From an optimization exercise on the open Yosys and OpenROAD flow, aimed at a short achievable clock period and few clock cycles; shortcuts taken in it are not production practice.
At most, simulation tests tie the RTL to the original design; equivalence was not proved.
The series may have gaps, and a smaller design here may also do less where the tests do not look.
For runs 2 and 12, only the layout was checked, not whether the RTL still works.
Power and IR drop assume default switching activity.

`design.v`:
```
module regfile (
    input         clk,
    input         we,
    input  [4:0]  wa,
    input  [31:0] wd,
    input  [31:1] oh1, oh2,
    output [31:0] rd1, rd2
);
    reg [31:0] rf [1:31];
    integer w, r;
    always @(posedge clk)
        for (w = 1; w < 32; w = w + 1)
            if (we && wa == w) rf[w] <= wd;
    reg [31:0] a, b;
    always @(*) begin
        a = 32'd0; b = 32'd0;
        for (r = 1; r < 32; r = r + 1) begin
            a = a | (rf[r] & {32{oh1[r]}});
            b = b | (rf[r] & {32{oh2[r]}});
        end
    end
    assign rd1 = a;
    assign rd2 = b;
endmodule
module controller (
    input  [31:0] instr,
    output        is_r, is_addi, is_lw, is_sw, is_beq, is_jal,
    output        use1, use2, wr, same,
    output        op_sub, op_and, op_or,
    output [31:1] oh1, oh2,
    output [31:0] imm, boff
);
    wire [6:0] op = instr[6:0];
    wire [2:0] f3 = instr[14:12];
    assign is_r    = op == 7'b0110011;
    assign is_addi = op == 7'b0010011;
    assign is_lw   = op == 7'b0000011;
    assign is_sw   = op == 7'b0100011;
    assign is_beq  = op == 7'b1100011;
    assign is_jal  = op == 7'b1101111;
    assign use1 = is_r | is_addi | is_lw | is_sw | is_beq;
    assign use2 = is_r | is_beq;
    assign wr   = (is_r | is_addi | is_lw | is_jal) & (instr[11:7] != 5'd0);
    assign same = instr[19:15] == instr[24:20];
    assign op_sub = is_r & ({instr[30], f3} == 4'b1000);
    assign op_or  = is_r & ({instr[30], f3} == 4'b0110);
    assign op_and = is_r & ({instr[30], f3} != 4'b0000) & ({instr[30], f3} != 4'b1000)
                         & ({instr[30], f3} != 4'b0110);
    genvar i;
    generate
        for (i = 1; i < 32; i = i + 1) begin : g_oh
            assign oh1[i] = instr[19:15] == i;
            assign oh2[i] = instr[24:20] == i;
        end
    endgenerate
    assign imm  = is_sw ? {{20{instr[31]}}, instr[31:25], instr[11:7]}
                        : {{20{instr[31]}}, instr[31:20]};
    assign boff = is_jal ? {{12{instr[31]}}, instr[31], instr[19:12], instr[20], instr[30:21]}
                         : {{20{instr[31]}}, instr[31], instr[7], instr[30:25], instr[11:8]};
endmodule
module datapath (
    input         clk, rst,
    input  [31:0] instr, dread_mem,
    output [31:0] instr_addr, result, rs2,
    output        datamem_en, datamem_we
);
    reg  [31:0] pc_f;
    assign instr_addr = pc_f;
    wire        d_r, d_addi, d_lw, d_sw, d_beq, d_jal, d_use1, d_use2, d_wr, d_same;
    wire        d_sub, d_and, d_or;
    wire [31:1] d_oh1, d_oh2;
    wire [31:0] d_imm, d_boff;
    controller dec (
        .instr(instr),
        .is_r(d_r), .is_addi(d_addi), .is_lw(d_lw), .is_sw(d_sw), .is_beq(d_beq), .is_jal(d_jal),
        .use1(d_use1), .use2(d_use2), .wr(d_wr), .same(d_same),
        .op_sub(d_sub), .op_and(d_and), .op_or(d_or),
        .oh1(d_oh1), .oh2(d_oh2), .imm(d_imm), .boff(d_boff)
    );
    reg        btb_v   [0:15];
    reg [3:0]  btb_tag [0:15];
    reg [7:0]  btb_tgt [0:15];
    wire [3:0] bi = pc_f[3:0];
    wire       btb_hit = btb_v[bi] && btb_tag[bi] == pc_f[7:4];
    wire [31:0] pc_seq = pc_f + 32'd1;
    wire [31:0] pc_pred = btb_hit ? {pc_f[31:8], btb_tgt[bi]} : pc_seq;
    reg         x_v;
    reg         x_r, x_addi, x_lw, x_sw, x_beq, x_jal, x_use1, x_use2, x_wr, x_same;
    reg         x_sub, x_and, x_or;
    reg  [31:1] x_oh1, x_oh2;
    reg  [31:0] x_imm, x_boff, x_pc;
    reg  [4:0]  x_rs1, x_rs2, x_rd;
    reg         m_v, m_lw, m_wr;
    reg  [4:0]  m_rd;
    reg  [31:0] m_res, m_st;
    reg         m_en, m_we;
    assign result     = m_res;
    assign rs2        = m_st;
    assign datamem_en = m_en;
    assign datamem_we = m_we;
    wire [31:0] rf1, rf2;
    wire        rf_we = m_v & m_wr;
    wire [31:0] rf_wd = m_lw ? dread_mem : m_res;
    regfile regfile (
        .clk(clk), .we(rf_we), .wa(m_rd), .wd(rf_wd),
        .oh1(x_oh1), .oh2(x_oh2), .rd1(rf1), .rd2(rf2)
    );
    wire hit1 = m_v & m_wr & (m_rd == x_rs1);
    wire hit2 = m_v & m_wr & (m_rd == x_rs2);
    wire stall = x_v & m_lw & ((x_use1 & hit1) | (x_use2 & hit2));
    wire [31:0] a  = hit1 ? m_res : rf1;
    wire [31:0] b2 = hit2 ? m_res : rf2;
    wire [31:0] b  = x_r ? b2 : x_imm;
    wire [31:0] s_add = a + b;
    wire [31:0] s_sub = a - b;
    wire [31:0] link  = x_pc + 32'd1;
    wire [31:0] x_res = x_jal ? link :
                        x_and ? (a & b) :
                        x_or  ? (a | b) :
                        x_sub ? s_sub : s_add;
    wire [31:0] st_data = (hit2 & m_lw) ? dread_mem : b2;
    wire [31:0] target = x_pc + x_boff;
    wire        taken  = x_jal | (x_beq & (a == b2));
    wire        go     = x_v & ~stall;
    wire        tgt_ok = target == pc_f;
    wire        seq_ok = link == pc_f;
    wire        mispredict = go & (taken ? ~tgt_ok : ~seq_ok);
    wire [31:0] redirect_pc = taken ? target : link;
    wire        btb_wr = go & (x_jal | (x_beq & x_same));
    integer k;
    always @(posedge clk) begin
        if (rst) begin
            pc_f <= 32'd0;
            x_v  <= 1'b0;
            m_v  <= 1'b0;
            m_en <= 1'b0;
            m_we <= 1'b0;
            for (k = 0; k < 16; k = k + 1) btb_v[k] <= 1'b0;
        end else begin
            if (mispredict)  pc_f <= redirect_pc;
            else if (!stall) pc_f <= pc_pred;
            if (mispredict)  x_v <= 1'b0;
            else if (!stall) x_v <= 1'b1;
            m_v  <= go;
            m_en <= go & (x_lw | x_sw);
            m_we <= go & x_sw;
            if (btb_wr) btb_v[x_pc[3:0]] <= 1'b1;
        end
        if (!stall) begin
            x_r <= d_r; x_addi <= d_addi; x_lw <= d_lw; x_sw <= d_sw; x_beq <= d_beq; x_jal <= d_jal;
            x_use1 <= d_use1; x_use2 <= d_use2; x_wr <= d_wr; x_same <= d_same;
            x_sub <= d_sub; x_and <= d_and; x_or <= d_or;
            x_oh1 <= d_oh1; x_oh2 <= d_oh2; x_imm <= d_imm; x_boff <= d_boff;
            x_pc <= pc_f;
            x_rs1 <= instr[19:15]; x_rs2 <= instr[24:20]; x_rd <= instr[11:7];
        end
        if (btb_wr) begin
            btb_tag[x_pc[3:0]] <= x_pc[7:4];
            btb_tgt[x_pc[3:0]] <= target[7:0];
        end
        m_lw  <= x_lw;
        m_wr  <= x_wr;
        m_rd  <= x_rd;
        m_res <= x_res;
        m_st  <= st_data;
    end
endmodule
module cpu(
    input clk,rst,
    input [31:0] instr, dread_mem,
    output [31:0] result, instr_addr, rs2,
    output instrmem_en,datamem_en, datamem_we
    );
    assign instrmem_en = 1'b1;   
    datapath datapath (
        .clk(clk), .rst(rst),
        .instr(instr), .dread_mem(dread_mem),
        .instr_addr(instr_addr), .result(result), .rs2(rs2),
        .datamem_en(datamem_en), .datamem_we(datamem_we)
    );
endmodule
```
`run.sh`:
```
#!/bin/bash
# synth_recipe.tcl (not shown) runs the flow's synth.tcl, then flattens the netlist and writes it again
# the make line also repeats each setting of config.mk as NAME=value (left out here)
make -C /OpenROAD-flow-scripts/flow DESIGN_CONFIG=/design/flow/config.mk WORK_HOME=/design/flow/orfs CLKGATE_MAP_FILE= SYNTH_SCRIPT=/design/flow/synth_recipe.tcl finish
```
`config.mk`:
```
export PLATFORM = sky130hd
export DESIGN_NAME = cpu
export DESIGN_NICKNAME = cpu
export VERILOG_FILES = /design/flow/design.v
export SDC_FILE = /design/flow/constraint.sdc
export NUM_CORES = 4
export LEC_CHECK = 0
export ABC_CLOCK_PERIOD_IN_PS = 4000
export CAP_MARGIN = 20
export CORE_MARGIN = 2
export CORE_UTILIZATION = 40
export SLEW_MARGIN = 20
```
`constraint.sdc`:
```
create_clock -name core_clock -period 14.0 [get_ports {clk}]
set_input_delay 2.8000 -clock core_clock [delete_from_list [all_inputs] [get_ports {clk}]]
set_output_delay 2.8000 -clock core_clock [all_outputs]
set_load 0.01 [all_outputs]
```
### Ports around the boundary, run 1

Drawn at 1 px/um. Pins as bars across the die edge, other pins in grey.
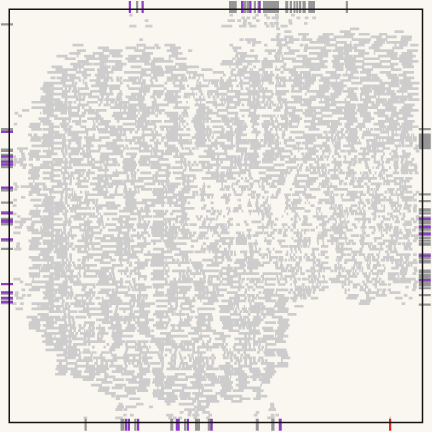
Key: rs2 = purple [pins 32, direction output, edge 13 west, 9 south, 5 north, 5 east]; instrmem_en = red [pins 1, direction output, edge south]
All pins by edge: 53 east, 49 north, 36 west, 27 south.

### Finished layout with every layer on, run 1

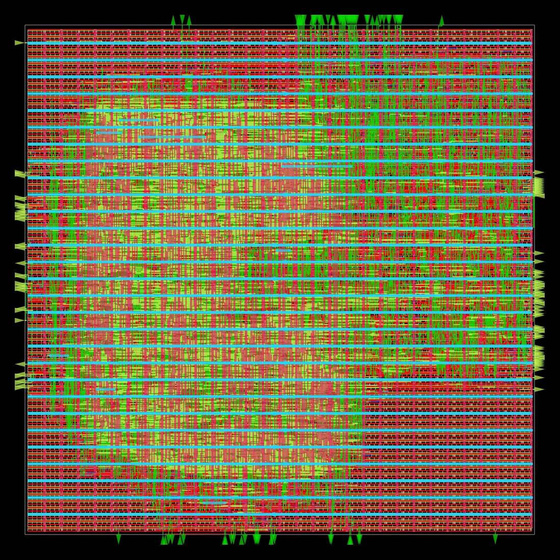
final WL: 313 mm
Die Wd: 412 um

==> reports/metrics.cfg, run 1 <==
[power_and_ir_drop]
p_per_area_mw_per_mm2=147
swShare=0.276
power_frac_comb=0.133
combinationalPower_mw=1.51
total_power_mw=11.3
power.leakage_nw=24.5

[global_route]
grt_start_max_net_pins=84
grtUsageMet1=0.433
grt_use_met2=0.498
antenna_found_initial=14
use_met3=0.187

[worst_setup_path]
critPathMaxStageDelay_ns=0.89
crit_start=datapath.m_rd[4]
r2r-end=datapath.m_res[29]
rrSetupSlack_ns=5.99
critPathLaunchType=flip-flop
critPathTopFamily=simple AND/OR/NAND/NOR gates

[floorplanning]
num_rows=149

[clock_tree]
cts_resized=0
clock_insertion_delay_worst_skew_ns=0.83
root_buffer=clkbuf_16
ctsHoldBuffers=0
cts.reportedPaths.clkPinSlew_ns=0.06
cts_sinks=1457
cts_setup_buffers=0

[cells_and_area]
utilization=0.465
final_cell_mix=edfxtp_1, a22oi_1, nor2_1

[logic_synthesis]
synth_seq_cells=1457
synth-edff-count=1330
synth-seq-area-share=0.638
async_flop_share=0
synth_top_family_by_area=compound AO/OA/AOI/OAI gates
synth-compound-area-share=0.162

[job]
drv_cap=0

[route]
num_vias=55411
wl_met3_mm=54.4
wl_met1_mm=105
dr.max_layer_used=met5
drt_first_iter_violations=12141

[timing]
period_share=0.572
slew_headroom=0.0994
rsz0062_at_grt=no
skew_ns=0.0503
hold_viol=0

[worst_hold_path]
hold_start=datapath.x_rd[3]
min_delay_path_depth=0

[outcome]
status=finished clean

Testbench counts for the RTL of run 1, summed over its fixed seeds: cycles 24,440.
### Gate-type map, run 1

Drawn at 1.5 px/um.
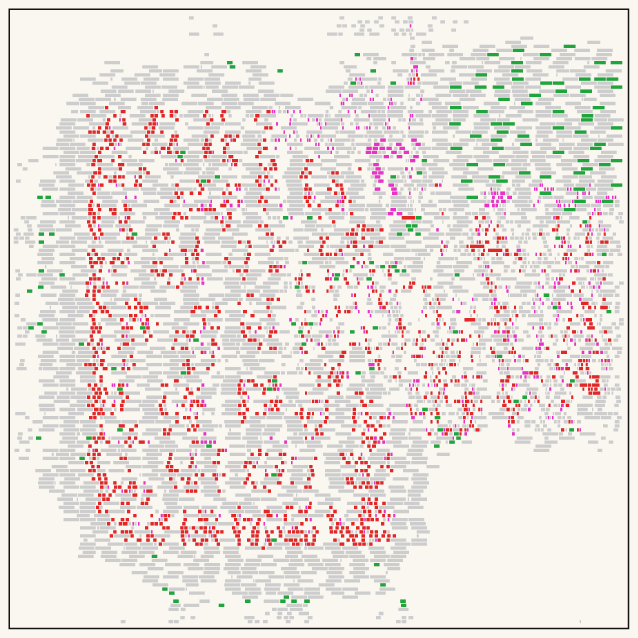
Key: nor cells = magenta [cells 553]; aoi and oai cells = red [cells 1370]; mux cells = green [cells 168]

==> run 1: state kept, by name, indices dropped and copies added (netlist names), 5 cells and up, named ones only <==
name	cells
datapath.regfile.rf	992
datapath.x_oh2	31
datapath.btb_tag	64
datapath.m_res	32
datapath.btb_v	16
datapath.m_st	32
datapath.x_rs1	5
datapath.x_imm	5
datapath.x_boff	20
datapath.m_rd	5
datapath.x_rs2	5
datapath.btb_tgt	128
datapath.x_pc	32
datapath.x_oh1	31
datapath.pc_f	32
datapath.x_rd	5
==> run 1: worst max path at each step <==
stage | end | slack, ns | depth (start not counted)
2_1_floorplan | flip-flop | 7.29 | 14
3_3_place_gp | datapath.m_res[31] | 5.95 | 22
3_5_place_dp | datapath.m_res[31] | 6.38 | 22
4_1_cts | datapath.m_res[31] | 6.33 | 22
5_1_grt | datapath.m_res[29] | 5.83 | 21
6_report | datapath.m_res[29] | 5.99 | 21
==> run 1: stage by stage <==
stage	area, um^2	setup WS (ns)	cells	hold WS [ns]
final	76700	5.99	7457	0.349
after detailed placement	71200	6.38	7148	0.338
after global placement	71100	5.95	7144	0.332
after CTS	76600	6.33	7440	0.351
after floorplan	66500	7.29	4973	0.323
after global routing	76600	5.83	7442	0.364
==> run 1: synthesized netlist by cell type (all sizes together), types with 11 or more instances <==
library cell	number	area, um^2
nand3b	13	97.6
nand3	130	651
xnor2	137	1200
a222oi	65	651
nor4	51	332
buf	41	211
clkbuf	308	1160
o31ai	11	82.6
a31oi	77	482
and4	12	108
mux2	79	890
a21o	31	233
dfxtp	127	2540
a211oi	32	245
or3	14	87.6
edfxtp	1330	39900
a2111oi	14	181
nand2b	32	200
nand2	126	473
nand4	221	1390
a22oi	838	6290
a221oi	33	289
o21ai	90	458
o211ai	21	158
and2	12	75.1
ha	77	963
a21oi	139	696
inv	49	184
mux2i	24	240
nor2	386	1450
mux4	65	1460
nor3	92	465
and3	31	194
xor2	95	840
nor2b	17	106
a22o	31	272
xnor3	11	248
==> run 1: area by class of cell <==
type / count / area, um^2
fill: 14517 / 88300
sequential: 1457 / 42500
multi-input combinational: 3118 / 22900
clock buffer: 203 / 4220
timing repair buffer: 337 / 2960
tap: 2189 / 2740
clock inverter: 89 / 1120
inverter: 49 / 189
antenna: 15 / 37.5
### Wiring by layer, run 1

Drawn at 1 px/um.
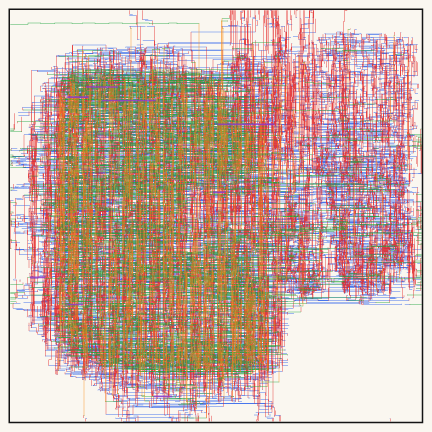

## Run 2: what changed since run 1
--- a/design.v
+++ b/design.v
@@ -79,9 +79,12 @@
     );
-    reg        btb_v   [0:15];
-    reg [3:0]  btb_tag [0:15];
-    reg [7:0]  btb_tgt [0:15];
-    wire [3:0] bi = pc_f[3:0];
-    wire       btb_hit = btb_v[bi] && btb_tag[bi] == pc_f[7:4];
-    wire [31:0] pc_seq = pc_f + 32'd1;
-    wire [31:0] pc_pred = btb_hit ? {pc_f[31:8], btb_tgt[bi]} : pc_seq;
+    wire        f_beq   = instr[6:0] == 7'b1100011;
+    wire        f_taken = (instr[6:0] == 7'b1101111) |
+                          (f_beq & (instr[31] | (instr[19:15] == instr[24:20])));
+    wire [7:0]  f_off   = instr[2] ? instr[28:21] : {instr[28:25], instr[11:8]};
+    wire [7:0]  f_tlo   = pc_f[7:0] + f_off;
+    wire [31:0] pc_seq  = pc_f + 32'd1;
+    wire        fw      = x_v & x_wr;
+    wire        f_f1    = fw & (x_rd == instr[19:15]);
+    wire        f_f2    = fw & (x_rd == instr[24:20]);
+    wire [31:0] pc_pred = f_taken ? {pc_f[31:8], f_tlo} : pc_seq;
     reg         x_v;
@@ -92,2 +95,3 @@
     reg  [4:0]  x_rs1, x_rs2, x_rd;
+    reg         x_f1, x_f2;      
     reg         m_v, m_lw, m_wr;
@@ -107,7 +111,13 @@
     );
-    wire hit1 = m_v & m_wr & (m_rd == x_rs1);
-    wire hit2 = m_v & m_wr & (m_rd == x_rs2);
-    wire stall = x_v & m_lw & ((x_use1 & hit1) | (x_use2 & hit2));
-    wire [31:0] a  = hit1 ? m_res : rf1;
-    wire [31:0] b2 = hit2 ? m_res : rf2;
+    wire [31:1] x_rs1oh, x_rs2oh;
+    genvar gi;
+    generate
+        for (gi = 1; gi < 32; gi = gi + 1) begin : g_oh
+            assign x_rs1oh[gi] = x_rs1 == gi;
+            assign x_rs2oh[gi] = x_rs2 == gi;
+        end
+    endgenerate
+    wire stall = x_v & m_lw & ((x_use1 & x_f1) | (x_use2 & x_f2));
+    wire [31:0] a  = rf1 | (m_res & {32{x_f1}});
+    wire [31:0] b2 = rf2 | (m_res & {32{x_f2}});
     wire [31:0] b  = x_r ? b2 : x_imm;
@@ -120,3 +130,3 @@
                         x_sub ? s_sub : s_add;
-    wire [31:0] st_data = (hit2 & m_lw) ? dread_mem : b2;
+    wire [31:0] st_data = (x_f2 & m_lw) ? dread_mem : b2;
     wire [31:0] target = x_pc + x_boff;
@@ -128,4 +138,2 @@
     wire [31:0] redirect_pc = taken ? target : link;
-    wire        btb_wr = go & (x_jal | (x_beq & x_same));
-    integer k;
     always @(posedge clk) begin
@@ -137,3 +145,2 @@
             m_we <= 1'b0;
-            for (k = 0; k < 16; k = k + 1) btb_v[k] <= 1'b0;
         end else begin
@@ -146,3 +153,13 @@
             m_we <= go & x_sw;
-            if (btb_wr) btb_v[x_pc[3:0]] <= 1'b1;
+        end
+        if (stall) begin
+            if (x_f1) x_oh1 <= x_rs1oh;
+            if (x_f2) x_oh2 <= x_rs2oh;
+            x_f1  <= 1'b0;
+            x_f2  <= 1'b0;
+        end else begin
+            x_f1  <= f_f1;
+            x_f2  <= f_f2;
+            x_oh1 <= d_oh1 & ~{31{f_f1}};
+            x_oh2 <= d_oh2 & ~{31{f_f2}};
         end
@@ -152,9 +169,5 @@
             x_sub <= d_sub; x_and <= d_and; x_or <= d_or;
-            x_oh1 <= d_oh1; x_oh2 <= d_oh2; x_imm <= d_imm; x_boff <= d_boff;
+            x_imm <= d_imm; x_boff <= d_boff;
             x_pc <= pc_f;
             x_rs1 <= instr[19:15]; x_rs2 <= instr[24:20]; x_rd <= instr[11:7];
-        end
-        if (btb_wr) begin
-            btb_tag[x_pc[3:0]] <= x_pc[7:4];
-            btb_tgt[x_pc[3:0]] <= target[7:0];
         end
==> flow/run.sh (new file) <==
#!/bin/bash
set -euo pipefail
cd "$(dirname "$0")/.."
bash standard.sh SETUP_SLACK_MARGIN=9.7 finish > make_finish.log 2>&1
==> standard.sh (new file) <==
#!/bin/bash
# synth_recipe.tcl (not shown) runs the flow's synth.tcl, then flattens the netlist and writes it again
# the make line also repeats each setting of config.mk as NAME=value (left out here)
make -C /OpenROAD-flow-scripts/flow DESIGN_CONFIG=/design/flow/config.mk WORK_HOME=/design/flow/orfs CLKGATE_MAP_FILE= SYNTH_SCRIPT=/design/flow/synth_recipe.tcl "${@:-finish}"
removed: run.sh
### Wiring by layer, run 2

Drawn at 1 px/um.
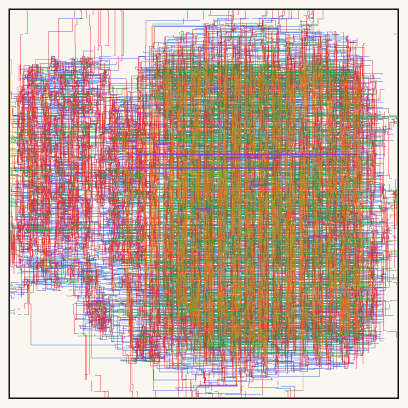
Key: M3 = green [wire length 57.5 mm]; M1 = blue [wire length 103 mm]; M2 = red [wire length 123 mm]; M5 = purple [wire length 521 um]; M4 = orange [wire length 30.3 mm]

==> run 2 against run 1 <==
Critical path type unchanged. Final area shrank 3.5%. Sequential cell count is 211 lower. Area after synthesis down 12%. Sequential share of layout area decreased by 6.0 points. Combinational power is 21% higher. Global-route usage up 4.5 points.
==> reports/metrics.cfg, run 2 <==
[outcome]
status=finished clean

[cells_and_area]
area.growth.synth_to_final_pct=25.7
largest_reg_flops=992  ; unchanged
largest-register=datapath.regfile.rf
utilization=0.507  ; +0.0423
instances_no_fill=7190  ; -3.6%
nFillCells=12442  ; -14%

[clock_tree]
root_buffer=clkbuf_16
cts_tree=built
cts.reportedPaths.clkPinSlew_ns=0.06  ; about the same
ctsHoldBuffers=0  ; unchanged
cts_sinks=1246  ; -14%

[worst_setup_path]
critPathMaxStageDelay_ns=0.50  ; -0.39 ns
critPathLaunchType=flip-flop
cp_slowest_cell=or4_1
crit_type=flip-flop to flip-flop
rrSetupSlack_ns=8.52  ; +2.53 ns

[route]
wl_met1_mm=103  ; -1.9%
dr.max_layer_used=met5
drt_first_iter_violations=11460  ; -5.6%
num_vias=54514  ; -1.6%

[logic_synthesis]
yosysTopAreaCellShare=0.580  ; -0.0200
synth-seq-area-share=0.617  ; -0.0212
synth_seq_cells=1246  ; -14%
async_flop_share=0  ; unchanged
synth_top_flop_cell=edfxtp_1
synth_commonest_cells=edfxtp_1, a22oi_1, clkbuf_1
synth-edff-count=1137  ; -15%
ys_top_cells_by_area=edfxtp_1, a22oi_1, dfxtp_1
yosysMostFrequentCell=edfxtp_1
synth_top_area_cell=edfxtp_1

[timing]
skew_ns=0.0626  ; +0.0123 ns
layout_setup_ws_ns=8.52  ; +2.53 ns
slew_headroom=0.189  ; +0.0900
finalSetupViolCount=0
period_share=0.391  ; -0.181
hold_viol=0  ; unchanged
rsz0062_at_grt=yes

[power_and_ir_drop]
p_per_area_mw_per_mm2=139  ; -5.4%
total_power_mw=10.3  ; -8.7%

[job]
drv_cap=0  ; unchanged

[place]
pre_cts_ws_ns=7.81  ; +1.43 ns
place_inst=6589  ; -7.8%

[floorplanning]
start_util=0.403

[global_route]
overflow=0
grt_start_max_net_pins=65  ; -23%

### Finished layout with every layer on, run 2

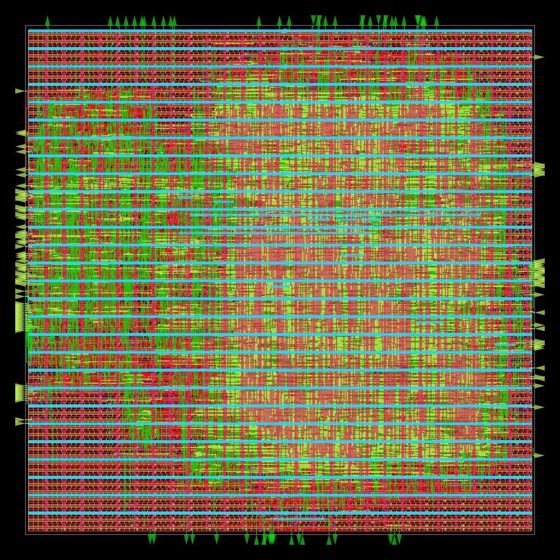
final instance area: 0.0740 mm^2
num rows: 140

-- run 2: cell families after synthesis --
kind of cell | after synthesis | share of synthesized area
other | 1 | 0.0000637
and+or+nand+nor | 1032 | 0.0941
buffers and inverters | 399 | 0.0261
AOI/OAI and AO/OA | 1582 | 0.194
xor gates and xnor gates | 233 | 0.0361
adders and majority gates | 84 | 0.0182
DFF | 1246 | 0.617
muxes | 79 | 0.0145
-- run 2: worst max-delay path, delay by kind of cell, from the launching register on --
kind | cells | cell delay (ns)
fa+ha+maj | 1 | 0.31
simple gates | 11 | 2.06
flops | 1 | 0.42
xor+xnor | 1 | 0.14
compound gates | 11 | 1.80
buf+inv | 2 | 0.48
-- run 2: final cells by class --
class | count | area [um^2] | share of cell area
antenna | 21 | 52.6 | 0.000710
multi-input combinational | 3011 | 22900 | 0.309
tap | 1917 | 2400 | 0.0324
inverter | 72 | 273 | 0.00369
sequential | 1246 | 36600 | 0.494
clock inverter | 75 | 952 | 0.0129
clock buffer | 173 | 3670 | 0.0496
timing repair buffer | 675 | 7220 | 0.0976
-- run 2: metrics by stage --
| stage | area, um^2 | hold slack (ns) |
|---|---|---|
| 6_report | 74000 | 0.397 |
| 5_1_grt | 73900 | 0.420 |
| 4_1_cts | 73200 | 0.403 |
| 3_5_place_dp | 63700 | 0.384 |
| 3_3_place_gp | 63700 | 0.377 |
| 2_1_floorplan | 59500 | 0.349 |
-- run 2: power by group --
part	switching, mW	total (mW)	internal, mW
Combinational	1.19	1.82	0.634
Clock	1.61	3.75	2.14
Sequential	0.201	4.73	4.53
-- run 2: what timing repair did --
item                                   4_1_cts  5_1_grt
endpoints found under the hold margin        0        0
gates resized for setup                    673       80
setup endpoints to repair                  187       94
gates cloned                                30        3
setup buffers                              248       50
pin swaps                                   94       54
-- run 2: path summary, 6_finish.rpt --
path / startpoint / to / cells past startpoint
setup reg to reg: datapath.x_oh2[13] / datapath.m_res[30] / 26
hold / removal: datapath.x_lw / datapath.m_lw / 0
hold reg to reg: datapath.x_lw / datapath.m_lw / 0
setup / recovery: datapath.x_oh2[13] / datapath.m_res[30] / 26
-- run 2: layer usage --
layer / vias up / track usage
met5: - / 0.0258
met3: 2037 / 0.227
met4: 24 / 0.266
met2: 6132 / 0.559
li1: 20123 / -
met1: 26198 / 0.475
### M1 wires, run 2

Drawn at 1 px/um.
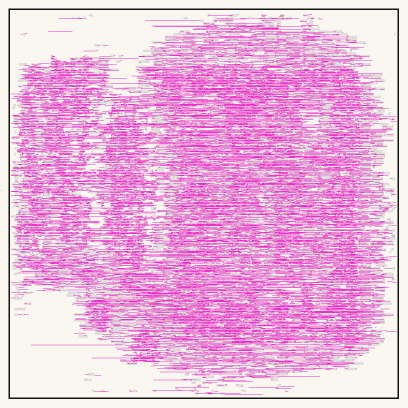

## Run 3: files that changed since run 2, shown whole
==> design.v <==
module adder (
    input  [31:0] a, b,
    input         cin,
    output [31:0] s
);
    wire [32:0] g0 = {a & b, cin};
    wire [32:0] t0 = {a | b, cin};
    wire [32:0] g1, t1, g2, t2, g3, t3, g4, t4, g5;
    genvar i;
    generate
        for (i = 0; i < 33; i = i + 1) begin : g_tree
            if (i >= 1) begin : l1
                assign g1[i] = g0[i] | (t0[i] & g0[i-1]);
                assign t1[i] = t0[i] & t0[i-1];
            end else begin : l1p
                assign g1[i] = g0[i]; assign t1[i] = t0[i];
            end
            if (i >= 2) begin : l2
                assign g2[i] = g1[i] | (t1[i] & g1[i-2]);
                assign t2[i] = t1[i] & t1[i-2];
            end else begin : l2p
                assign g2[i] = g1[i]; assign t2[i] = t1[i];
            end
            if (i >= 4) begin : l3
                assign g3[i] = g2[i] | (t2[i] & g2[i-4]);
                assign t3[i] = t2[i] & t2[i-4];
            end else begin : l3p
                assign g3[i] = g2[i]; assign t3[i] = t2[i];
            end
            if (i >= 8) begin : l4
                assign g4[i] = g3[i] | (t3[i] & g3[i-8]);
                assign t4[i] = t3[i] & t3[i-8];
            end else begin : l4p
                assign g4[i] = g3[i]; assign t4[i] = t3[i];
            end
            if (i >= 16) begin : l5
                assign g5[i] = g4[i] | (t4[i] & g4[i-16]);
            end else begin : l5p
                assign g5[i] = g4[i];
            end
        end
    endgenerate
    assign s = (a ^ b) ^ g5[31:0];
endmodule
module regfile (
    input         clk,
    input         we,
    input  [4:0]  wa,
    input  [31:0] wd,
    input  [31:1] oh1, oh2,
    output [31:0] rd1, rd2
);
    reg [31:0] rf [1:31];
    integer w, r;
    always @(posedge clk)
        for (w = 1; w < 32; w = w + 1)
            if (we && wa == w) rf[w] <= wd;
    reg [31:0] a, b;
    always @(*) begin
        a = 32'd0; b = 32'd0;
        for (r = 1; r < 32; r = r + 1) begin
            a = a | (rf[r] & {32{oh1[r]}});
            b = b | (rf[r] & {32{oh2[r]}});
        end
    end
    assign rd1 = a;
    assign rd2 = b;
endmodule
module controller (
    input  [31:0] instr,
    output        is_r, is_addi, is_lw, is_sw, is_beq, is_jal,
    output        use1, use2, wr, same,
    output        op_sub, op_and, op_or,
    output [31:1] oh1, oh2,
    output [31:0] imm, boff
);
    wire [6:0] op = instr[6:0];
    wire [2:0] f3 = instr[14:12];
    assign is_r    = op == 7'b0110011;
    assign is_addi = op == 7'b0010011;
    assign is_lw   = op == 7'b0000011;
    assign is_sw   = op == 7'b0100011;
    assign is_beq  = op == 7'b1100011;
    assign is_jal  = op == 7'b1101111;
    assign use1 = is_r | is_addi | is_lw | is_sw | is_beq;
    assign use2 = is_r | is_beq;
    assign wr   = (is_r | is_addi | is_lw | is_jal) & (instr[11:7] != 5'd0);
    assign same = instr[19:15] == instr[24:20];
    assign op_sub = is_r & ({instr[30], f3} == 4'b1000);
    assign op_or  = is_r & ({instr[30], f3} == 4'b0110);
    assign op_and = is_r & ({instr[30], f3} != 4'b0000) & ({instr[30], f3} != 4'b1000)
                         & ({instr[30], f3} != 4'b0110);
    genvar i;
    generate
        for (i = 1; i < 32; i = i + 1) begin : g_oh
            assign oh1[i] = instr[19:15] == i;
            assign oh2[i] = instr[24:20] == i;
        end
    endgenerate
    assign imm  = is_sw ? {{20{instr[31]}}, instr[31:25], instr[11:7]}
                        : {{20{instr[31]}}, instr[31:20]};
    assign boff = is_jal ? {{12{instr[31]}}, instr[31], instr[19:12], instr[20], instr[30:21]}
                         : {{20{instr[31]}}, instr[31], instr[7], instr[30:25], instr[11:8]};
endmodule
module datapath (
    input         clk, rst,
    input  [31:0] instr, dread_mem,
    output [31:0] instr_addr, result, rs2,
    output        datamem_en, datamem_we
);
    reg  [31:0] pc_f;
    reg         d_v;
    reg         d_r, d_lw, d_sw, d_beq, d_jal, d_use1, d_use2, d_wr;
    reg         d_sub, d_and, d_or;
    reg  [31:1] d_oh1, d_oh2;
    reg  [31:0] d_imm, d_boff, d_pc;
    reg  [4:0]  d_rd;
    reg         d_fw1, d_fw2;    
    reg         d_bp1, d_bp2;    
    reg         x_v;
    reg         x_r, x_lw, x_sw, x_beq, x_jal, x_wr;
    reg         x_sub, x_and, x_or;
    reg  [31:0] x_a, x_b, x_imm, x_link, x_tgt;
    reg  [4:0]  x_rd;
    reg         x_f1, x_f2;      
    reg         x_tgt_ok, x_seq_ok;
    reg         m_v, m_lw, m_wr;
    reg  [4:0]  m_rd;
    reg  [31:0] m_res, m_st;
    reg         m_en, m_we;
    assign instr_addr = pc_f;
    assign result     = m_res;
    assign rs2        = m_st;
    assign datamem_en = m_en;
    assign datamem_we = m_we;
    wire        f_r, f_addi, f_lw, f_sw, f_beq, f_jal, f_use1, f_use2, f_wr, f_same;
    wire        f_sub, f_and, f_or;
    wire [31:1] f_oh1, f_oh2;
    wire [31:0] f_imm, f_boff;
    controller dec (
        .instr(instr),
        .is_r(f_r), .is_addi(f_addi), .is_lw(f_lw), .is_sw(f_sw), .is_beq(f_beq), .is_jal(f_jal),
        .use1(f_use1), .use2(f_use2), .wr(f_wr), .same(f_same),
        .op_sub(f_sub), .op_and(f_and), .op_or(f_or),
        .oh1(f_oh1), .oh2(f_oh2), .imm(f_imm), .boff(f_boff)
    );
    wire        f_taken = f_jal | (f_beq & (instr[31] | f_same));
    wire [7:0]  f_off   = instr[2] ? instr[28:21] : {instr[28:25], instr[11:8]};
    wire [7:0]  f_tlo   = pc_f[7:0] + f_off;
    wire [31:0] pc_pred = f_taken ? {pc_f[31:8], f_tlo} : pc_f + 32'd1;
    wire        f_fw1 = d_v & d_wr & (d_rd == instr[19:15]);
    wire        f_fw2 = d_v & d_wr & (d_rd == instr[24:20]);
    wire        f_bp1 = x_v & x_wr & (x_rd == instr[19:15]);
    wire        f_bp2 = x_v & x_wr & (x_rd == instr[24:20]);
    wire [31:0] rf1, rf2;
    wire        rf_we = m_v & m_wr;
    wire [31:0] m_val = m_lw ? dread_mem : m_res;
    regfile regfile (
        .clk(clk), .we(rf_we), .wa(m_rd), .wd(m_val),
        .oh1(d_oh1), .oh2(d_oh2), .rd1(rf1), .rd2(rf2)
    );
    wire [31:0] d_a = d_bp1 ? m_val : rf1;
    wire [31:0] d_b = d_bp2 ? m_val : rf2;
    wire        stall = d_v & x_v & x_lw & ((d_use1 & d_fw1) | (d_use2 & d_fw2));
    wire [31:0] d_link = d_pc + 32'd1;
    wire [31:0] d_tgt  = d_pc + d_boff;
    wire [31:0] a  = x_f1 ? m_res : x_a;
    wire [31:0] b2 = x_f2 ? m_res : x_b;
    wire [31:0] b  = x_r ? b2 : x_imm;
    wire [31:0] s_add, s_sub;
    adder add_u (.a(a), .b(b),  .cin(1'b0), .s(s_add));
    adder sub_u (.a(a), .b(~b), .cin(1'b1), .s(s_sub));
    wire [31:0] x_res = x_jal ? x_link :
                        x_and ? (a & b) :
                        x_or  ? (a | b) :
                        x_sub ? s_sub : s_add;
    wire [31:0] st_data = (x_f2 & m_lw) ? dread_mem : b2;
    wire        taken = x_jal | (x_beq & (a == b2));
    wire        mispredict = x_v & (taken ? ~x_tgt_ok : ~x_seq_ok);
    wire [31:0] redirect_pc = taken ? x_tgt : x_link;
    wire        d_go = d_v & ~stall & ~mispredict;
    always @(posedge clk) begin
        if (rst) begin
            pc_f <= 32'd0;
            d_v  <= 1'b0;
            x_v  <= 1'b0;
            m_v  <= 1'b0;
            m_en <= 1'b0;
            m_we <= 1'b0;
        end else begin
            if (mispredict)  pc_f <= redirect_pc;
            else if (!stall) pc_f <= pc_pred;
            if (mispredict)  d_v <= 1'b0;
            else if (!stall) d_v <= 1'b1;
            x_v  <= d_go;
            m_v  <= x_v;
            m_en <= x_v & (x_lw | x_sw);
            m_we <= x_v & x_sw;
        end
        if (stall) begin
            d_bp1 <= d_fw1;
            d_bp2 <= d_fw2;
            d_fw1 <= 1'b0;
            d_fw2 <= 1'b0;
        end else begin
            d_r <= f_r; d_lw <= f_lw; d_sw <= f_sw; d_beq <= f_beq; d_jal <= f_jal;
            d_use1 <= f_use1; d_use2 <= f_use2; d_wr <= f_wr;
            d_sub <= f_sub; d_and <= f_and; d_or <= f_or;
            d_oh1 <= f_oh1; d_oh2 <= f_oh2; d_imm <= f_imm; d_boff <= f_boff;
            d_pc <= pc_f; d_rd <= instr[11:7];
            d_fw1 <= f_fw1; d_fw2 <= f_fw2; d_bp1 <= f_bp1; d_bp2 <= f_bp2;
        end
        x_r <= d_r; x_lw <= d_lw; x_sw <= d_sw; x_beq <= d_beq; x_jal <= d_jal; x_wr <= d_wr;
        x_sub <= d_sub; x_and <= d_and; x_or <= d_or;
        x_a <= d_a; x_b <= d_b; x_imm <= d_imm; x_link <= d_link; x_tgt <= d_tgt;
        x_rd <= d_rd; x_f1 <= d_fw1; x_f2 <= d_fw2;
        x_tgt_ok <= d_tgt == pc_f;
        x_seq_ok <= d_link == pc_f;
        m_lw  <= x_lw;
        m_wr  <= x_wr;
        m_rd  <= x_rd;
        m_res <= x_res;
        m_st  <= st_data;
    end
endmodule
module cpu(
    input clk,rst,
    input [31:0] instr, dread_mem,
    output [31:0] result, instr_addr, rs2,
    output instrmem_en,datamem_en, datamem_we
    );
    assign instrmem_en = 1'b1;   
    datapath datapath (
        .clk(clk), .rst(rst),
        .instr(instr), .dread_mem(dread_mem),
        .instr_addr(instr_addr), .result(result), .rs2(rs2),
        .datamem_en(datamem_en), .datamem_we(datamem_we)
    );
endmodule
### M1 wires, run 3

Drawn at 1 px/um.
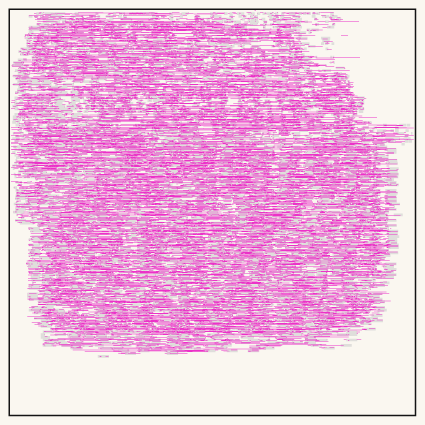
The layer carries 107 mm of wire. 5172 nets have wire on it. The wires run mostly horizontal. The layer holds 37% of the routed length. The longest straight run is 110 um.

==> run 3 against run 2 <==
Hold slack got worse by 0.058 ns. Still clean on timing, DRC and antenna. Largest power group unchanged. Wire length decreased by 8.8%. Clock power increased by 5.6%. Combinational power decreased by 6%. First-iteration DRC count decreased by 9.4%. Largest cell class unchanged. Critical endpoint is now datapath.regfile.rf[16][11]. Critical path depth decreased by 23.
==> reports/metrics.cfg, run 3 <==
[outcome]
status=finished clean

[logic_synthesis]
synth-seq-area-share=0.611  ; -0.00649
yosysTopAreaCellShare=0.527  ; -0.0535
yosysMostFrequentCell=edfxtp_1
synth_top_flop_cell=edfxtp_1
synth_top_area_cell=edfxtp_1
synth_commonest_cells=edfxtp_1, a221oi_1, a22oi_1
ys_top_cells_by_area=edfxtp_1, dfxtp_1, a221oi_1
synth_seq_cells=1397  ; +12%

[cells_and_area]
largest-register=datapath.regfile.rf
design.seq.count=1397  ; +12%
nClkBuffers=192  ; +11%
seqCellArea_mm2=0.0395  ; +8.0%
num-nonclk-buffers=359  ; -47%
buffer_area_frac=0.0420  ; -0.0556
largest_class=flip-flops and latches
clk_share=0.0641  ; +0.00163
final_area_mm2=0.0744  ; +0.62%
instances_no_fill=7478  ; +4.0%
multi_input_cells=3186  ; +5.8%
area.growth.synth_to_final_pct=15.8
nFillCells=14274  ; +15%
multi_input_area_mm2=0.0237  ; +3.9%

[timing]
hold_viol=0  ; unchanged
skew_ns=0.0503  ; -0.0123 ns
period_share=0.310  ; -0.0812

[floorplanning]
start_util=0.402  ; -0.00173
num_rows=147  ; +5.0%

[job]
drv_cap=0  ; unchanged

[worst_setup_path]
cp_slowest_cell=mux2i_1
critPathMaxStageDelay_ns=0.76  ; +0.26 ns
critPathLaunchType=primary input

[global_route]
overflow=0  ; unchanged
grt_start_max_net_pins=85  ; +31%

[clock_tree]
ctsHoldBuffers=0  ; unchanged
cts_tree=built
root_buffer=clkbuf_16
cts_sinks=1397  ; +12%
cts.reportedPaths.clkPinSlew_ns=0.06  ; about the same

[place]
place_inst=7160  ; +8.7%

[route]
drt_first_iter_violations=10387  ; -9.4%
num_vias=53536  ; -1.8%

[power_and_ir_drop]
p_per_area_mw_per_mm2=146  ; +5.0%

Testbench counts for the RTL of run 3, summed over its fixed seeds: cycles 24,284.
### Wiring by layer, run 3

Drawn at 1 px/um.
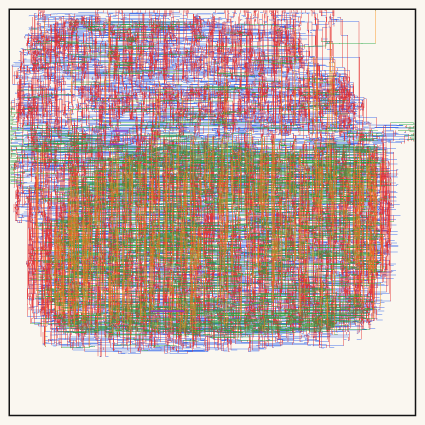
Key: M1 = blue [wire length 107 mm]; M2 = red [wire length 113 mm]; M4 = orange [wire length 19400 um]; M5 = purple [wire length 58.9 um]; M3 = green [wire length 48.2 mm]

==> run 3: cell count changes after synthesis, sizes merged, moves of 55 or more <==
cell / delta
a22oi: -697
a221oi: +318
a22o: +314
a21oi: +161
dfxtp: +161
nand4: -135
mux2i: +108
inv: +103
nor2: +96
ha: +85
nor3: +85
o22ai: -61
nor4: -55
==> run 3: path summary, 6_finish.rpt <==
path / cells after the start / slack (ns) / endpoint / startpoint
setup reg to reg: 14 / 9.80 / datapath.m_res[24] / datapath.x_f2
setup / recovery: 3 / 9.66 / datapath.regfile.rf[16][11] / dread_mem[11]
hold reg to reg: 0 / 0.34 / datapath.x_and / datapath.d_and
hold / removal: 0 / 0.34 / datapath.x_and / datapath.d_and
==> run 3: routing by layer <==
metal,global-route usage,routed length (um),part of all wire,vias up
met5,0,58,0.00020,-
met4,0.184,19400,0.068,6
met3,0.136,48200,0.17,1249
met2,0.456,113000,0.39,5277
met1,0.465,107000,0.37,26374
li1,-,-,-,20630
==> run 3: through the flow <==
stage               hold WS [ns]  utilization  power, mW  setup slack (ns)
finish                     0.339        0.465       10.9              9.66
global route               0.346        0.465       11.2              9.55
CTS                        0.341        0.463       10.8              9.69
detailed placement         0.327        0.429       6.91              7.91
global placement           0.324        0.429       6.90              7.89
floorplan                  0.323            -       6.10              8.91
==> run 3: what timing repair did <==
action	in CTS	in global routing
gates cloned	3	0
setup endpoints to repair	197	97
pin swaps	9	21
setup buffers	23	17
hold endpoints to repair	0	0
gates resized for setup	354	86
==> run 3: logic make-up (layout without fill, tap and decap cells) <==
group	count (synthesis)	in the layout	synth area share
buffers and inverters	505	797	0.0308
flip-flops	1397	1397	0.611
adder cells (fa/ha/maj)	169	169	0.0333
multiplexers	150	150	0.0236
other	1	13	0.0000584
XOR/XNOR	240	240	0.0336
AND/OR/NAND/NOR	1020	1021	0.0788
AO/OA/AOI/OAI	1605	1605	0.189
==> run 3: power breakdown <==
part	total (mW)	internal, mW	switching (mW)
registers	5.23	5.04	0.193
logic	1.71	0.511	1.19
clock network	3.96	2.25	1.71
==> run 3: worst max-delay path, delay by kind of cell <==
family                 cells  cell delay, ns
muxes                      1            0.76
buffers and inverters      2            1.11
### Finished layout with every layer on, run 3

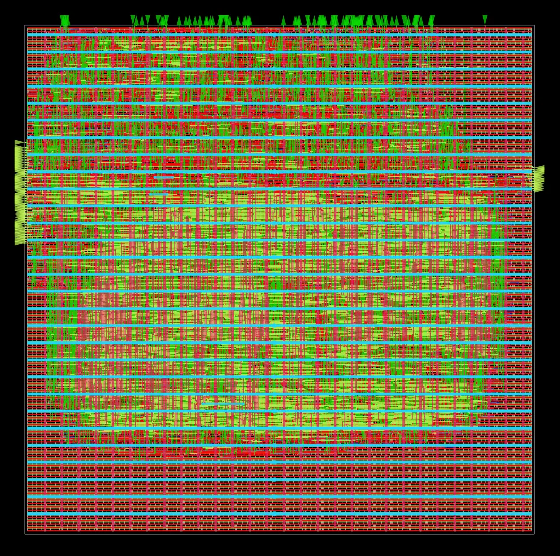

## Run 4: what changed since run 3
--- a/design.v
+++ b/design.v
@@ -43,2 +43,15 @@
     assign s = (a ^ b) ^ g5[31:0];
+endmodule
+module alu (
+    input  [31:0] a, b, link,
+    input         sub, op_and, op_or, jal,
+    output        zero
+);
+    wire [31:0] bb = sub ? ~b : b;
+    wire [31:0] c  = {a[30:0] | bb[30:0], sub};
+    wire        z_sum  = &(~(a ^ bb ^ c));
+    wire        z_and  = ~|(a & b);
+    wire        z_or   = ~|(a | b);
+    wire        z_link = ~|link;
+    assign zero = jal ? z_link : op_and ? z_and : op_or ? z_or : z_sum;
 endmodule
@@ -118,2 +131,3 @@
     reg         d_fw1, d_fw2;    
+    reg         d_z1, d_z2, d_same;   
     reg         d_bp1, d_bp2;    
@@ -125,3 +139,3 @@
     reg         x_f1, x_f2;      
-    reg         x_tgt_ok, x_seq_ok;
+    reg         x_tgt_ok, x_seq_ok, x_chk;
     reg         m_v, m_lw, m_wr;
@@ -166,2 +180,6 @@
     wire [31:0] d_tgt  = d_pc + d_boff;
+    wire        d_tgt_ok = d_tgt == pc_f;
+    wire        d_seq_ok = d_link == pc_f;
+    wire        d_early = d_same | (d_fw1 & d_z2) | (d_fw2 & d_z1);
+    wire        d_chk   = d_v & ~stall & (d_jal | (d_beq & d_early));
     wire [31:0] a  = x_f1 ? m_res : x_a;
@@ -177,6 +195,16 @@
     wire [31:0] st_data = (x_f2 & m_lw) ? dread_mem : b2;
-    wire        taken = x_jal | (x_beq & (a == b2));
-    wire        mispredict = x_v & (taken ? ~x_tgt_ok : ~x_seq_ok);
-    wire [31:0] redirect_pc = taken ? x_tgt : x_link;
-    wire        d_go = d_v & ~stall & ~mispredict;
+    wire        taken = x_beq & (a == b2);
+    wire        x_mis = x_chk & (taken ? ~x_tgt_ok : ~x_seq_ok);
+    wire [31:0] x_redirect = taken ? x_tgt : x_link;
+    wire        zero_x;
+    alu cmp_u (
+        .a(a), .b(b), .link(x_link),
+        .sub(x_sub), .op_and(x_and), .op_or(x_or), .jal(x_jal), .zero(zero_x)
+    );
+    wire        d_taken = d_jal | d_same | zero_x;
+    wire        d_mis = d_chk & (d_taken ? ~d_tgt_ok : ~d_seq_ok);
+    wire [31:0] d_redirect = d_taken ? d_tgt : d_link;
+    wire        mispredict = x_mis | d_mis;
+    wire [31:0] redirect_pc = x_mis ? x_redirect : d_redirect;
+    wire        d_go = d_v & ~stall & ~x_mis;
     always @(posedge clk) begin
@@ -211,2 +239,3 @@
             d_fw1 <= f_fw1; d_fw2 <= f_fw2; d_bp1 <= f_bp1; d_bp2 <= f_bp2;
+            d_z1 <= instr[19:15] == 5'd0; d_z2 <= instr[24:20] == 5'd0; d_same <= f_same;
         end
@@ -216,4 +245,5 @@
         x_rd <= d_rd; x_f1 <= d_fw1; x_f2 <= d_fw2;
-        x_tgt_ok <= d_tgt == pc_f;
-        x_seq_ok <= d_link == pc_f;
+        x_tgt_ok <= d_tgt_ok;
+        x_seq_ok <= d_seq_ok;
+        x_chk    <= d_go & d_beq & ~d_early;
         m_lw  <= x_lw;
### Finished layout with every layer on, run 4

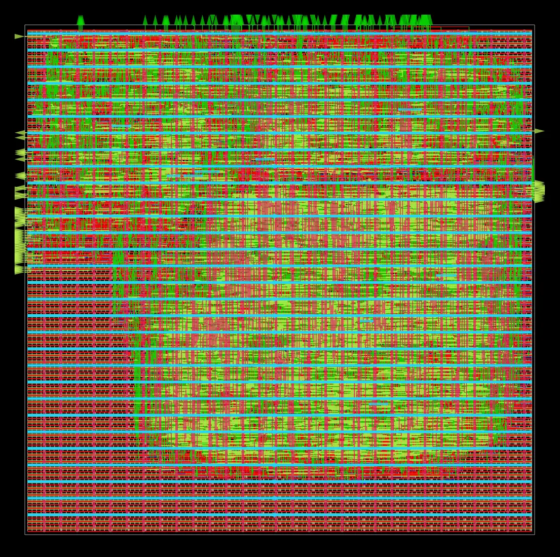
Core Util, Final: 0.489
fin cells: 8487
final WL: 335 mm
num rows: 151
Die H: 418 um

### Gate-type map, run 4

Drawn at 1.5 px/um.
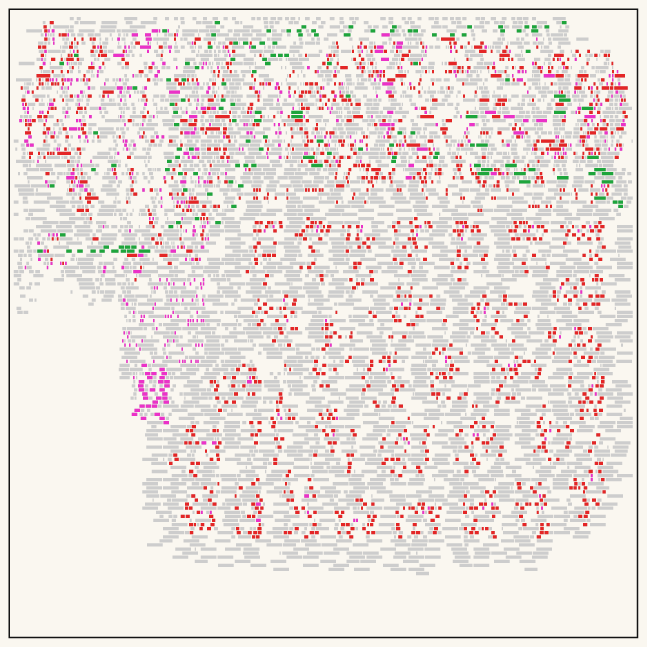
Key: nor cells = magenta [cells 559]; aoi and oai cells = red [cells 1420, where widely spread]; mux cells = green [cells 143]

==> run 4 against run 3 <==
Still clean on timing, DRC and antenna. First-iteration DRC count grew 16%. Area after synthesis up 6.6%. Power increased by 4.4%. Sequential share of layout area is 5.3 points lower. Clock-buffer cell count down 5. Critical path type is now flip-flop to flip-flop. Critical endpoint is now datapath.pc_f[12]. Highest routed layer unchanged.
==> reports/metrics.cfg, run 4 <==
[logic_synthesis]
synth-seq-area-share=0.575  ; -0.0362
synth_commonest_cells=edfxtp_1, a21oi_1, a221oi_1
synth_mux_area_frac=0.0214  ; -0.00223
synth_top_flop_cell=edfxtp_1
synth_top_family_by_area=compound AO/OA/AOI/OAI gates
synthXorXnorAreaFrac=0.0394  ; +0.00579
yosysMostFrequentCell=edfxtp_1
synthSimpleGateAreaFrac=0.0946  ; +0.0157
synth_fp_nets=6041

[worst_setup_path]
critPathTopFamily=simple AND/OR/NAND/NOR gates
rrSetupSlack_ns=9.51  ; -0.29 ns
cp_slowest_cell=or4_4
r2r-end=datapath.pc_f[12]
endpoint=datapath.pc_f[12]
timing.rr.start=datapath.x_f1
crit_buf_inv=6  ; +4
crit_type=flip-flop to flip-flop
critPathLaunchType=flip-flop
crit_start=datapath.x_f1
critPathMaxStageDelay_ns=0.59  ; -0.17 ns
worst_r2r_path_depth=20  ; +6

[route]
num_vias=61406  ; +15%
wl_met3_mm=58.1  ; +20%
drt_first_iter_violations=12076  ; +16%
met2_length_mm=131  ; +16%
wl_met1_mm=122  ; +14%

[job]
drv_cap=0  ; unchanged

[cells_and_area]
area.growth.synth_to_final_pct=21.0
final_area_mm2=0.0829  ; +11%
largest-register=datapath.regfile.rf
nets=6406

[global_route]
grt_start_max_net_pins=74  ; -13%

[place]
dp_hpwl_mm=190

[power_and_ir_drop]
p_per_area_mw_per_mm2=137  ; -6.3%

[clock_tree]
cts_buffer_depth=3
cts_tree=built
cts.reportedPaths.clkPinSlew_ns=0.07  ; about the same

[floorplanning]
start_util=0.404  ; +0.00220

[timing]
skew_ns=0.0642  ; +0.0139 ns
period_share=0.321  ; +0.0110
hold_viol=0  ; unchanged

[outcome]
status=finished clean

Testbench counts for the RTL of run 4, summed over its fixed seeds: cycles 23,559.
run 4: cell types whose count changed in the layout (fill, tap and decap cells not counted), sizes merged, moves of 49 or more:
cell / before / now
xnor2: 130 / 187
inv: 182 / 231
nand2: 131 / 228
o21ai: 86 / 157
a21oi: 297 / 347
buf: 206 / 432
run 4: layout make-up:
cell class | instances | area [um^2]
Timing Repair Buffer | 591 | 5460
Fill cell | 15066 | 86800
Inverter | 224 | 852
Clock inverter | 80 | 823
Antenna cell | 12 | 30.0
Sequential cell | 1401 | 39600
Multi-Input combinational cell | 3772 | 29300
Tap cell | 2218 | 2780
Timing Repair inverter | 2 | 15.0
Clock buffer | 187 | 4060
run 4: power breakdown:
group | internal [mW] | switching (mW)
Sequential | 5.04 | 0.173
Combinational | 0.684 | 1.45
Clock | 2.23 | 1.80
Total | 7.95 | 3.42
run 4: kinds of logic after synthesis:
kind of cell             after synthesis
multiplexers                         143
flip-flops                          1401
other                                  1
AND/OR/NAND/NOR                     1274
adder cells (fa/ha/maj)              200
XOR/XNOR                             300
AO/OA/AOI/OAI                       1849
buffers and inverters                607
run 4: stage by stage:
| stage | power (mW) | worst slack (ns) | hold slack (ns) |
|---|---|---|---|
| 6_report | 11.4 | 9.51 | 0.341 |
| 5_1_grt | 11.6 | 9.40 | 0.349 |
| 4_1_cts | 11.2 | 9.61 | 0.341 |
| 3_5_place_dp | 7.04 | 7.11 | 0.327 |
| 3_3_place_gp | 7.03 | 7.26 | 0.327 |
| 2_1_floorplan | 6.12 | 8.98 | 0.323 |
run 4: repair_timing:
item                       in CTS  in global routing
pin swaps                      81                118
buffers inserted              193                 48
setup endpoints to repair     198                 86
hold buffers                    0                  0
resized for setup             674                175
cloned                         15                  2
run 4: metal layers:
layer,vias to the layer above,GRT usage
met5,-,0.00194
met4,18,0.200
met3,1417,0.153
met2,6123,0.499
met1,30227,0.496
li1,23621,-
run 4: worst min path at each step:
stage | from | endpoint | slack, ns | cells past startpoint
4_1_cts | datapath.d_lw | datapath.x_lw | 0.34 | 0
5_1_grt | datapath.d_lw | datapath.x_lw | 0.35 | 0
3_3_place_gp | datapath.d_sw | datapath.x_sw | 0.33 | 0
3_5_place_dp | datapath.d_lw | datapath.x_lw | 0.33 | 0
2_1_floorplan | datapath.d_and | datapath.x_and | 0.32 | 0
6_report | datapath.d_lw | datapath.x_lw | 0.34 | 0
### M1 wires, run 4

Drawn at 1 px/um.
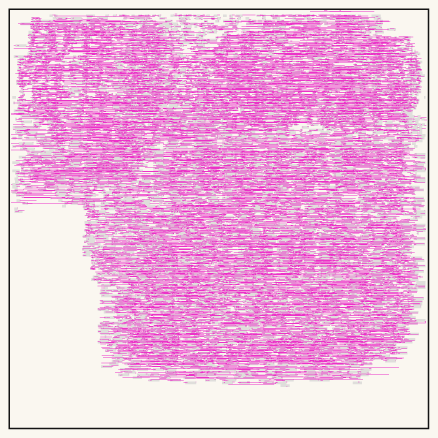

## Run 5: what changed since run 4
--- a/design.v
+++ b/design.v
@@ -1,44 +1,26 @@
-module adder (
-    input  [31:0] a, b,
-    input         cin,
-    output [31:0] s
-);
-    wire [32:0] g0 = {a & b, cin};
-    wire [32:0] t0 = {a | b, cin};
-    wire [32:0] g1, t1, g2, t2, g3, t3, g4, t4, g5;
-    genvar i;
+module adder #(parameter W = 32) (
+    input  [W-1:0] a, b,
+    input          cin,
+    output [W-1:0] s
+);
+    localparam L = W <= 2 ? 1 : W <= 4 ? 2 : W <= 8 ? 3 : W <= 16 ? 4 : W <= 32 ? 5 : 6;
+    wire [W:0] g [0:L];
+    wire [W:0] t [0:L];
+    assign g[0] = {a & b, cin};
+    assign t[0] = {a | b, cin};
+    genvar l, i;
     generate
-        for (i = 0; i < 33; i = i + 1) begin : g_tree
-            if (i >= 1) begin : l1
-                assign g1[i] = g0[i] | (t0[i] & g0[i-1]);
-                assign t1[i] = t0[i] & t0[i-1];
-            end else begin : l1p
-                assign g1[i] = g0[i]; assign t1[i] = t0[i];
+        for (l = 0; l < L; l = l + 1) begin : g_lvl
+            for (i = 0; i <= W; i = i + 1) begin : g_bit
+                if (i >= (1 << l)) begin : g_op
+                    assign g[l+1][i] = g[l][i] | (t[l][i] & g[l][i - (1 << l)]);
+                    assign t[l+1][i] = t[l][i] & t[l][i - (1 << l)];
+                end else begin : g_pass
+                    assign g[l+1][i] = g[l][i];
+                    assign t[l+1][i] = t[l][i];
+                end
             end
-            if (i >= 2) begin : l2
-                assign g2[i] = g1[i] | (t1[i] & g1[i-2]);
-                assign t2[i] = t1[i] & t1[i-2];
-            end else begin : l2p
-                assign g2[i] = g1[i]; assign t2[i] = t1[i];
-            end
-            if (i >= 4) begin : l3
-                assign g3[i] = g2[i] | (t2[i] & g2[i-4]);
-                assign t3[i] = t2[i] & t2[i-4];
-            end else begin : l3p
-                assign g3[i] = g2[i]; assign t3[i] = t2[i];
-            end
-            if (i >= 8) begin : l4
-                assign g4[i] = g3[i] | (t3[i] & g3[i-8]);
-                assign t4[i] = t3[i] & t3[i-8];
-            end else begin : l4p
-                assign g4[i] = g3[i]; assign t4[i] = t3[i];
-            end
-            if (i >= 16) begin : l5
-                assign g5[i] = g4[i] | (t4[i] & g4[i-16]);
-            end else begin : l5p
-                assign g5[i] = g4[i];
-            end
         end
     endgenerate
-    assign s = (a ^ b) ^ g5[31:0];
+    assign s = (a ^ b) ^ g[L][W-1:0];
 endmodule
@@ -161,4 +143,6 @@
     wire        f_taken = f_jal | (f_beq & (instr[31] | f_same));
-    wire [7:0]  f_off   = instr[2] ? instr[28:21] : {instr[28:25], instr[11:8]};
-    wire [7:0]  f_tlo   = pc_f[7:0] + f_off;
+    wire [7:0]  f_tj, f_tb;
+    adder #(8) tj_u (.a(pc_f[7:0]), .b(instr[28:21]), .cin(1'b0), .s(f_tj));
+    adder #(8) tb_u (.a(pc_f[7:0]), .b({instr[28:25], instr[11:8]}), .cin(1'b0), .s(f_tb));
+    wire [7:0]  f_tlo   = instr[2] ? f_tj : f_tb;
     wire [31:0] pc_pred = f_taken ? {pc_f[31:8], f_tlo} : pc_f + 32'd1;
### M1 wires, run 5

Drawn at 1 px/um.
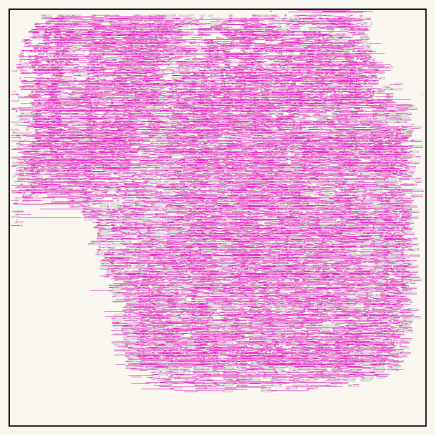
The wires run mostly horizontal. The layer carries 117 mm of wire. 5761 nets have wire on it. The layer holds 35% of the routed length. The longest straight run is 88.3 um.

==> run 5 against run 4 <==
Combinational power down 9.9%. Non-clock buffer count down 52. Register-to-register slack worse by 0.12 ns. First-iteration DRC count down 5.5%. Critical path depth down 1. Critical endpoint is now datapath.pc_f[21]. Largest power group unchanged. Highest routed layer unchanged.
==> reports/metrics.cfg, run 5 <==
[cells_and_area]
multi_input_area_mm2=0.0283  ; -3.5%
sh_seq_area=0.486  ; +0.00844
diodes=15  ; +3
design.seq.count=1401  ; unchanged
final_area_mm2=0.0815  ; -1.7%
nClkBuffers=193  ; +3.2%
area.growth.synth_to_final_pct=20.5
instances_no_fill=8224  ; -3.1%
multi_input_cells=3589  ; -4.9%
clk_share=0.0629  ; +0.00394
largest_class=flip-flops and latches
inv_count=199  ; -12%
seqCellArea_mm2=0.0396  ; about the same
nets=6161  ; -3.8%
num-nonclk-buffers=539  ; -8.8%

[floorplanning]
start_util=0.403  ; about the same
tapCellCount=2204  ; -0.63%
die_h_um=415  ; -0.64%
num_rows=150  ; -0.66%

[worst_setup_path]
cp_slowest_cell=dfxtp_4
crit_type=flip-flop to flip-flop
critPathMaxStageDelay_ns=0.49  ; -0.10 ns

[logic_synthesis]
yosysMostFrequentCell=edfxtp_1
synth_top_flop_cell=edfxtp_1
synth-seq-area-share=0.582  ; +0.00748

[clock_tree]
cts_buffer_depth=3  ; unchanged
cts.reportedPaths.clkPinSlew_ns=0.06  ; about the same
ctsHoldBuffers=0  ; unchanged

[route]
drt_first_iter_violations=11416  ; -5.5%
num_vias=59572  ; -3.0%

[outcome]
status=finished clean

[timing]
fin_hold_ws_ns=0.342  ; +0.000404 ns

[place]
dp_hpwl_mm=192  ; +1.5%

[global_route]
grt_start_max_net_pins=97  ; +31%

[power_and_ir_drop]
p_per_area_mw_per_mm2=139  ; +1.3%
total_power_mw=11.3  ; -0.42%

Testbench counts for the RTL of run 5, summed over its fixed seeds: cycles 23,559.
### Ports around the boundary, run 5

Drawn at 1 px/um. Pins as bars across the die edge, other pins in grey.
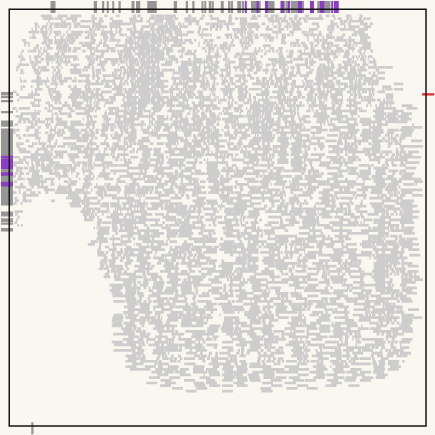
Key: rs2 = purple [pins 32, direction output, edge 19 north, 13 west]; instrmem_en = red [pins 1, direction output, edge east]

## run 5: cell types whose count changed after synthesis, sizes merged, moves of 17 or more
cell    change
xor2       +18
a21oi      -26
inv        -29
clkbuf     -36
mux2i      +40
nor3       -27
nand2      -17
## run 5: per-stage QoR
step / util / setup WS, ns
after floorplan: - / 9.20
after global placement: 0.432 / 6.80
after detailed placement: 0.432 / 6.72
after CTS: 0.482 / 9.55
after global routing: 0.486 / 9.32
final: 0.486 / 9.39
## run 5: what timing repair did
item | in CTS | in global routing
setup endpoints to repair | 165 | 82
gates resized for setup | 750 | 109
cloned | 16 | 0
pin swaps | 102 | 47
buffers inserted | 141 | 22
endpoints found under the hold margin | 0 | 0
## run 5: layer usage
layer,GRT usage,vias to the layer above,wire length [um],share of wire
met5,0.00250,-,281,0.00085
met4,0.216,32,25500,0.077
met3,0.164,1655,59200,0.18
met2,0.501,6172,128000,0.39
met1,0.482,29015,117000,0.35
li1,-,22698,-,-
## run 5: path summary, 6_finish.rpt
| check | to | startpoint | cells past startpoint |
|---|---|---|---|
| setup / recovery | datapath.pc_f[21] | datapath.x_f2 | 19 |
| hold / removal | datapath.x_and | datapath.d_and | 0 |
| setup reg to reg | datapath.pc_f[21] | datapath.x_f2 | 19 |
| hold reg to reg | datapath.x_and | datapath.d_and | 0 |
## run 5: logic make-up after synthesis
group                      after synthesis  synth area share
and+or+nand+nor                       1153            0.0863
DFF                                   1401             0.582
buffers and inverters                  553            0.0325
muxes                                  171            0.0256
other                                    1         0.0000555
AOI/OAI and AO/OA                     1739             0.192
xor gates and xnor gates               306            0.0416
adders and majority gates              214            0.0400
## run 5: worst register-to-register path: stages (launching register included)
cell	delay, ns
dfxtp_4	0.49
buf_8	0.18
buf_12	0.13
buf_12	0.13
mux2i_2	0.28
a21oi_2	0.14
xnor2_1	0.15
ha_1	0.31
xnor2_1	0.14
nor4_1	0.29
nand4_1	0.22
o311ai_4	0.48
or4_4	0.23
buf_12	0.12
buf_4	0.13
buf_16	0.12
mux2_2	0.33
o31ai_2	0.27
o22ai_1	0.16
a31o_1	0.21
## run 5: where the power goes
part           switching [mW]  internal (mW)  total, mW
logic                    1.32          0.603       1.92
clock network            1.78           2.39       4.17
registers               0.204           5.03       5.23
total                    3.30           8.03       11.3
### Wiring by layer, run 5

Drawn at 1 px/um.
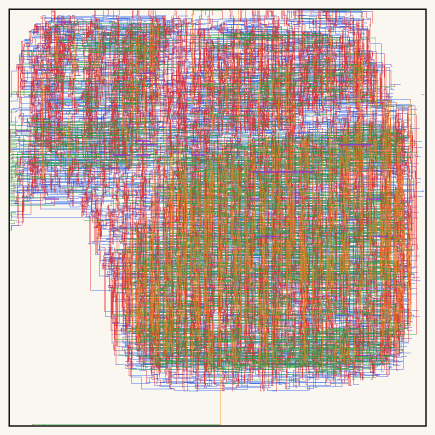

## Run 6: what changed since run 5
--- a/design.v
+++ b/design.v
@@ -115,2 +115,3 @@
     reg         d_bp1, d_bp2;    
+    reg         d_bw1, d_bw2;    
     reg         x_v;
@@ -126,2 +127,5 @@
     reg         m_en, m_we;
+    reg         w_wr;
+    reg  [4:0]  w_rd;
+    reg  [31:0] w_val;
     assign instr_addr = pc_f;
@@ -152,11 +156,12 @@
     wire        f_bp2 = x_v & x_wr & (x_rd == instr[24:20]);
+    wire        f_bw1 = m_v & m_wr & (m_rd == instr[19:15]);
+    wire        f_bw2 = m_v & m_wr & (m_rd == instr[24:20]);
     wire [31:0] rf1, rf2;
-    wire        rf_we = m_v & m_wr;
     wire [31:0] m_val = m_lw ? dread_mem : m_res;
     regfile regfile (
-        .clk(clk), .we(rf_we), .wa(m_rd), .wd(m_val),
+        .clk(clk), .we(w_wr), .wa(w_rd), .wd(w_val),
         .oh1(d_oh1), .oh2(d_oh2), .rd1(rf1), .rd2(rf2)
     );
-    wire [31:0] d_a = d_bp1 ? m_val : rf1;
-    wire [31:0] d_b = d_bp2 ? m_val : rf2;
+    wire [31:0] d_a = d_bp1 ? m_val : d_bw1 ? w_val : rf1;
+    wire [31:0] d_b = d_bp2 ? m_val : d_bw2 ? w_val : rf2;
     wire        stall = d_v & x_v & x_lw & ((d_use1 & d_fw1) | (d_use2 & d_fw2));
@@ -198,3 +203,5 @@
             x_v  <= 1'b0;
+            x_chk <= 1'b0;
             m_v  <= 1'b0;
+            w_wr <= 1'b0;
             m_en <= 1'b0;
@@ -207,3 +214,5 @@
             x_v  <= d_go;
+            x_chk <= d_go & d_beq & ~d_early;
             m_v  <= x_v;
+            w_wr <= m_v & m_wr;
             m_en <= x_v & (x_lw | x_sw);
@@ -214,2 +223,4 @@
             d_bp2 <= d_fw2;
+            d_bw1 <= d_bp1;
+            d_bw2 <= d_bp2;
             d_fw1 <= 1'b0;
@@ -223,2 +234,3 @@
             d_fw1 <= f_fw1; d_fw2 <= f_fw2; d_bp1 <= f_bp1; d_bp2 <= f_bp2;
+            d_bw1 <= f_bw1; d_bw2 <= f_bw2;
             d_z1 <= instr[19:15] == 5'd0; d_z2 <= instr[24:20] == 5'd0; d_same <= f_same;
@@ -231,3 +243,2 @@
         x_seq_ok <= d_seq_ok;
-        x_chk    <= d_go & d_beq & ~d_early;
         m_lw  <= x_lw;
@@ -237,2 +248,4 @@
         m_st  <= st_data;
+        w_rd  <= m_rd;
+        w_val <= m_val;
     end
### Wiring by layer, run 6

Drawn at 1 px/um.
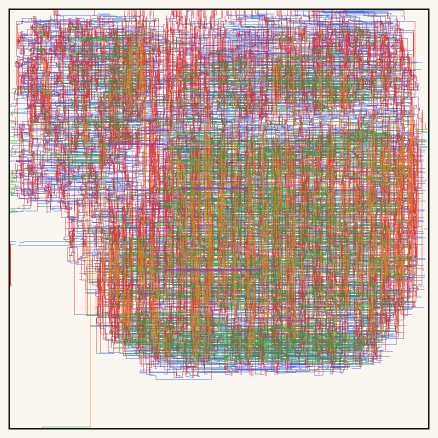
Key: M4 = orange [wire length 24.8 mm]; M3 = green [wire length 56.9 mm]; M5 = purple [wire length 307 um]; M2 = red [wire length 126 mm]; M1 = blue [wire length 120 mm]

### Gate-type map, run 6

Drawn at 1.5 px/um.
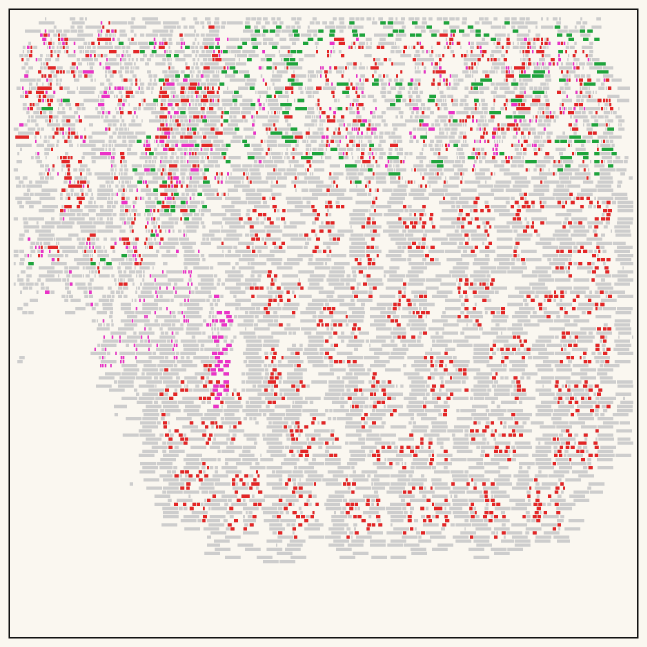
Key: aoi and oai cells = red [cells 1345, where widely spread]; nor cells = magenta [cells 412]; mux cells = green [cells 204, where a band across the top]

==> run 6 against run 5 <==
Sequential share of layout area up 0.50 points. Highest routed layer unchanged. Hold slack better by 0.015 ns. Maximum frequency down 7.0%. Sequential power up 8.6%. Register-to-register slack worse by 0.35 ns. Final area up 0.87%. Still clean on timing, DRC and antenna.
==> reports/metrics.cfg, run 6 <==
[outcome]
status=finished clean

[place]
dp_hpwl_mm=193  ; +0.27%
pre_cts_ws_ns=7.80  ; +1.08 ns

[power_and_ir_drop]
seqPwrFrac=0.493  ; +0.031
swShare=0.289  ; -0.00196
intPower_mw=8.17  ; +1.8%
total_power_mw=11.5  ; +1.5%
pg_clk_mw=4.29  ; +3%
p_per_area_mw_per_mm2=140  ; +0.67%
power.group.top=registers
p_switching_mw=3.33  ; +0.86%
p_clk_frac=0.373  ; +0.005
combinationalPower_mw=1.54  ; -20%
p_seq_mw=5.68  ; +8.6%
power_frac_comb=0.134  ; -0.036

[clock_tree]
cts_buffer_depth=3  ; unchanged
cts.reportedPaths.clkPinSlew_ns=0.07  ; about the same
ctsHoldBuffers=0  ; unchanged

[floorplanning]
num_rows=151  ; +0.67%
start_util=0.404  ; about the same
die_h_um=418  ; +0.68%

[worst_setup_path]
crit_start=datapath.x_f2
critPathTopFamily=simple AND/OR/NAND/NOR gates
crit_path_max_fanout=12
worst-path-stages=23  ; +4
crit_type=flip-flop to flip-flop
critPathMaxStageDelay_ns=0.49  ; about the same
endpoint=datapath.pc_f[26]
worst_r2r_path_depth=23  ; +4
cp_slowest_cell=or4_4
r2r-end=datapath.pc_f[26]
timing.rr.start=datapath.x_f2

[logic_synthesis]
yosysMostFrequentCell=edfxtp_1
synth-seq-area-share=0.586  ; +0.00372
synth_top_flop_cell=edfxtp_1

[timing]
fin_hold_ws_ns=0.356  ; +0.0146 ns
period_share=0.354
layout_setup_ws_ns=9.04  ; -0.349 ns
final_max_slew_viol_count=0

[route]
num_vias=59188  ; -0.64%
drt_first_iter_violations=11845  ; +3.8%
route.detailed.drc=0

[cells_and_area]
instances_no_fill=8241  ; +0.21%
area.growth.synth_to_final_pct=19.9
final_area_mm2=0.0822  ; +0.87%
seqCellArea_mm2=0.0404  ; +1.9%
nets=6155  ; -0.097%
multi_input_area_mm2=0.0284  ; +0.59%
utilization=0.484  ; -0.00226
largest_reg_flops=992

[global_route]
grt_start_max_net_pins=84  ; -13%

Testbench counts for the RTL of run 6, summed over its fixed seeds: cycles 23,559.
-- run 6: cell count changes in the layout (fill, tap and decap cells not counted), sizes merged, moves of 19 or more --
| cell | before | now |
|---|---|---|
| o21ai | 144 | 194 |
| buf | 396 | 360 |
| nor3 | 116 | 73 |
| mux2 | 15 | 78 |
| o32ai | 4 | 66 |
| mux2i | 156 | 126 |
| nor2 | 308 | 275 |
| xnor2 | 171 | 190 |
| dfxtp | 271 | 311 |
| a21oi | 322 | 249 |
-- run 6: logic make-up (layout without fill, tap and decap cells) --
kind of cell    count (synthesis)  after routing  synth area share
xor+xnor                      299            299            0.0385
flops                        1441           1441             0.586
other cells                     1             28         0.0000547
mux                           204            204            0.0312
simple gates                 1119           1121            0.0824
buf+inv                       551            971            0.0313
fa+ha+maj                     214            214            0.0395
compound gates               1744           1745             0.191
-- run 6: repair_timing --
action                                  in CTS  in global routing
buffers inserted                            78                 77
cloned                                       7                  5
pin swaps                                   42                 75
hold endpoints to repair                     0                  0
resized for setup                          475                282
endpoints found under the setup margin     161                 69
-- run 6: cell type report --
| cell class | count | share of cell area |
|---|---|---|
| flip-flops and latches | 1441 | 0.491 |
| diodes | 27 | 0.000822 |
| clock buffers | 193 | 0.0511 |
| inverters | 185 | 0.00863 |
| clock inverters | 82 | 0.0128 |
| well taps | 2218 | 0.0338 |
| repair buffers | 511 | 0.0560 |
| multi-input cells | 3584 | 0.346 |
-- run 6: how the worst min path moves through the flow --
stage,cells past startpoint,startpoint,slack (ns),endpoint
3_5_place_dp,0,datapath.d_imm[0],0.34,datapath.x_imm[0]
2_1_floorplan,0,datapath.d_and,0.32,datapath.x_and
5_1_grt,0,datapath.d_imm[0],0.36,datapath.x_imm[0]
3_3_place_gp,0,datapath.d_and,0.33,datapath.x_and
4_1_cts,0,datapath.d_imm[0],0.36,datapath.x_imm[0]
6_report,0,datapath.d_imm[0],0.36,datapath.x_imm[0]
-- run 6: routing by layer --
layer | share of wire | up-vias | global-route usage
li1 | - | 22812 | -
met1 | 0.36 | 28789 | 0.481
met2 | 0.39 | 6126 | 0.476
met3 | 0.17 | 1443 | 0.157
met4 | 0.075 | 18 | 0.217
met5 | 0.00094 | - | 0.0147
### M1 wires, run 6

Drawn at 1 px/um.
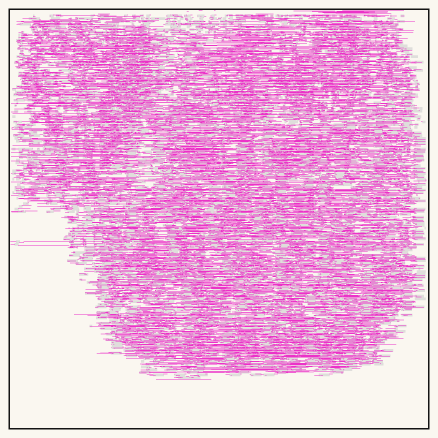

## Run 7: what changed since run 6
--- a/design.v
+++ b/design.v
@@ -151,3 +151,4 @@
     wire [7:0]  f_tlo   = instr[2] ? f_tj : f_tb;
-    wire [31:0] pc_pred = f_taken ? {pc_f[31:8], f_tlo} : pc_f + 32'd1;
+    wire [31:0] pc_seq  = pc_f + 32'd1;
+    wire [31:0] pc_pred = {pc_seq[31:8], f_taken ? f_tlo : pc_seq[7:0]};
     wire        f_fw1 = d_v & d_wr & (d_rd == instr[19:15]);
@@ -186,3 +187,2 @@
     wire        x_mis = x_chk & (taken ? ~x_tgt_ok : ~x_seq_ok);
-    wire [31:0] x_redirect = taken ? x_tgt : x_link;
     wire        zero_x;
@@ -194,5 +194,10 @@
     wire        d_mis = d_chk & (d_taken ? ~d_tgt_ok : ~d_seq_ok);
-    wire [31:0] d_redirect = d_taken ? d_tgt : d_link;
     wire        mispredict = x_mis | d_mis;
-    wire [31:0] redirect_pc = x_mis ? x_redirect : d_redirect;
+    wire [31:0] pc_keep = stall ? pc_f : pc_pred;
+    wire [31:0] pc_dt   = (d_chk & ~d_tgt_ok) ? d_tgt  : pc_keep;
+    wire [31:0] pc_dn   = (d_chk & ~d_seq_ok) ? d_link : pc_keep;
+    wire [31:0] pc_d    = (d_jal | d_same | zero_x) ? pc_dt : pc_dn;
+    wire [31:0] pc_xt   = (x_chk & ~x_tgt_ok) ? x_tgt  : pc_d;
+    wire [31:0] pc_xn   = (x_chk & ~x_seq_ok) ? x_link : pc_d;
+    wire [31:0] pc_next = taken ? pc_xt : pc_xn;
     wire        d_go = d_v & ~stall & ~x_mis;
@@ -209,4 +214,3 @@
         end else begin
-            if (mispredict)  pc_f <= redirect_pc;
-            else if (!stall) pc_f <= pc_pred;
+            pc_f <= pc_next;
             if (mispredict)  d_v <= 1'b0;
### M1 wires, run 7

Drawn at 1 px/um.
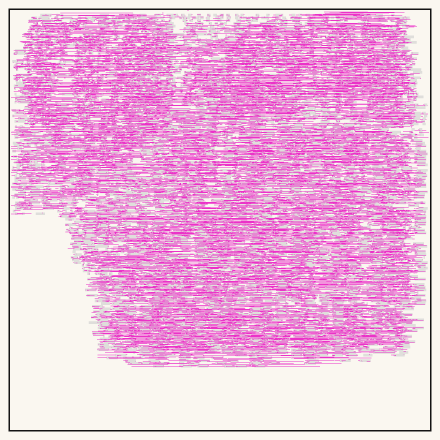
5908 nets have wire on it. The layer carries 121 mm of wire. The wires run mostly horizontal.

### Wiring by layer, run 7

Drawn at 1 px/um.
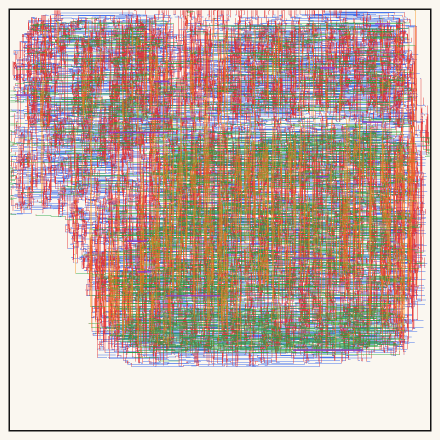
Key: M2 = red [wire length 127 mm]; M3 = green [wire length 60.7 mm]; M5 = purple [wire length 371 um]; M1 = blue [wire length 121 mm]; M4 = orange [wire length 24.5 mm]

==> run 7 against run 6 <==
Via count rose by 2.6%. Final cell count rose by 2.6%. Final area rose by 1.9%. Largest cell class unchanged. Critical endpoint is now datapath.pc_f[28].
==> reports/metrics.cfg, run 7 <==
[outcome]
status=finished clean

[worst_setup_path]
r2r-end=datapath.pc_f[28]
timing.rr.start=datapath.x_f2
crit_start=datapath.x_f2
critPathTopFamily=simple AND/OR/NAND/NOR gates
crit_type=flip-flop to flip-flop
critPathMaxStageDelay_ns=0.49  ; about the same
worst-path-stages=23  ; unchanged
endpoint=datapath.pc_f[28]
cp_slowest_cell=or4_4

[clock_tree]
ctsHoldBuffers=0  ; unchanged
cts_buffer_depth=3  ; unchanged
cts.reportedPaths.clkPinSlew_ns=0.06  ; about the same

[floorplanning]
start_util=0.403  ; -0.000585

[cells_and_area]
area.growth.synth_to_final_pct=21.0
largest_reg_flops=992  ; unchanged
nets=6285  ; +2.1%
instances_no_fill=8457  ; +2.6%

[route]
wl_met3_mm=60.7  ; +6.6%
dr.max_layer_used=met5
drt_first_iter_violations=11405  ; -3.7%

[timing]
period_share=0.330  ; -0.0247

[place]
dp_hpwl_mm=190  ; -1.4%

[global_route]
grt_start_max_net_pins=95  ; +13%

[worst_hold_path]
min_delay_path_depth=0  ; unchanged

[logic_synthesis]
yosysMostFrequentCell=edfxtp_1
synth_top_flop_cell=edfxtp_1
synth-seq-area-share=0.580  ; -0.00559

Testbench counts for the RTL of run 7, summed over its fixed seeds: cycles 23,559.
-- run 7: per-layer routing --
layer	track usage	vias to the layer above
met1	0.491	29650
li1	-	23339
met3	0.167	1421
met4	0.205	31
met5	0.00500	-
met2	0.479	6302
-- run 7: report_power, final --
part / switching [mW] / internal, mW
Sequential: 0.524 / 5.16
Combinational: 1.00 / 0.621
Clock: 1.82 / 2.54
Total: 3.34 / 8.33
-- run 7: cells by family (layout without fill, tap and decap cells) --
kind of cell / Yosys count / in the layout / share of synthesized area
AOI/OAI and AO/OA: 1847 / 1847 / 0.200
xor gates and xnor gates: 300 / 300 / 0.0396
adders and majority gates: 214 / 214 / 0.0391
buffers and inverters: 561 / 1011 / 0.0313
DFF: 1441 / 1441 / 0.580
muxes: 166 / 166 / 0.0254
other: 1 / 14 / 0.0000542
and+or+nand+nor: 1154 / 1154 / 0.0841
-- run 7: repair_timing --
item                                   in CTS  in global routing
gates resized for setup                   693                244
cloned                                      6                  5
pin swaps                                  60                104
setup endpoints to repair                 162                 52
buffers inserted                          123                 78
endpoints found under the hold margin       0                  0
-- run 7: per-stage QoR --
stage | hold WS (ns) | power, mW | instance area [um^2] | util | worst slack (ns)
after floorplan | 0.323 | 6.23 | 69400 | - | 9.24
after global placement | 0.328 | 7.06 | 73900 | 0.430 | 7.70
after detailed placement | 0.327 | 7.07 | 73900 | 0.430 | 7.53
after CTS | 0.341 | 11.5 | 82000 | 0.477 | 9.52
after global routing | 0.349 | 11.9 | 83800 | 0.488 | 9.38
final | 0.342 | 11.7 | 83800 | 0.488 | 9.39
-- run 7: worst min-delay path by stage --
stage                        start        endpoint  slack [ns]
CTS                  datapath.d_lw   datapath.x_lw        0.34
floorplan           datapath.d_and  datapath.x_and        0.32
finish               datapath.d_lw   datapath.x_lw        0.34
detailed placement   datapath.d_lw   datapath.x_lw        0.33
global placement     datapath.d_lw   datapath.x_lw        0.33
global route         datapath.d_lw   datapath.x_lw        0.35
-- run 7: final cells by class --
type                    count  area, um^2  share of cell area
well taps                2310        2890              0.0345
clock buffers             207        4230              0.0504
repair inverters            2        20.0            0.000239
repair buffers            545        4900              0.0585
diodes                     13        32.5            0.000388
inverters                 183         736             0.00878
clock inverters            74        1090              0.0130
multi-input cells        3682       29500               0.352
flip-flops and latches   1441       40400               0.482
### Finished layout with every layer on, run 7

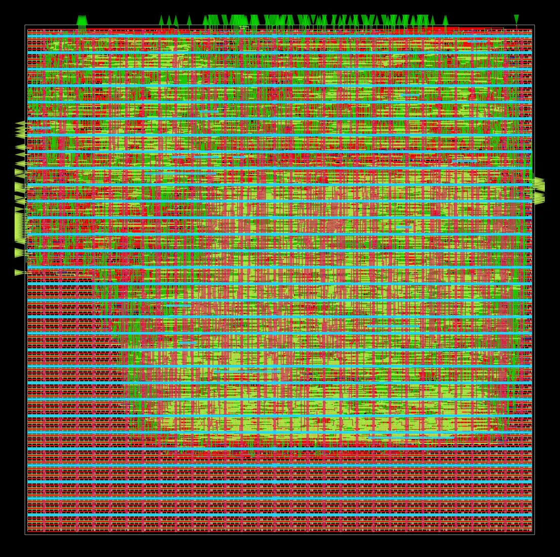

## Run 8: what changed since run 7
--- a/design.v
+++ b/design.v
@@ -25,2 +25,11 @@
     assign s = (a ^ b) ^ g[L][W-1:0];
+endmodule
+module sum_eq #(parameter W = 32) (
+    input  [W-1:0] a, b, k,
+    input          cin,
+    output         eq
+);
+    wire [W-1:0] p = a ^ b;
+    wire [W-1:0] c = {(a[W-2:0] & b[W-2:0]) | (p[W-2:0] & ~k[W-2:0]), cin};
+    assign eq = &(~(p ^ k ^ c));
 endmodule
@@ -170,4 +179,5 @@
     wire [31:0] d_tgt  = d_pc + d_boff;
-    wire        d_tgt_ok = d_tgt == pc_f;
-    wire        d_seq_ok = d_link == pc_f;
+    wire        d_tgt_ok, d_seq_ok;
+    sum_eq tgt_eq (.a(d_pc), .b(d_boff), .cin(1'b0), .k(pc_f), .eq(d_tgt_ok));
+    sum_eq seq_eq (.a(d_pc), .b(32'd0),  .cin(1'b1), .k(pc_f), .eq(d_seq_ok));
     wire        d_early = d_same | (d_fw1 & d_z2) | (d_fw2 & d_z1);
@@ -187,17 +197,18 @@
     wire        x_mis = x_chk & (taken ? ~x_tgt_ok : ~x_seq_ok);
-    wire        zero_x;
-    alu cmp_u (
-        .a(a), .b(b), .link(x_link),
-        .sub(x_sub), .op_and(x_and), .op_or(x_or), .jal(x_jal), .zero(zero_x)
-    );
+    wire [31:0] x_redirect = taken ? x_tgt : x_link;
+    wire        z00, z01, z10, z11;
+    alu cmp00 (.a(x_a),   .b(x_r ? x_b   : x_imm), .link(x_link),
+               .sub(x_sub), .op_and(x_and), .op_or(x_or), .jal(x_jal), .zero(z00));
+    alu cmp01 (.a(x_a),   .b(x_r ? m_res : x_imm), .link(x_link),
+               .sub(x_sub), .op_and(x_and), .op_or(x_or), .jal(x_jal), .zero(z01));
+    alu cmp10 (.a(m_res), .b(x_r ? x_b   : x_imm), .link(x_link),
+               .sub(x_sub), .op_and(x_and), .op_or(x_or), .jal(x_jal), .zero(z10));
+    alu cmp11 (.a(m_res), .b(x_r ? m_res : x_imm), .link(x_link),
+               .sub(x_sub), .op_and(x_and), .op_or(x_or), .jal(x_jal), .zero(z11));
+    wire        zero_x = x_f1 ? (x_f2 ? z11 : z10) : (x_f2 ? z01 : z00);
     wire        d_taken = d_jal | d_same | zero_x;
     wire        d_mis = d_chk & (d_taken ? ~d_tgt_ok : ~d_seq_ok);
+    wire [31:0] d_redirect = d_taken ? d_tgt : d_link;
     wire        mispredict = x_mis | d_mis;
-    wire [31:0] pc_keep = stall ? pc_f : pc_pred;
-    wire [31:0] pc_dt   = (d_chk & ~d_tgt_ok) ? d_tgt  : pc_keep;
-    wire [31:0] pc_dn   = (d_chk & ~d_seq_ok) ? d_link : pc_keep;
-    wire [31:0] pc_d    = (d_jal | d_same | zero_x) ? pc_dt : pc_dn;
-    wire [31:0] pc_xt   = (x_chk & ~x_tgt_ok) ? x_tgt  : pc_d;
-    wire [31:0] pc_xn   = (x_chk & ~x_seq_ok) ? x_link : pc_d;
-    wire [31:0] pc_next = taken ? pc_xt : pc_xn;
+    wire [31:0] redirect_pc = x_mis ? x_redirect : d_redirect;
     wire        d_go = d_v & ~stall & ~x_mis;
@@ -214,3 +225,4 @@
         end else begin
-            pc_f <= pc_next;
+            if (mispredict)  pc_f <= redirect_pc;
+            else if (!stall) pc_f <= pc_pred;
             if (mispredict)  d_v <= 1'b0;
### Finished layout with every layer on, run 8

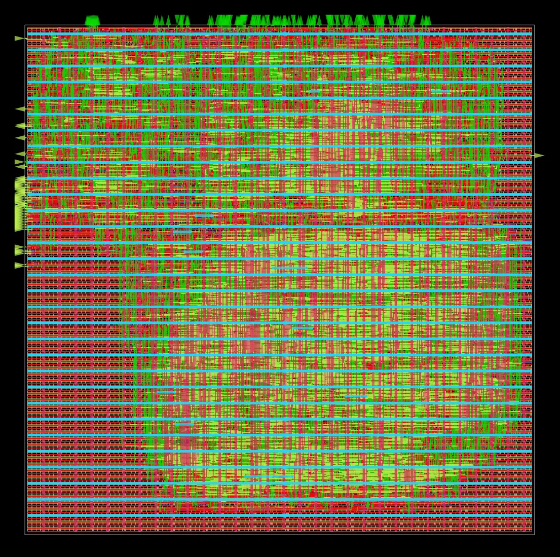
I/O pin total: 165
num rows: 157

==> run 8 against run 7 <==
Critical path depth grew 1. Final cell count rose by 6.9%. Power rose by 8.6%. Maximum frequency shrank 1.5%. Final area is 3.1% higher. Clock-buffer cell count up 2. Critical path type unchanged. Via count rose by 6.0%. Global-route usage is 1.3 points higher. Hold slack worse by 0.0029 ns. Still clean on timing, DRC and antenna. Sequential cell count stayed put. Combinational power is 61% higher. Clock skew up 0.012 ns.
==> reports/metrics.cfg, run 8 <==
[power_and_ir_drop]
power_frac_comb=0.206  ; +0.067
p_switching_mw=4.12  ; +23%
power.group.top=registers
seqPwrFrac=0.452  ; -0.035
p_clk_frac=0.342  ; -0.032
intPower_mw=8.55  ; +2.7%
swShare=0.325  ; +0.0388
combinationalPower_mw=2.61  ; +61%
pg_clk_mw=4.33  ; about the same

[cells_and_area]
design.seq.count=1441  ; unchanged
clk_share=0.0619  ; -0.00162
largest_reg_flops=992  ; unchanged
area.growth.synth_to_final_pct=18.0
multi_input_area_mm2=0.0316  ; +7.1%
largest_class=flip-flops and latches
diodes=25  ; +12
sh_seq_area=0.467  ; -0.0151
num-nonclk-buffers=524  ; -3.9%
nClkBuffers=209  ; +0.97%
buffer_area_frac=0.0586  ; +0.0000811
seqCellArea_mm2=0.0404  ; about the same
nets=6928  ; +10%

[outcome]
status=finished clean

[clock_tree]
ctsHoldBuffers=0  ; unchanged
cts_sinks=1441
cts.reportedPaths.clkPinSlew_ns=0.07  ; about the same
cts_buffer_depth=3  ; unchanged
htreeDepth=4

[global_route]
grt_use_met2=0.517  ; +0.0378
grtUsageMet1=0.500  ; +0.00921
use_met3=0.153  ; -0.0142
grt_start_max_net_pins=86  ; -9.5%

[timing]
period_share=0.335  ; +0.00511
slew_headroom=0.0849
period_minus_slack_ns=4.69

[route]
drt_first_iter_violations=12245  ; +7.4%
route.detailed.drc=0
wl_met3_mm=61.0  ; +0.59%
dr.max_layer_used=met5
via_per_inst=7.12

[logic_synthesis]
synth_top_flop_cell=edfxtp_1
synth-edff-count=1130
yosysMostFrequentCell=edfxtp_1
syn_area_per_cell_um2=11.8
yosysTopAreaCellShare=0.463

[worst_hold_path]
min_delay_path_depth=0  ; unchanged
hold_class=flip-flop to flip-flop

[floorplanning]
start_util=0.401  ; -0.00168
tapCellCount=2385  ; +3.2%

[place]
dp_hpwl_mm=220  ; +16%
pre_cts_ws_ns=7.38  ; -0.152 ns

[worst_setup_path]
crit_type=flip-flop to flip-flop

Testbench counts for the RTL of run 8, summed over its fixed seeds: cycles 23,559.
### M1 wires, run 8

Drawn at 1 px/um.
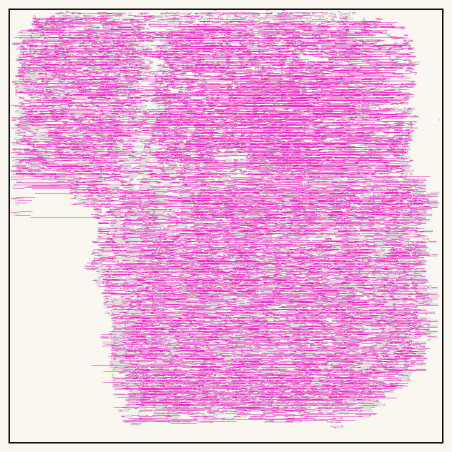
6504 nets have wire on it. The layer carries 132 mm of wire. The wires run mostly horizontal. The longest straight run is 115 um.

## run 8: cell count changes after synthesis, moves of 18 or more
cell,previous run,this run
ha_1,210,334
xor2_1,110,227
nand2_1,240,334
inv_1,182,258
xnor2_1,182,235
mux2_2,76,31
fa_1,4,35
a21oi_1,235,261
nor4_1,43,69
a31o_2,2,22
nor2_1,289,308
nand4_1,188,206
## run 8: through the flow
stage	hold WS (ns)	utilization	cells	cell area (um^2)	power, mW
3_5_place_dp	0.328	0.429	8586	78300	8.05
6_report	0.339	0.474	9038	86400	12.7
2_1_floorplan	0.323	-	6212	73400	6.71
5_1_grt	0.346	0.473	9014	86400	12.9
3_3_place_gp	0.325	0.429	8586	78300	8.06
4_1_cts	0.340	0.470	8981	85700	12.5
## run 8: cells by family (layout without fill, tap and decap cells)
| group | count (synthesis) | after routing | synth area share |
|---|---|---|---|
| adder cells (fa/ha/maj) | 369 | 369 | 0.0666 |
| XOR/XNOR | 462 | 462 | 0.0552 |
| AO/OA/AOI/OAI | 1910 | 1910 | 0.194 |
| AND/OR/NAND/NOR | 1244 | 1244 | 0.0820 |
| other | 1 | 26 | 0.0000512 |
| flip-flops | 1441 | 1441 | 0.548 |
| buffers and inverters | 661 | 1076 | 0.0355 |
| multiplexers | 124 | 125 | 0.0179 |
## run 8: final timing paths
path,start,end,slack (ns)
max,datapath.x_r,datapath.pc_f[18],9.31
min,datapath.d_imm[2],datapath.x_imm[2],0.34
max reg2reg,datapath.x_r,datapath.pc_f[18],9.31
min reg2reg,datapath.d_imm[2],datapath.x_imm[2],0.34
## run 8: critical path: stages, from the launching register on
cell and delay [ns]:
dfxtp_4 0.36, buf_12 0.15, buf_16 0.14, nor2b_4 0.25, buf_12 0.17, buf_16 0.14
buf_4 0.12, a21oi_2 0.04, xnor2_2 0.17, ha_1 0.23, xor2_1 0.21, nand4_1 0.14
nor4_2 0.35, a31oi_1 0.15, a221oi_2 0.22, nor3_1 0.09, buf_4 0.23, or2_4 0.30
mux2i_4 0.21, buf_12 0.18, buf_12 0.12, buf_16 0.13, a21oi_2 0.12, o21ai_1 0.08
a221oi_1 0.25
## run 8: what timing repair did
action,in CTS,in global routing
cloned,14,1
pin swaps,65,58
gates resized for setup,586,91
buffers inserted,89,31
setup endpoints to repair,164,60
### Wiring by layer, run 8

Drawn at 1 px/um.
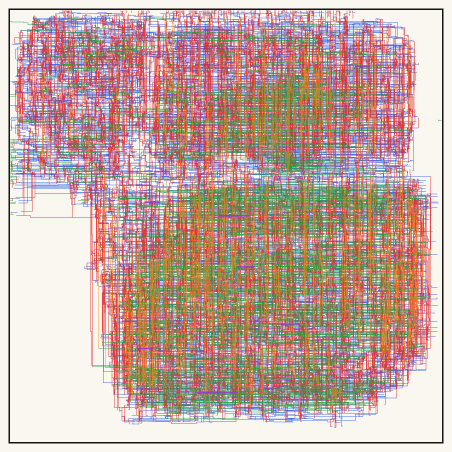

## Run 9: what changed since run 8
--- a/design.v
+++ b/design.v
@@ -34,15 +34,2 @@
     assign eq = &(~(p ^ k ^ c));
-endmodule
-module alu (
-    input  [31:0] a, b, link,
-    input         sub, op_and, op_or, jal,
-    output        zero
-);
-    wire [31:0] bb = sub ? ~b : b;
-    wire [31:0] c  = {a[30:0] | bb[30:0], sub};
-    wire        z_sum  = &(~(a ^ bb ^ c));
-    wire        z_and  = ~|(a & b);
-    wire        z_or   = ~|(a | b);
-    wire        z_link = ~|link;
-    assign zero = jal ? z_link : op_and ? z_and : op_or ? z_or : z_sum;
 endmodule
@@ -122,3 +109,2 @@
     reg         d_fw1, d_fw2;    
-    reg         d_z1, d_z2, d_same;   
     reg         d_bp1, d_bp2;    
@@ -131,3 +117,3 @@
     reg         x_f1, x_f2;      
-    reg         x_tgt_ok, x_seq_ok, x_chk;
+    reg         x_tgt_ok, x_seq_ok;
     reg         m_v, m_lw, m_wr;
@@ -182,4 +168,2 @@
     sum_eq seq_eq (.a(d_pc), .b(32'd0),  .cin(1'b1), .k(pc_f), .eq(d_seq_ok));
-    wire        d_early = d_same | (d_fw1 & d_z2) | (d_fw2 & d_z1);
-    wire        d_chk   = d_v & ~stall & (d_jal | (d_beq & d_early));
     wire [31:0] a  = x_f1 ? m_res : x_a;
@@ -195,21 +179,7 @@
     wire [31:0] st_data = (x_f2 & m_lw) ? dread_mem : b2;
-    wire        taken = x_beq & (a == b2);
-    wire        x_mis = x_chk & (taken ? ~x_tgt_ok : ~x_seq_ok);
-    wire [31:0] x_redirect = taken ? x_tgt : x_link;
-    wire        z00, z01, z10, z11;
-    alu cmp00 (.a(x_a),   .b(x_r ? x_b   : x_imm), .link(x_link),
-               .sub(x_sub), .op_and(x_and), .op_or(x_or), .jal(x_jal), .zero(z00));
-    alu cmp01 (.a(x_a),   .b(x_r ? m_res : x_imm), .link(x_link),
-               .sub(x_sub), .op_and(x_and), .op_or(x_or), .jal(x_jal), .zero(z01));
-    alu cmp10 (.a(m_res), .b(x_r ? x_b   : x_imm), .link(x_link),
-               .sub(x_sub), .op_and(x_and), .op_or(x_or), .jal(x_jal), .zero(z10));
-    alu cmp11 (.a(m_res), .b(x_r ? m_res : x_imm), .link(x_link),
-               .sub(x_sub), .op_and(x_and), .op_or(x_or), .jal(x_jal), .zero(z11));
-    wire        zero_x = x_f1 ? (x_f2 ? z11 : z10) : (x_f2 ? z01 : z00);
-    wire        d_taken = d_jal | d_same | zero_x;
-    wire        d_mis = d_chk & (d_taken ? ~d_tgt_ok : ~d_seq_ok);
-    wire [31:0] d_redirect = d_taken ? d_tgt : d_link;
-    wire        mispredict = x_mis | d_mis;
-    wire [31:0] redirect_pc = x_mis ? x_redirect : d_redirect;
-    wire        d_go = d_v & ~stall & ~x_mis;
+    wire        eq_x = x_f1 ? (x_f2 | (m_res == x_b)) : (x_f2 ? (x_a == m_res) : (x_a == x_b));
+    wire        taken = x_jal | (x_beq & eq_x);
+    wire        mispredict = x_v & (taken ? ~x_tgt_ok : ~x_seq_ok);
+    wire [31:0] redirect_pc = taken ? x_tgt : x_link;
+    wire        d_go = d_v & ~stall & ~mispredict;
     always @(posedge clk) begin
@@ -219,3 +189,2 @@
             x_v  <= 1'b0;
-            x_chk <= 1'b0;
             m_v  <= 1'b0;
@@ -230,3 +199,2 @@
             x_v  <= d_go;
-            x_chk <= d_go & d_beq & ~d_early;
             m_v  <= x_v;
@@ -251,3 +219,2 @@
             d_bw1 <= f_bw1; d_bw2 <= f_bw2;
-            d_z1 <= instr[19:15] == 5'd0; d_z2 <= instr[24:20] == 5'd0; d_same <= f_same;
         end
### Wiring by layer, run 9

Drawn at 1 px/um.
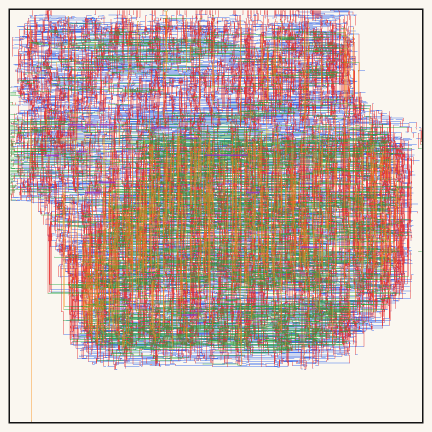
Key: M3 = green [wire length 53.4 mm]; M2 = red [wire length 114 mm]; M4 = orange [wire length 20.4 mm]; M1 = blue [wire length 111 mm]; M5 = purple [wire length 209 um]

### M1 wires, run 9

Drawn at 1 px/um.
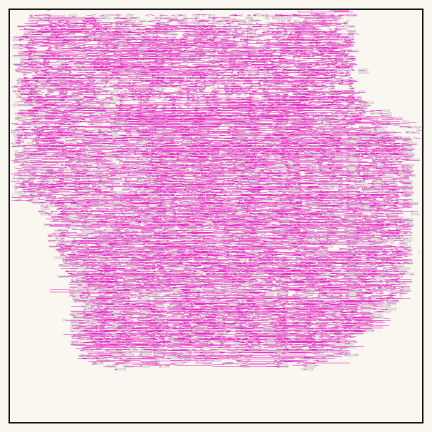
The wires run mostly horizontal. The longest straight run is 87.4 um.

==> run 9 against run 8 <==
Combinational power decreased by 43%. Utilization decreased by 0.72 points. Wire length decreased by 18%. First-iteration DRC count decreased by 13%. Sequential share of layout area increased by 5.6 points. Clock-buffer cell count decreased by 7. Critical path depth decreased by 23. Hold slack about the same. Worst setup slack improved by 0.41 ns. Highest routed layer unchanged.
==> reports/metrics.cfg, run 9 <==
[worst_setup_path]
r2r-end=datapath.m_res[28]
crit_type=flip-flop to output port
cp_slowest_cell=dfxtp_4
critPathTopFamily=flip-flops
timing.rr.start=datapath.x_f2

[outcome]
status=finished clean

[timing]
period_share=0.306  ; -0.0291
slew_headroom=0.107  ; +0.0223
period_minus_slack_ns=4.28  ; -0.408 ns

[clock_tree]
ctsHoldBuffers=0  ; unchanged
cts.reportedPaths.clkPinSlew_ns=0.06  ; about the same
cts_sinks=1437  ; -0.28%
cts_buffer_depth=3  ; unchanged

[place]
dp_hpwl_mm=174  ; -21%
dpl_cell_area_mm2=0.0712  ; -9.0%
place_inst=7392  ; -14%

[logic_synthesis]
synth_top_flop_cell=edfxtp_1
ys_warn_count=5
synth-edff-count=1127  ; -0.27%
yosysMostFrequentCell=edfxtp_1
syn_area_per_cell_um2=12.8  ; +8.7%
yosysTopAreaCellShare=0.508  ; +0.0447

[cells_and_area]
instances_no_fill=7703  ; -15%
area.growth.synth_to_final_pct=15.6
final_area_mm2=0.0770  ; -11%
seqCellArea_mm2=0.0402  ; -0.27%
multi_input_area_mm2=0.0252  ; -20%
largest_reg_flops=992  ; unchanged
nets=5682  ; -18%

[floorplanning]
start_util=0.403  ; +0.00194
pin_count=165  ; unchanged

[route]
route.detailed.drc=0  ; unchanged
drt_first_iter_violations=10601  ; -13%

[power_and_ir_drop]
total_power_mw=11.5  ; -9.0%

[worst_hold_path]
hold_class=flip-flop to flip-flop

[global_route]
grt_start_max_net_pins=89  ; +3.5%

Testbench counts for the RTL of run 9, summed over its fixed seeds: cycles 24,284.
==> run 9: cell types whose count changed in the layout (fill, tap and decap cells not counted), sizes merged, moves of 51 or more <==
cell / delta
buf: -200
inv: -74
ha: -124
mux2: +51
nand2: -138
xor2: -138
nor2: -87
a21oi: -60
==> run 9: per-layer routing <==
metal / global-route usage / wire (um)
met5: 0 / 208
met4: 0.181 / 20400
met3: 0.165 / 53400
met2: 0.450 / 114000
met1: 0.459 / 111000
==> run 9: timing repair <==
action	4_1_cts	5_1_grt
pin swaps	5	6
setup buffers	9	2
resized for setup	304	51
cloned	3	0
setup endpoints to repair	155	35
hold endpoints to repair	0	0
==> run 9: worst max path at each step <==
stage | start | endpoint | slack, ns | depth (start not counted)
global route | instr[21] | datapath.pc_f[6] | 9.57 | 15
detailed placement | instr[24] | datapath.pc_f[2] | 8.12 | 9
global placement | instr[19] | datapath.pc_f[2] | 8.03 | 9
finish | datapath.m_res[0] | result[0] | 9.72 | 1
floorplan | instr[21] | datapath.pc_f[6] | 9.26 | 13
CTS | instr[16] | datapath.pc_f[2] | 9.67 | 10
==> run 9: logic make-up (layout without fill, tap and decap cells) <==
group                      Yosys count  in the layout  share of synthesized area
DFF                               1437           1437                      0.601
muxes                              138            138                     0.0226
buffers and inverters              492            791                     0.0287
and+or+nand+nor                    978            978                     0.0736
xor gates and xnor gates           282            282                     0.0371
AOI/OAI and AO/OA                 1624           1625                      0.187
other                                1             18                  0.0000563
adders and majority gates          245            245                     0.0500
==> run 9: layout make-up <==
| type | instances | share of cell area |
|---|---|---|
| repair buffers | 336 | 0.0381 |
| diodes | 17 | 0.000552 |
| clock buffers | 202 | 0.0550 |
| well taps | 2189 | 0.0356 |
| flip-flops and latches | 1437 | 0.522 |
| clock inverters | 74 | 0.0126 |
| inverters | 179 | 0.00889 |
| multi-input cells | 3269 | 0.327 |
==> run 9: metrics by stage <==
step	hold slack (ns)	worst slack, ns	util
final	0.339	9.72	0.466
after global routing	0.347	9.57	0.466
after global placement	0.326	8.03	0.431
after CTS	0.344	9.67	0.465
after detailed placement	0.329	8.12	0.431
after floorplan	0.323	9.26	-
==> run 9: power by group <==
part | leakage [nW] | internal (mW) | total (mW) | switching, mW
combinational | 10.7 | 0.554 | 1.48 | 0.924
sequential | 13.1 | 5.21 | 5.78 | 0.572
clock | 2.53 | 2.50 | 4.28 | 1.77
### Finished layout with every layer on, run 9

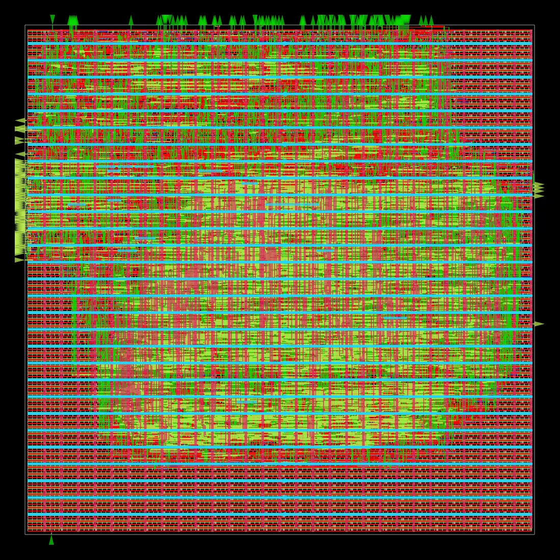

## Run 10: what changed since run 9
==> flow/run.sh (replaced) <==
#!/bin/bash
set -euo pipefail
cd "$(dirname "$0")/.."
bash standard.sh SETUP_SLACK_MARGIN=10.3 finish > make_finish.log 2>&1
### Finished layout with every layer on, run 10

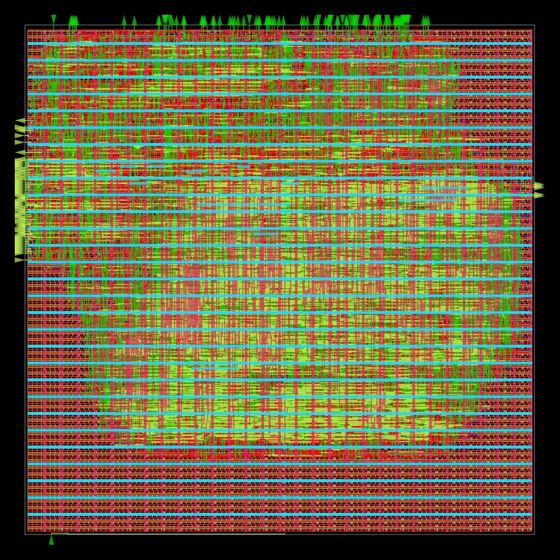
final instance area: 0.0786 mm^2
fin cells: 7826
Die Wd: 412 um
num rows: 149

### M1 wires, run 10

Drawn at 1 px/um.
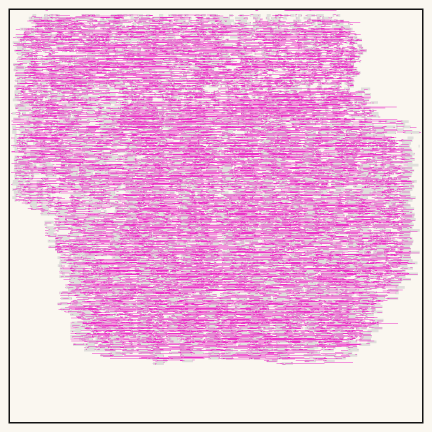
5450 nets have wire on it. The longest straight run is 85.6 um. The layer holds 37% of the routed length.

==> run 10 against run 9 <==
First-iteration DRC count rose by 1.7%. Final cell count rose by 1.6%. Still clean. Power fell by 0.28%. Global-route usage rose by 0.33 points. Clock skew fell by 0.0067 ns. Clock power fell by 5.6%. Via count rose by 2.3%. Maximum frequency rose by 1.5%. Hold slack improved by 0.0011 ns. Critical path depth rose by 13. Sequential power fell by 1%. Register-to-register slack improved by 0.35 ns.
==> reports/metrics.cfg, run 10 <==
[power_and_ir_drop]
seqPwrFrac=0.496  ; -0.005
power_frac_comb=0.153  ; +0.025
ir_drop_mv=0.124
p_clk_frac=0.351  ; -0.020
intPower_mw=8.19  ; -0.87%
p_switching_mw=3.31  ; +1.2%
total_power_mw=11.5  ; -0.28%
swShare=0.288  ; +0.00423

[worst_setup_path]
cp.arrival_ns=4.91
required_ns=14.69
cp_slowest_cell=a2111oi_2
critPathLaunchType=primary input
critPathTopFamily=compound AO/OA/AOI/OAI gates
crit_type=primary input to flip-flop

[clock_tree]
cts.reportedPaths.clkPinSlew_ns=0.06  ; about the same
cts_sinks=1437  ; unchanged
ctsHoldBuffers=0  ; unchanged
cts_tree=built
cts-buffers-inserted=148
cts_buffer_depth=3  ; unchanged

[route]
drt_first_iter_violations=10786  ; +1.7%
route.detailed.drc=0  ; unchanged
num_vias=55586

[worst_hold_path]
hold_class=flip-flop to flip-flop

[cells_and_area]
area.growth.synth_to_final_pct=18.0
seqCellArea_mm2=0.0403  ; +0.19%
nets=5813  ; +2.3%
largest_reg_flops=992  ; unchanged
largest-register=datapath.regfile.rf
nFillCells=14672
multi_input_area_mm2=0.0258  ; +2.3%

[logic_synthesis]
syn_area_per_cell_um2=12.8  ; unchanged
ys_top_cells_by_area=edfxtp_1, dfxtp_1, a221oi_1
yosysTopAreaCellShare=0.508  ; unchanged
synth_top_area_cell=edfxtp_1
synth_top_flop_cell=edfxtp_1
ys_warn_count=5  ; unchanged
synth-edff-count=1127  ; unchanged
yosysMostFrequentCell=edfxtp_1

[timing]
slew_headroom=0.0959  ; -0.0112
period_minus_slack_ns=4.22  ; -0.0612 ns
period_share=0.301  ; -0.00437
fin_hold_ws_ns=0.340  ; +0.00111 ns

[global_route]
grt_start_max_net_pins=88  ; -1.1%

[place]
dp_hpwl_mm=176  ; +1.2%
dpl_cell_area_mm2=0.0714  ; +0.19%

[floorplanning]
pin_count=165  ; unchanged
start_util=0.403  ; unchanged

[outcome]
status=finished clean

[run 10: cell count changes in the layout (fill, tap and decap cells not counted), sizes merged]
cell / delta
clkinvlp: -3
dlygate4sd2: -53
bufinv: -8
clkdlybuf4s15: -32
diode: -4
mux2: +1
clkdlybuf4s50: -7
buf: +227
clkbuf: -6
inv: +2
o22ai: +1
clkinv: +5
[run 10: power groups by stage]
stage | sequential (mW) | clock [mW] | combinational, mW
after floorplan | 5.60 | 0 | 0.773
after detailed placement | 5.81 | 0 | 1.42
final | 5.71 | 4.04 | 1.76
after global placement | 5.81 | 0 | 1.42
after global routing | 5.75 | 4.20 | 1.82
after CTS | 5.69 | 4.03 | 1.64
[run 10: path summary, 6_finish.rpt]
check	depth (start not counted)	from	to	slack, ns
worst max-delay path	14	instr[21]	datapath.pc_f[5]	9.78
worst min-delay path	0	datapath.d_lw	datapath.x_lw	0.34
worst max register to register	20	datapath.m_res[0]	datapath.m_res[26]	10.17
worst min register to register	0	datapath.d_lw	datapath.x_lw	0.34
[run 10: final cells by class]
cell class | instances | share of cell area
tap | 2189 | 0.0349
sequential | 1437 | 0.513
clock buffer | 202 | 0.0524
inverter | 179 | 0.00880
multi-input combinational | 3271 | 0.328
timing repair buffer | 465 | 0.0532
clock inverter | 70 | 0.00943
antenna | 13 | 0.000414
[run 10: cells by family after synthesis]
kind of cell | count (synthesis) | synth area share
AO/OA/AOI/OAI | 1624 | 0.187
flip-flops | 1437 | 0.601
AND/OR/NAND/NOR | 978 | 0.0736
buffers and inverters | 492 | 0.0287
XOR/XNOR | 282 | 0.0371
adder cells (fa/ha/maj) | 245 | 0.0500
multiplexers | 138 | 0.0226
other | 1 | 0.0000563
[run 10: metrics by stage]
step,utilization,cells,setup slack (ns)
after floorplan,-,5197,9.26
final,0.476,7826,9.78
after CTS,0.471,7776,9.80
after global placement,0.432,7402,8.04
after detailed placement,0.432,7402,8.10
after global routing,0.476,7814,9.62
[run 10: timing repair]
action / in CTS / in global routing
setup endpoints to repair: 186 / 152
pin swaps: 43 / 53
setup buffers: 98 / 35
gates cloned: 4 / 2
gates resized for setup: 817 / 95
[run 10: metal layers]
layer  routed length [um]  global-route usage  share of wire
met1               111000               0.463           0.37
met3                56200               0.173           0.18
met4                21600               0.184          0.071
met2               114000               0.449           0.38
met5                  294             0.00933        0.00097
### Ports around the boundary, run 10

Drawn at 1 px/um. Pins as bars across the die edge, other pins in grey.
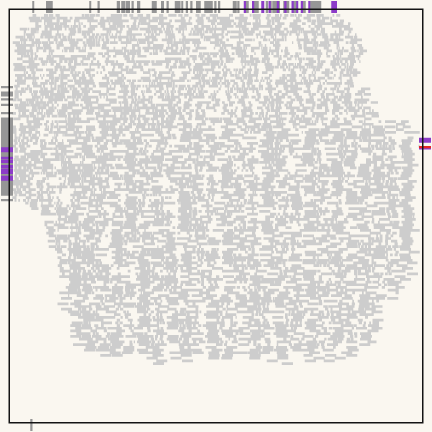

## Run 11: what changed since run 10
==> flow/run.sh (replaced) <==
#!/bin/bash
set -euo pipefail
cd "$(dirname "$0")/.."
bash standard.sh SETUP_SLACK_MARGIN=11 finish > make_finish.log 2>&1
### Ports around the boundary, run 11

Drawn at 1 px/um. Pins as bars across the die edge, other pins in grey.
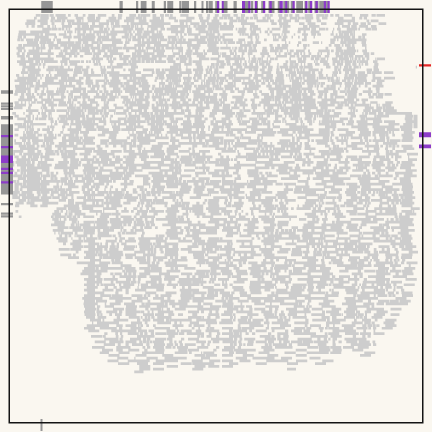
Key: rs2 = purple [pins 32, direction output, edge 17 north, 10 west, 5 east]; instrmem_en = red [pins 1, direction output, edge east]
All pins by edge: 97 north, 61 west, 6 east, 1 south.

### Finished layout with every layer on, run 11

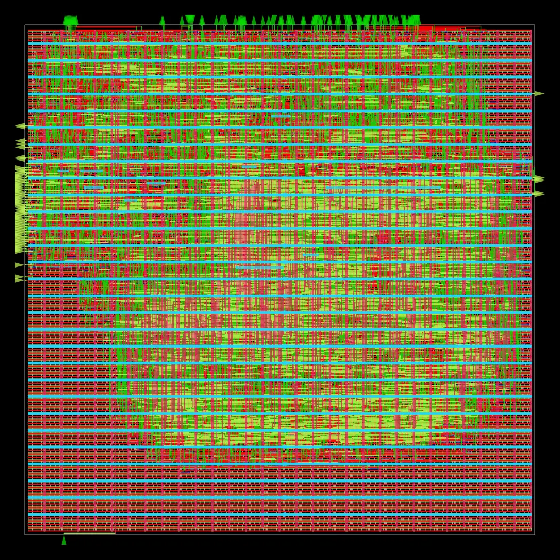
final WL: 308 mm
Die H: 412 um

==> run 11 against run 10 <==
First-iteration DRC count shrank 8.4%. Sequential power is essentially flat. Largest power group unchanged. Worst setup slack lost 0.028 ns. Sequential cell count is the same. Clock-buffer cell count grew 3. Final cell count grew 1.9%. Utilization grew 2.7 points. Critical path depth grew 1. Critical path type unchanged. Final area grew 5.6%. Hold slack lost 0.020 ns. Maximum frequency shrank 0.65%.
==> reports/metrics.cfg, run 11 <==
[outcome]
status=finished clean

[timing]
period_share=0.303  ; +0.00197
period_minus_slack_ns=4.24  ; +0.0275 ns
slew_headroom=0.148  ; +0.0523
final_max_slew_viol_count=0

[logic_synthesis]
syn_area_per_cell_um2=12.8  ; unchanged
synth_top_flop_cell=edfxtp_1
yosysMostFrequentCell=edfxtp_1
ys_warn_count=5  ; unchanged
synth_top_area_cell=edfxtp_1
ys_top_cells_by_area=edfxtp_1, dfxtp_1, a221oi_1
synth-edff-count=1127  ; unchanged
synth_fp_nets=5508
yosysTopAreaCellShare=0.508  ; unchanged

[floorplanning]
start_util=0.403  ; unchanged
pin_count=165  ; unchanged
die_w_um=412  ; unchanged
num_rows=149  ; unchanged

[worst_setup_path]
worst-path-stages=15  ; +1
required_ns=14.71  ; +0.02 ns
cp.arrival_ns=4.95  ; +0.04 ns
critPathLaunchType=primary input
crit_start=instr[21]
cp_slowest_cell=fa_2
worst_r2r_path_depth=18  ; -10%
crit_type=primary input to flip-flop
r2r-end=datapath.m_res[28]
timing.rr.start=datapath.x_f2
endpoint=datapath.pc_f[6]
critPathTopFamily=compound AO/OA/AOI/OAI gates
rrSetupSlack_ns=10.20  ; +0.03 ns

[cells_and_area]
nets=5956  ; +2.5%
area.growth.synth_to_final_pct=24.5
layout_commonest_cell=edfxtp_1
largest-register=datapath.regfile.rf
largest_reg_flops=992  ; unchanged

[global_route]
antenna_found_initial=20
grt_start_max_net_pins=79  ; -10%

[worst_hold_path]
hold_class=flip-flop to flip-flop

[power_and_ir_drop]
total_power_mw=12.1  ; +4.9%
ir_drop_mv=0.121  ; -2.2%

[clock_tree]
cts_tree=built
cts-buffers-inserted=151  ; +2.0%
ctsHoldBuffers=0  ; unchanged
cts_sinks=1437  ; unchanged
cts_buffer_depth=3  ; unchanged
root_buffer=clkbuf_16
cts.reportedPaths.clkPinSlew_ns=0.06  ; about the same

[place]
dp_hpwl_mm=178  ; +0.99%

[route]
num_vias=55676  ; +0.16%
drt_first_iter_violations=9880  ; -8.4%
route.detailed.drc=0  ; unchanged

==> run 11: worst min path at each step <==
stage,startpoint,endpoint,slack (ns),cells past startpoint
finish,datapath.d_r,datapath.x_r,0.32,0
global route,datapath.d_jal,datapath.x_jal,0.34,0
CTS,datapath.d_jal,datapath.x_jal,0.34,0
detailed placement,datapath.d_and,datapath.x_and,0.33,0
global placement,datapath.d_or,datapath.x_or,0.32,0
floorplan,datapath.d_and,datapath.x_and,0.32,0
==> run 11: routing by layer <==
layer  share of wire  GRT usage  up-vias  wire, um
met5         0.00072    0.00565        -       222
met4           0.065      0.186       21     20100
met3            0.17      0.154     1141     53500
met2            0.39      0.467     5394    120000
met1            0.37      0.472    27477    114000
li1                -          -    21643         -
==> run 11: area by class of cell <==
cell class	count	area, um^2
inverter	179	698
clock inverter	78	992
clock buffer	205	4280
antenna	13	32.5
timing repair buffer	603	5840
fill	14172	82200
multi-input combinational	3273	28100
tap	2189	2740
sequential	1437	40300
==> run 11: power by group <==
group          switching, mW  internal, mW
combinational           1.17         0.861
clock                   1.82          2.50
sequential             0.515          5.21
total                   3.50          8.57
==> run 11: cell families after synthesis <==
family,after synthesis,share of synthesized area
other,1,0.0000563
AO/OA/AOI/OAI,1624,0.187
flip-flops,1437,0.601
AND/OR/NAND/NOR,978,0.0736
multiplexers,138,0.0226
buffers and inverters,492,0.0287
adder cells (fa/ha/maj),245,0.0500
XOR/XNOR,282,0.0371
==> run 11: metrics by stage <==
stage / instance area, um^2 / cells / hold WS, ns / worst slack (ns) / util
after floorplan: 68500 / 5197 / 0.323 / 9.26 / -
after global placement: 72600 / 7401 / 0.324 / 7.78 / 0.440
after detailed placement: 72700 / 7401 / 0.327 / 7.90 / 0.440
after CTS: 81500 / 7903 / 0.339 / 9.84 / 0.494
after global routing: 82900 / 7966 / 0.343 / 9.59 / 0.502
final: 83000 / 7977 / 0.320 / 9.76 / 0.502
==> run 11: what timing repair did <==
| action | 4_1_cts | 5_1_grt |
|---|---|---|
| setup endpoints to repair | 341 | 311 |
| pin swaps | 124 | 111 |
| setup buffers | 203 | 59 |
| cloned | 16 | 2 |
| resized for setup | 1005 | 202 |
### Gate-type map, run 11

Drawn at 1.5 px/um.
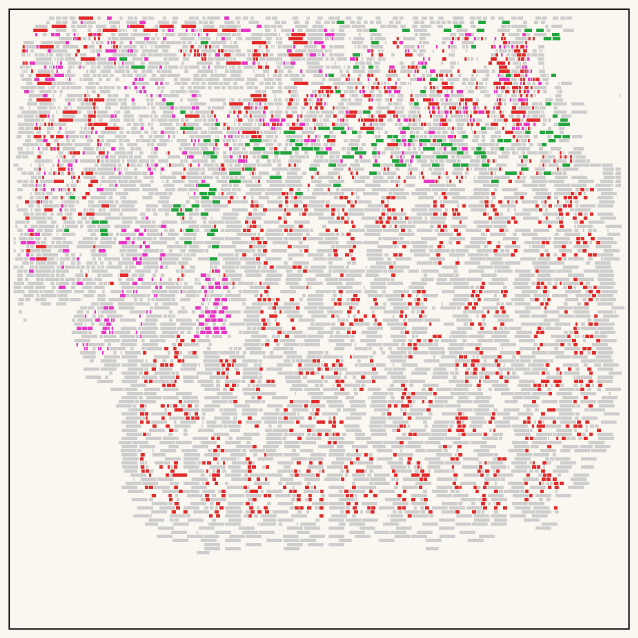

==> run 12: too many edits to list; what changed since run 11 <==
design.v: 249 -> 551 lines; modules unchanged: 0
  adder: edited, 26 -> 8 lines
  alu: new, 21 lines
  mux2_1: new, 7 lines
  mux4_1: new, 7 lines
  register: new, 16 lines
  regfile: edited, 24 -> 15 lines
  signext: new, 20 lines
  alu_control: new, 17 lines
  main_control: new, 17 lines
  controller: edited, 36 -> 18 lines
  branchForwarding: new, 11 lines
  branchhazardDetection: new, 9 lines
  forwarding_unit: new, 8 lines
  hazardDetection: new, 9 lines
  datapath: edited, 140 -> 314 lines
  cpu: edited, 14 -> 42 lines
  removed: sum_eq
==> module mux2_1 as of run 12 <==
module mux2_1 #(parameter size = 32) (input [size-1:0] a,
    input [size-1:0] b,
    input sel,
    output [size-1:0]out
    );
    assign out = sel ? b : a;
endmodule
==> module forwarding_unit as of run 12 <==
module forwarding_unit (
    input [4:0] rs1, rs2, rd_EX, rd_MEM,
    input RegWrite_EX, RegWrite_MEM, 
    output [1:0] forwardA, forwardB
);
    assign forwardA = (RegWrite_EX & (rd_EX != 0) & (rs1 == rd_EX)) ? 2'b10 : (RegWrite_MEM & (rd_MEM != 0) & (rs1 == rd_MEM)) ? 2'b01 : 2'b00;
    assign forwardB = (RegWrite_EX & (rd_EX != 0) & (rs2 == rd_EX)) ? 2'b10 : (RegWrite_MEM & (rd_MEM != 0) & (rs2 == rd_MEM)) ? 2'b01 : 2'b00;
endmodule
==> module register as of run 12 <==
module register #(parameter size = 32) (
    input load,
    input clk,
    input rst, clear,
    input [size-1:0] in,
    output reg [size-1:0] out
    );
    always @(posedge clk) begin
        if (rst)
            out <= 0;
        else if (clear)
            out <= 0;
        else if (load)
            out <= in;
    end
endmodule
==> module main_control as of run 12 <==
module main_control (
    input [6:0] opcode,
    output reg [1:0] ALUOp,
    output reg RegWrite, MemRead, MemWrite, ALUSrc, MemtoReg, Branch, Jump
);
    always @(opcode) begin
        case (opcode)
            7'b011_0011: {ALUOp, RegWrite, MemRead, MemWrite, ALUSrc, MemtoReg, Branch, Jump} = 9'b1_0100_0000;  
            7'b001_0011: {ALUOp, RegWrite, MemRead, MemWrite, ALUSrc, MemtoReg, Branch, Jump} = 9'b0_0100_1000;  
            7'b000_0011: {ALUOp, RegWrite, MemRead, MemWrite, ALUSrc, MemtoReg, Branch, Jump} = 9'b0_0110_1100;  
            7'b010_0011: {ALUOp, RegWrite, MemRead, MemWrite, ALUSrc, MemtoReg, Branch, Jump} = 9'b0_0011_1000;  
            7'b110_0011: {ALUOp, RegWrite, MemRead, MemWrite, ALUSrc, MemtoReg, Branch, Jump} = 9'b0_1000_0010;  
            7'b110_1111: {ALUOp, RegWrite, MemRead, MemWrite, ALUSrc, MemtoReg, Branch, Jump} = 9'b0_1100_0001;  
            default: {ALUOp, RegWrite, MemRead, MemWrite, ALUSrc, MemtoReg, Branch, Jump} = 9'b0_0000_0000;
        endcase
    end
endmodule
==> module branchForwarding as of run 12 <==
module branchForwarding (
    input [4:0] rs1, rs2, rd_EX, rd_MEM,
    input RegWrite_EX, MemRead_EX, RegWrite_MEM,
    output [1:0] branch_forwardA, branch_forwardB 
);
    assign branch_forwardA = (RegWrite_EX & !MemRead_EX & (rd_EX != 0) & (rs1 == rd_EX)) ? 2'b10 
                                                                           : (RegWrite_MEM & (rd_MEM != 0) & (rs1 == rd_MEM)) 
                                                                           ? 2'b01 : 2'b00;
    assign branch_forwardB = (RegWrite_EX & !MemRead_EX & (rd_EX != 0) & (rs2 == rd_EX)) ? 2'b10 
                                                                           : (RegWrite_MEM & (rd_MEM != 0) & (rs2 == rd_MEM)) ? 2'b01 : 2'b00;
endmodule
==> module branchhazardDetection as of run 12 <==
module branchhazardDetection (
    input [4:0] rs1, rs2, rd_ID, rd_EX,
    input Branch, MemRead, 
    output PCWrite, IDWrite, CtrlSrc
);
    assign PCWrite = Branch && (((rd_ID == rs1 || rd_ID == rs2) && (rd_ID != 0)) || (MemRead && (rd_EX == rs1 || rd_EX == rs2) && (rd_EX != 0))) ? 0 : 1;
    assign IDWrite = Branch && (((rd_ID == rs1 || rd_ID == rs2) && (rd_ID != 0)) || (MemRead && (rd_EX == rs1 || rd_EX == rs2) && (rd_EX != 0))) ? 0 : 1;
    assign CtrlSrc = Branch && (((rd_ID == rs1 || rd_ID == rs2) && (rd_ID != 0)) || (MemRead && (rd_EX == rs1 || rd_EX == rs2) && (rd_EX != 0))) ? 1 : 0;    
endmodule
==> run.sh (new file) <==
#!/bin/bash
# synth_recipe.tcl (not shown) runs the flow's synth.tcl, then flattens the netlist and writes it again
# the make line also repeats each setting of config.mk as NAME=value (left out here)
make -C /OpenROAD-flow-scripts/flow DESIGN_CONFIG=/design/flow/config.mk WORK_HOME=/design/flow/orfs CLKGATE_MAP_FILE= SYNTH_SCRIPT=/design/flow/synth_recipe.tcl finish
--- a/config.mk
+++ b/config.mk
@@ -6,5 +6,4 @@
 export NUM_CORES = 4
 export LEC_CHECK = 0
-export ABC_CLOCK_PERIOD_IN_PS = 4000
 export CAP_MARGIN = 20
 export CORE_MARGIN = 2
removed: flow/run.sh
removed: standard.sh
### Gate-type map, run 12

Drawn at 1.5 px/um.
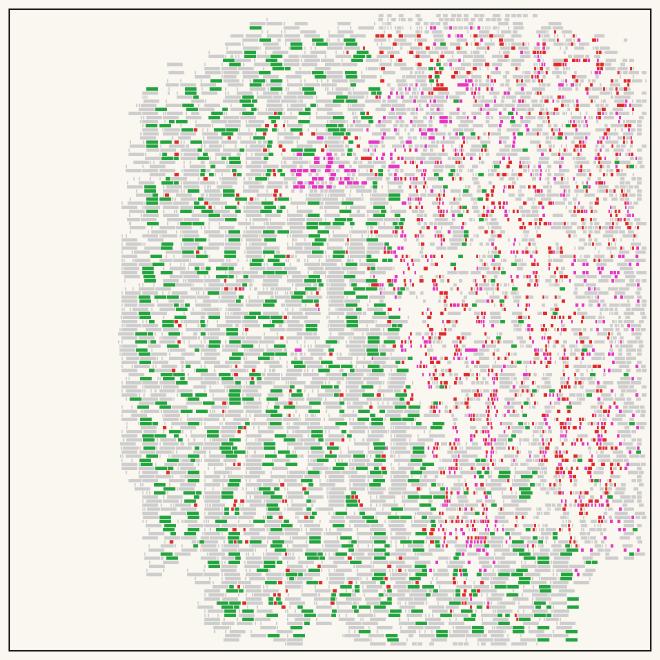
Key: nor cells = magenta [cells 658]; mux cells = green [cells 809]; aoi and oai cells = red [cells 874]

### Ports around the boundary, run 12

Drawn at 1 px/um. Pins as bars across the die edge, other pins in grey.
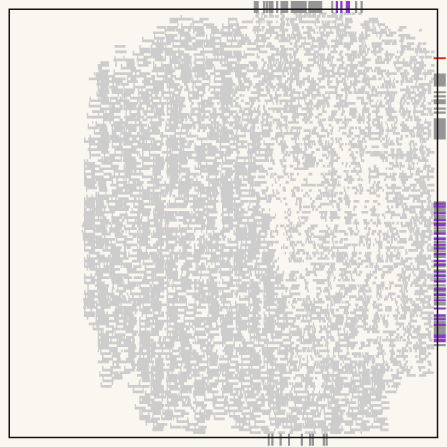
Key: rs2 = purple [pins 32, direction output, edge 27 east, 5 north]; instrmem_en = red [pins 1, direction output, edge east]
All pins by edge: 104 east, 52 north, 9 south.

==> run 12 against run 11 <==
Synthesized cell count up 4.7%. Via count decreased by 4.5%. Register-to-register slack got worse by 9.5 ns. Hold slack better by 0.13 ns. Wire length decreased by 21%. Non-clock buffer count shrank 306. Global-route usage shrank 8.7 points. Critical path depth up 7. Sequential share of layout area shrank 3.6 points. Sequential power fell by 19%. Critical endpoint is now datapath.pc.out[13].
==> reports/metrics.cfg, run 12 <==
[outcome]
status=finished clean

[logic_synthesis]
syn_area_per_cell_um2=13.1  ; +2.4%
synth_top_area_cell=edfxtp_1
yosysMostFrequentCell=edfxtp_1
synth_top_flop_cell=edfxtp_1
ys_top_cells_by_area=edfxtp_1, mux4_2, dfxtp_1
yosysTopAreaCellShare=0.430  ; -0.0777
synth_fp_nets=5670  ; +2.9%
synth-edff-count=1024  ; -9.1%

[worst_setup_path]
crit_type=flip-flop to flip-flop
cp.arrival_ns=14.02  ; +9.07 ns
critPathLaunchType=flip-flop
cp_slowest_cell=mux4_2
required_ns=14.71  ; about the same

[floorplanning]
pin_count=165  ; unchanged
start_util=0.401  ; -0.00197
num_rows=155  ; +4.0%
die_w_um=427  ; +3.5%
die_h_um=427  ; +3.5%

[timing]
slew_headroom=0.281  ; +0.133
layout_setup_ws_ns=0.684  ; -9.07 ns
final_max_slew_viol_count=0  ; unchanged
fin_hold_ws_ns=0.448  ; +0.128 ns

[cells_and_area]
final_area_mm2=0.0853  ; +2.8%
instances_no_fill=9009  ; +13%
multi_input_area_mm2=0.0314  ; +12%
area.growth.synth_to_final_pct=19.3
largest_reg_flops=1024  ; +3.2%
utilization=0.479  ; -0.0234
nets=6752  ; +13%
seqCellArea_mm2=0.0384  ; -4.8%
layout_commonest_cell=inv_1
largest-register=datapath.regfile.rf

[route]
met2_length_mm=119  ; -0.87%
route.detailed.drc=0  ; unchanged
dr.max_layer_used=met4
num_vias=53196  ; -4.5%
wl_met3_mm=20.2  ; -62%
wl_met1_mm=94.2  ; -17%
drt_first_iter_violations=5664  ; -43%

[worst_hold_path]
hold_class=flip-flop to flip-flop

[clock_tree]
ctsHoldBuffers=0  ; unchanged
cts_buffer_depth=3  ; unchanged
cts_setup_buffers=0  ; -100%
cts_tree=built
cts-buffers-inserted=154  ; +2.0%
cts_resized=0  ; -100%
cts_sinks=1404  ; -2.3%

[power_and_ir_drop]
ir_drop_mv=0.138  ; +14%
total_power_mw=11.4  ; -5.6%

[place]
dp_hpwl_mm=150  ; -15%
place_inst=7694  ; +4.0%
dpl_cell_area_mm2=0.0759  ; +4.5%

[global_route]
antenna_found_initial=1  ; -95%
grt_pass1_vias=54452

## run 12: cell types whose count changed in the layout (fill, tap and decap cells not counted), moves of 171 or more
cell / previous run / this run
a221oi_1: 320 / 39
inv_1: 157 / 1169
buf_4: 361 / 119
mux2i_1: 19 / 219
nor2b_1: 18 / 189
a22o_1: 321 / 12
nand2_1: 183 / 450
a22oi_1: 320 / 57
mux4_2: 0 / 494
## run 12: critical path, delay by kind of cell (launching register included)
kind                       cells  cell delay, ns
AOI/OAI and AO/OA              9            2.80
DFF                            1            0.39
xor gates and xnor gates       1            0.15
and+or+nand+nor                6            0.89
adders and majority gates      1            0.41
buffers and inverters          3            0.56
muxes                          2            1.03
## run 12: cells by family (layout without fill, tap and decap cells)
group           after synthesis  count (layout)  share of synthesized area
compound gates             1051            1051                     0.0963
xor+xnor                    148             148                     0.0181
fa+ha+maj                   163             163                     0.0289
buf+inv                     531            1742                     0.0295
flops                      1404            1404                      0.537
mux                         809             809                      0.202
other cells                   1               3                  0.0000525
simple gates               1334            1334                     0.0889
## run 12: final cells by class
class | count | area share
Sequential cell | 1404 | 0.450
Tap cell | 2355 | 0.0346
Multi-Input combinational cell | 3506 | 0.368
Timing Repair Buffer | 297 | 0.0334
Antenna cell | 2 | 0.0000587
Clock buffer | 172 | 0.0482
Inverter | 136 | 0.00599
Clock inverter | 1137 | 0.0596
## run 12: power by group
part	internal (mW)	switching [mW]
Clock	2.90	2.57
Combinational	0.525	0.793
Sequential	4.53	0.0769
## run 12: routing by layer
metal  GRT usage  vias to the layer above
met4       0.121                        0
met5           0                        -
met1       0.327                    26860
met3      0.0596                      527
li1            -                    23155
met2       0.435                     2654
## run 12: path summary, 6_finish.rpt
| kind | startpoint | to | slack (ns) | cells past startpoint |
|---|---|---|---|---|
| min | datapath.controlID.out[1] | datapath.controlEX.out[1] | 0.45 | 1 |
| max reg2reg | datapath.regfile.rf[14][5] | datapath.pc.out[13] | 0.68 | 22 |
| max | datapath.regfile.rf[14][5] | datapath.pc.out[13] | 0.68 | 22 |
| min reg2reg | datapath.controlID.out[1] | datapath.controlEX.out[1] | 0.45 | 1 |

==> afterwards: timing with drivers on the ports <==
No port has a modelled driver above. Below, the same layouts with a new extraction and two added sets of constraints.
Step 1 sets driving cells, clkbuf_16 on the clock port and buf_2 on the other inputs (assumed; they add their load-dependent delay and slew).
Step 2 moves the port delays by t, midway between the first and last clock arrival at a register: inputs arrive t later, outputs are due t later. That takes back most of the time a late clock gives input paths.
Three values: ideal ports, drivers, drivers and shift; two values: the first two.
run | t, ns | setup WS [ns] | hold slack, ns | worst setup path after step 2 | slew at the worst register clock pin (ns)
run 1 | 0.887 | 5.990 / 5.990 / 5.990 | 0.349 / 0.349 / 0.349 | register to register | 0.07 / 0.07
run 2 | 0.863 | 8.525 / 8.525 / 8.438 | 0.397 / 0.397 / 0.397 | input to register | 0.07 / 0.07
run 3 | 0.878 | 9.661 / 9.635 / 8.836 | 0.339 / 0.339 / 0.339 | input to register | 0.07 / 0.07
run 4 | 0.890 | 9.506 / 9.506 / 8.710 | 0.341 / 0.341 / 0.341 | input to register | 0.08 / 0.08
run 5 | 0.881 | 9.389 / 9.389 / 8.679 | 0.342 / 0.342 / 0.342 | input to register | 0.07 / 0.07
run 6 | 0.900 | 9.039 / 9.039 / 8.584 | 0.356 / 0.356 / 0.356 | input to register | 0.07 / 0.07
run 7 | 0.899 | 9.386 / 9.386 / 8.786 | 0.342 / 0.342 / 0.342 | input to register | 0.08 / 0.08
run 8 | 0.911 | 9.314 / 9.314 / 8.724 | 0.339 / 0.339 / 0.339 | input to register | 0.07 / 0.07
run 9 | 0.891 | 9.722 / 9.629 / 8.891 | 0.339 / 0.339 / 0.339 | input to register | 0.07 / 0.07
run 10 | 0.879 | 9.783 / 9.761 / 8.938 | 0.340 / 0.340 / 0.340 | input to register | 0.07 / 0.07
run 11 | 0.895 | 9.755 / 9.780 / 8.903 | 0.320 / 0.320 / 0.320 | input to register | 0.07 / 0.07
After both steps setup and hold are still met in every run listed. For run 11, which loses most, drivers alone change the setup slack by +0.025 ns; drivers and shift together by -0.852 ns.
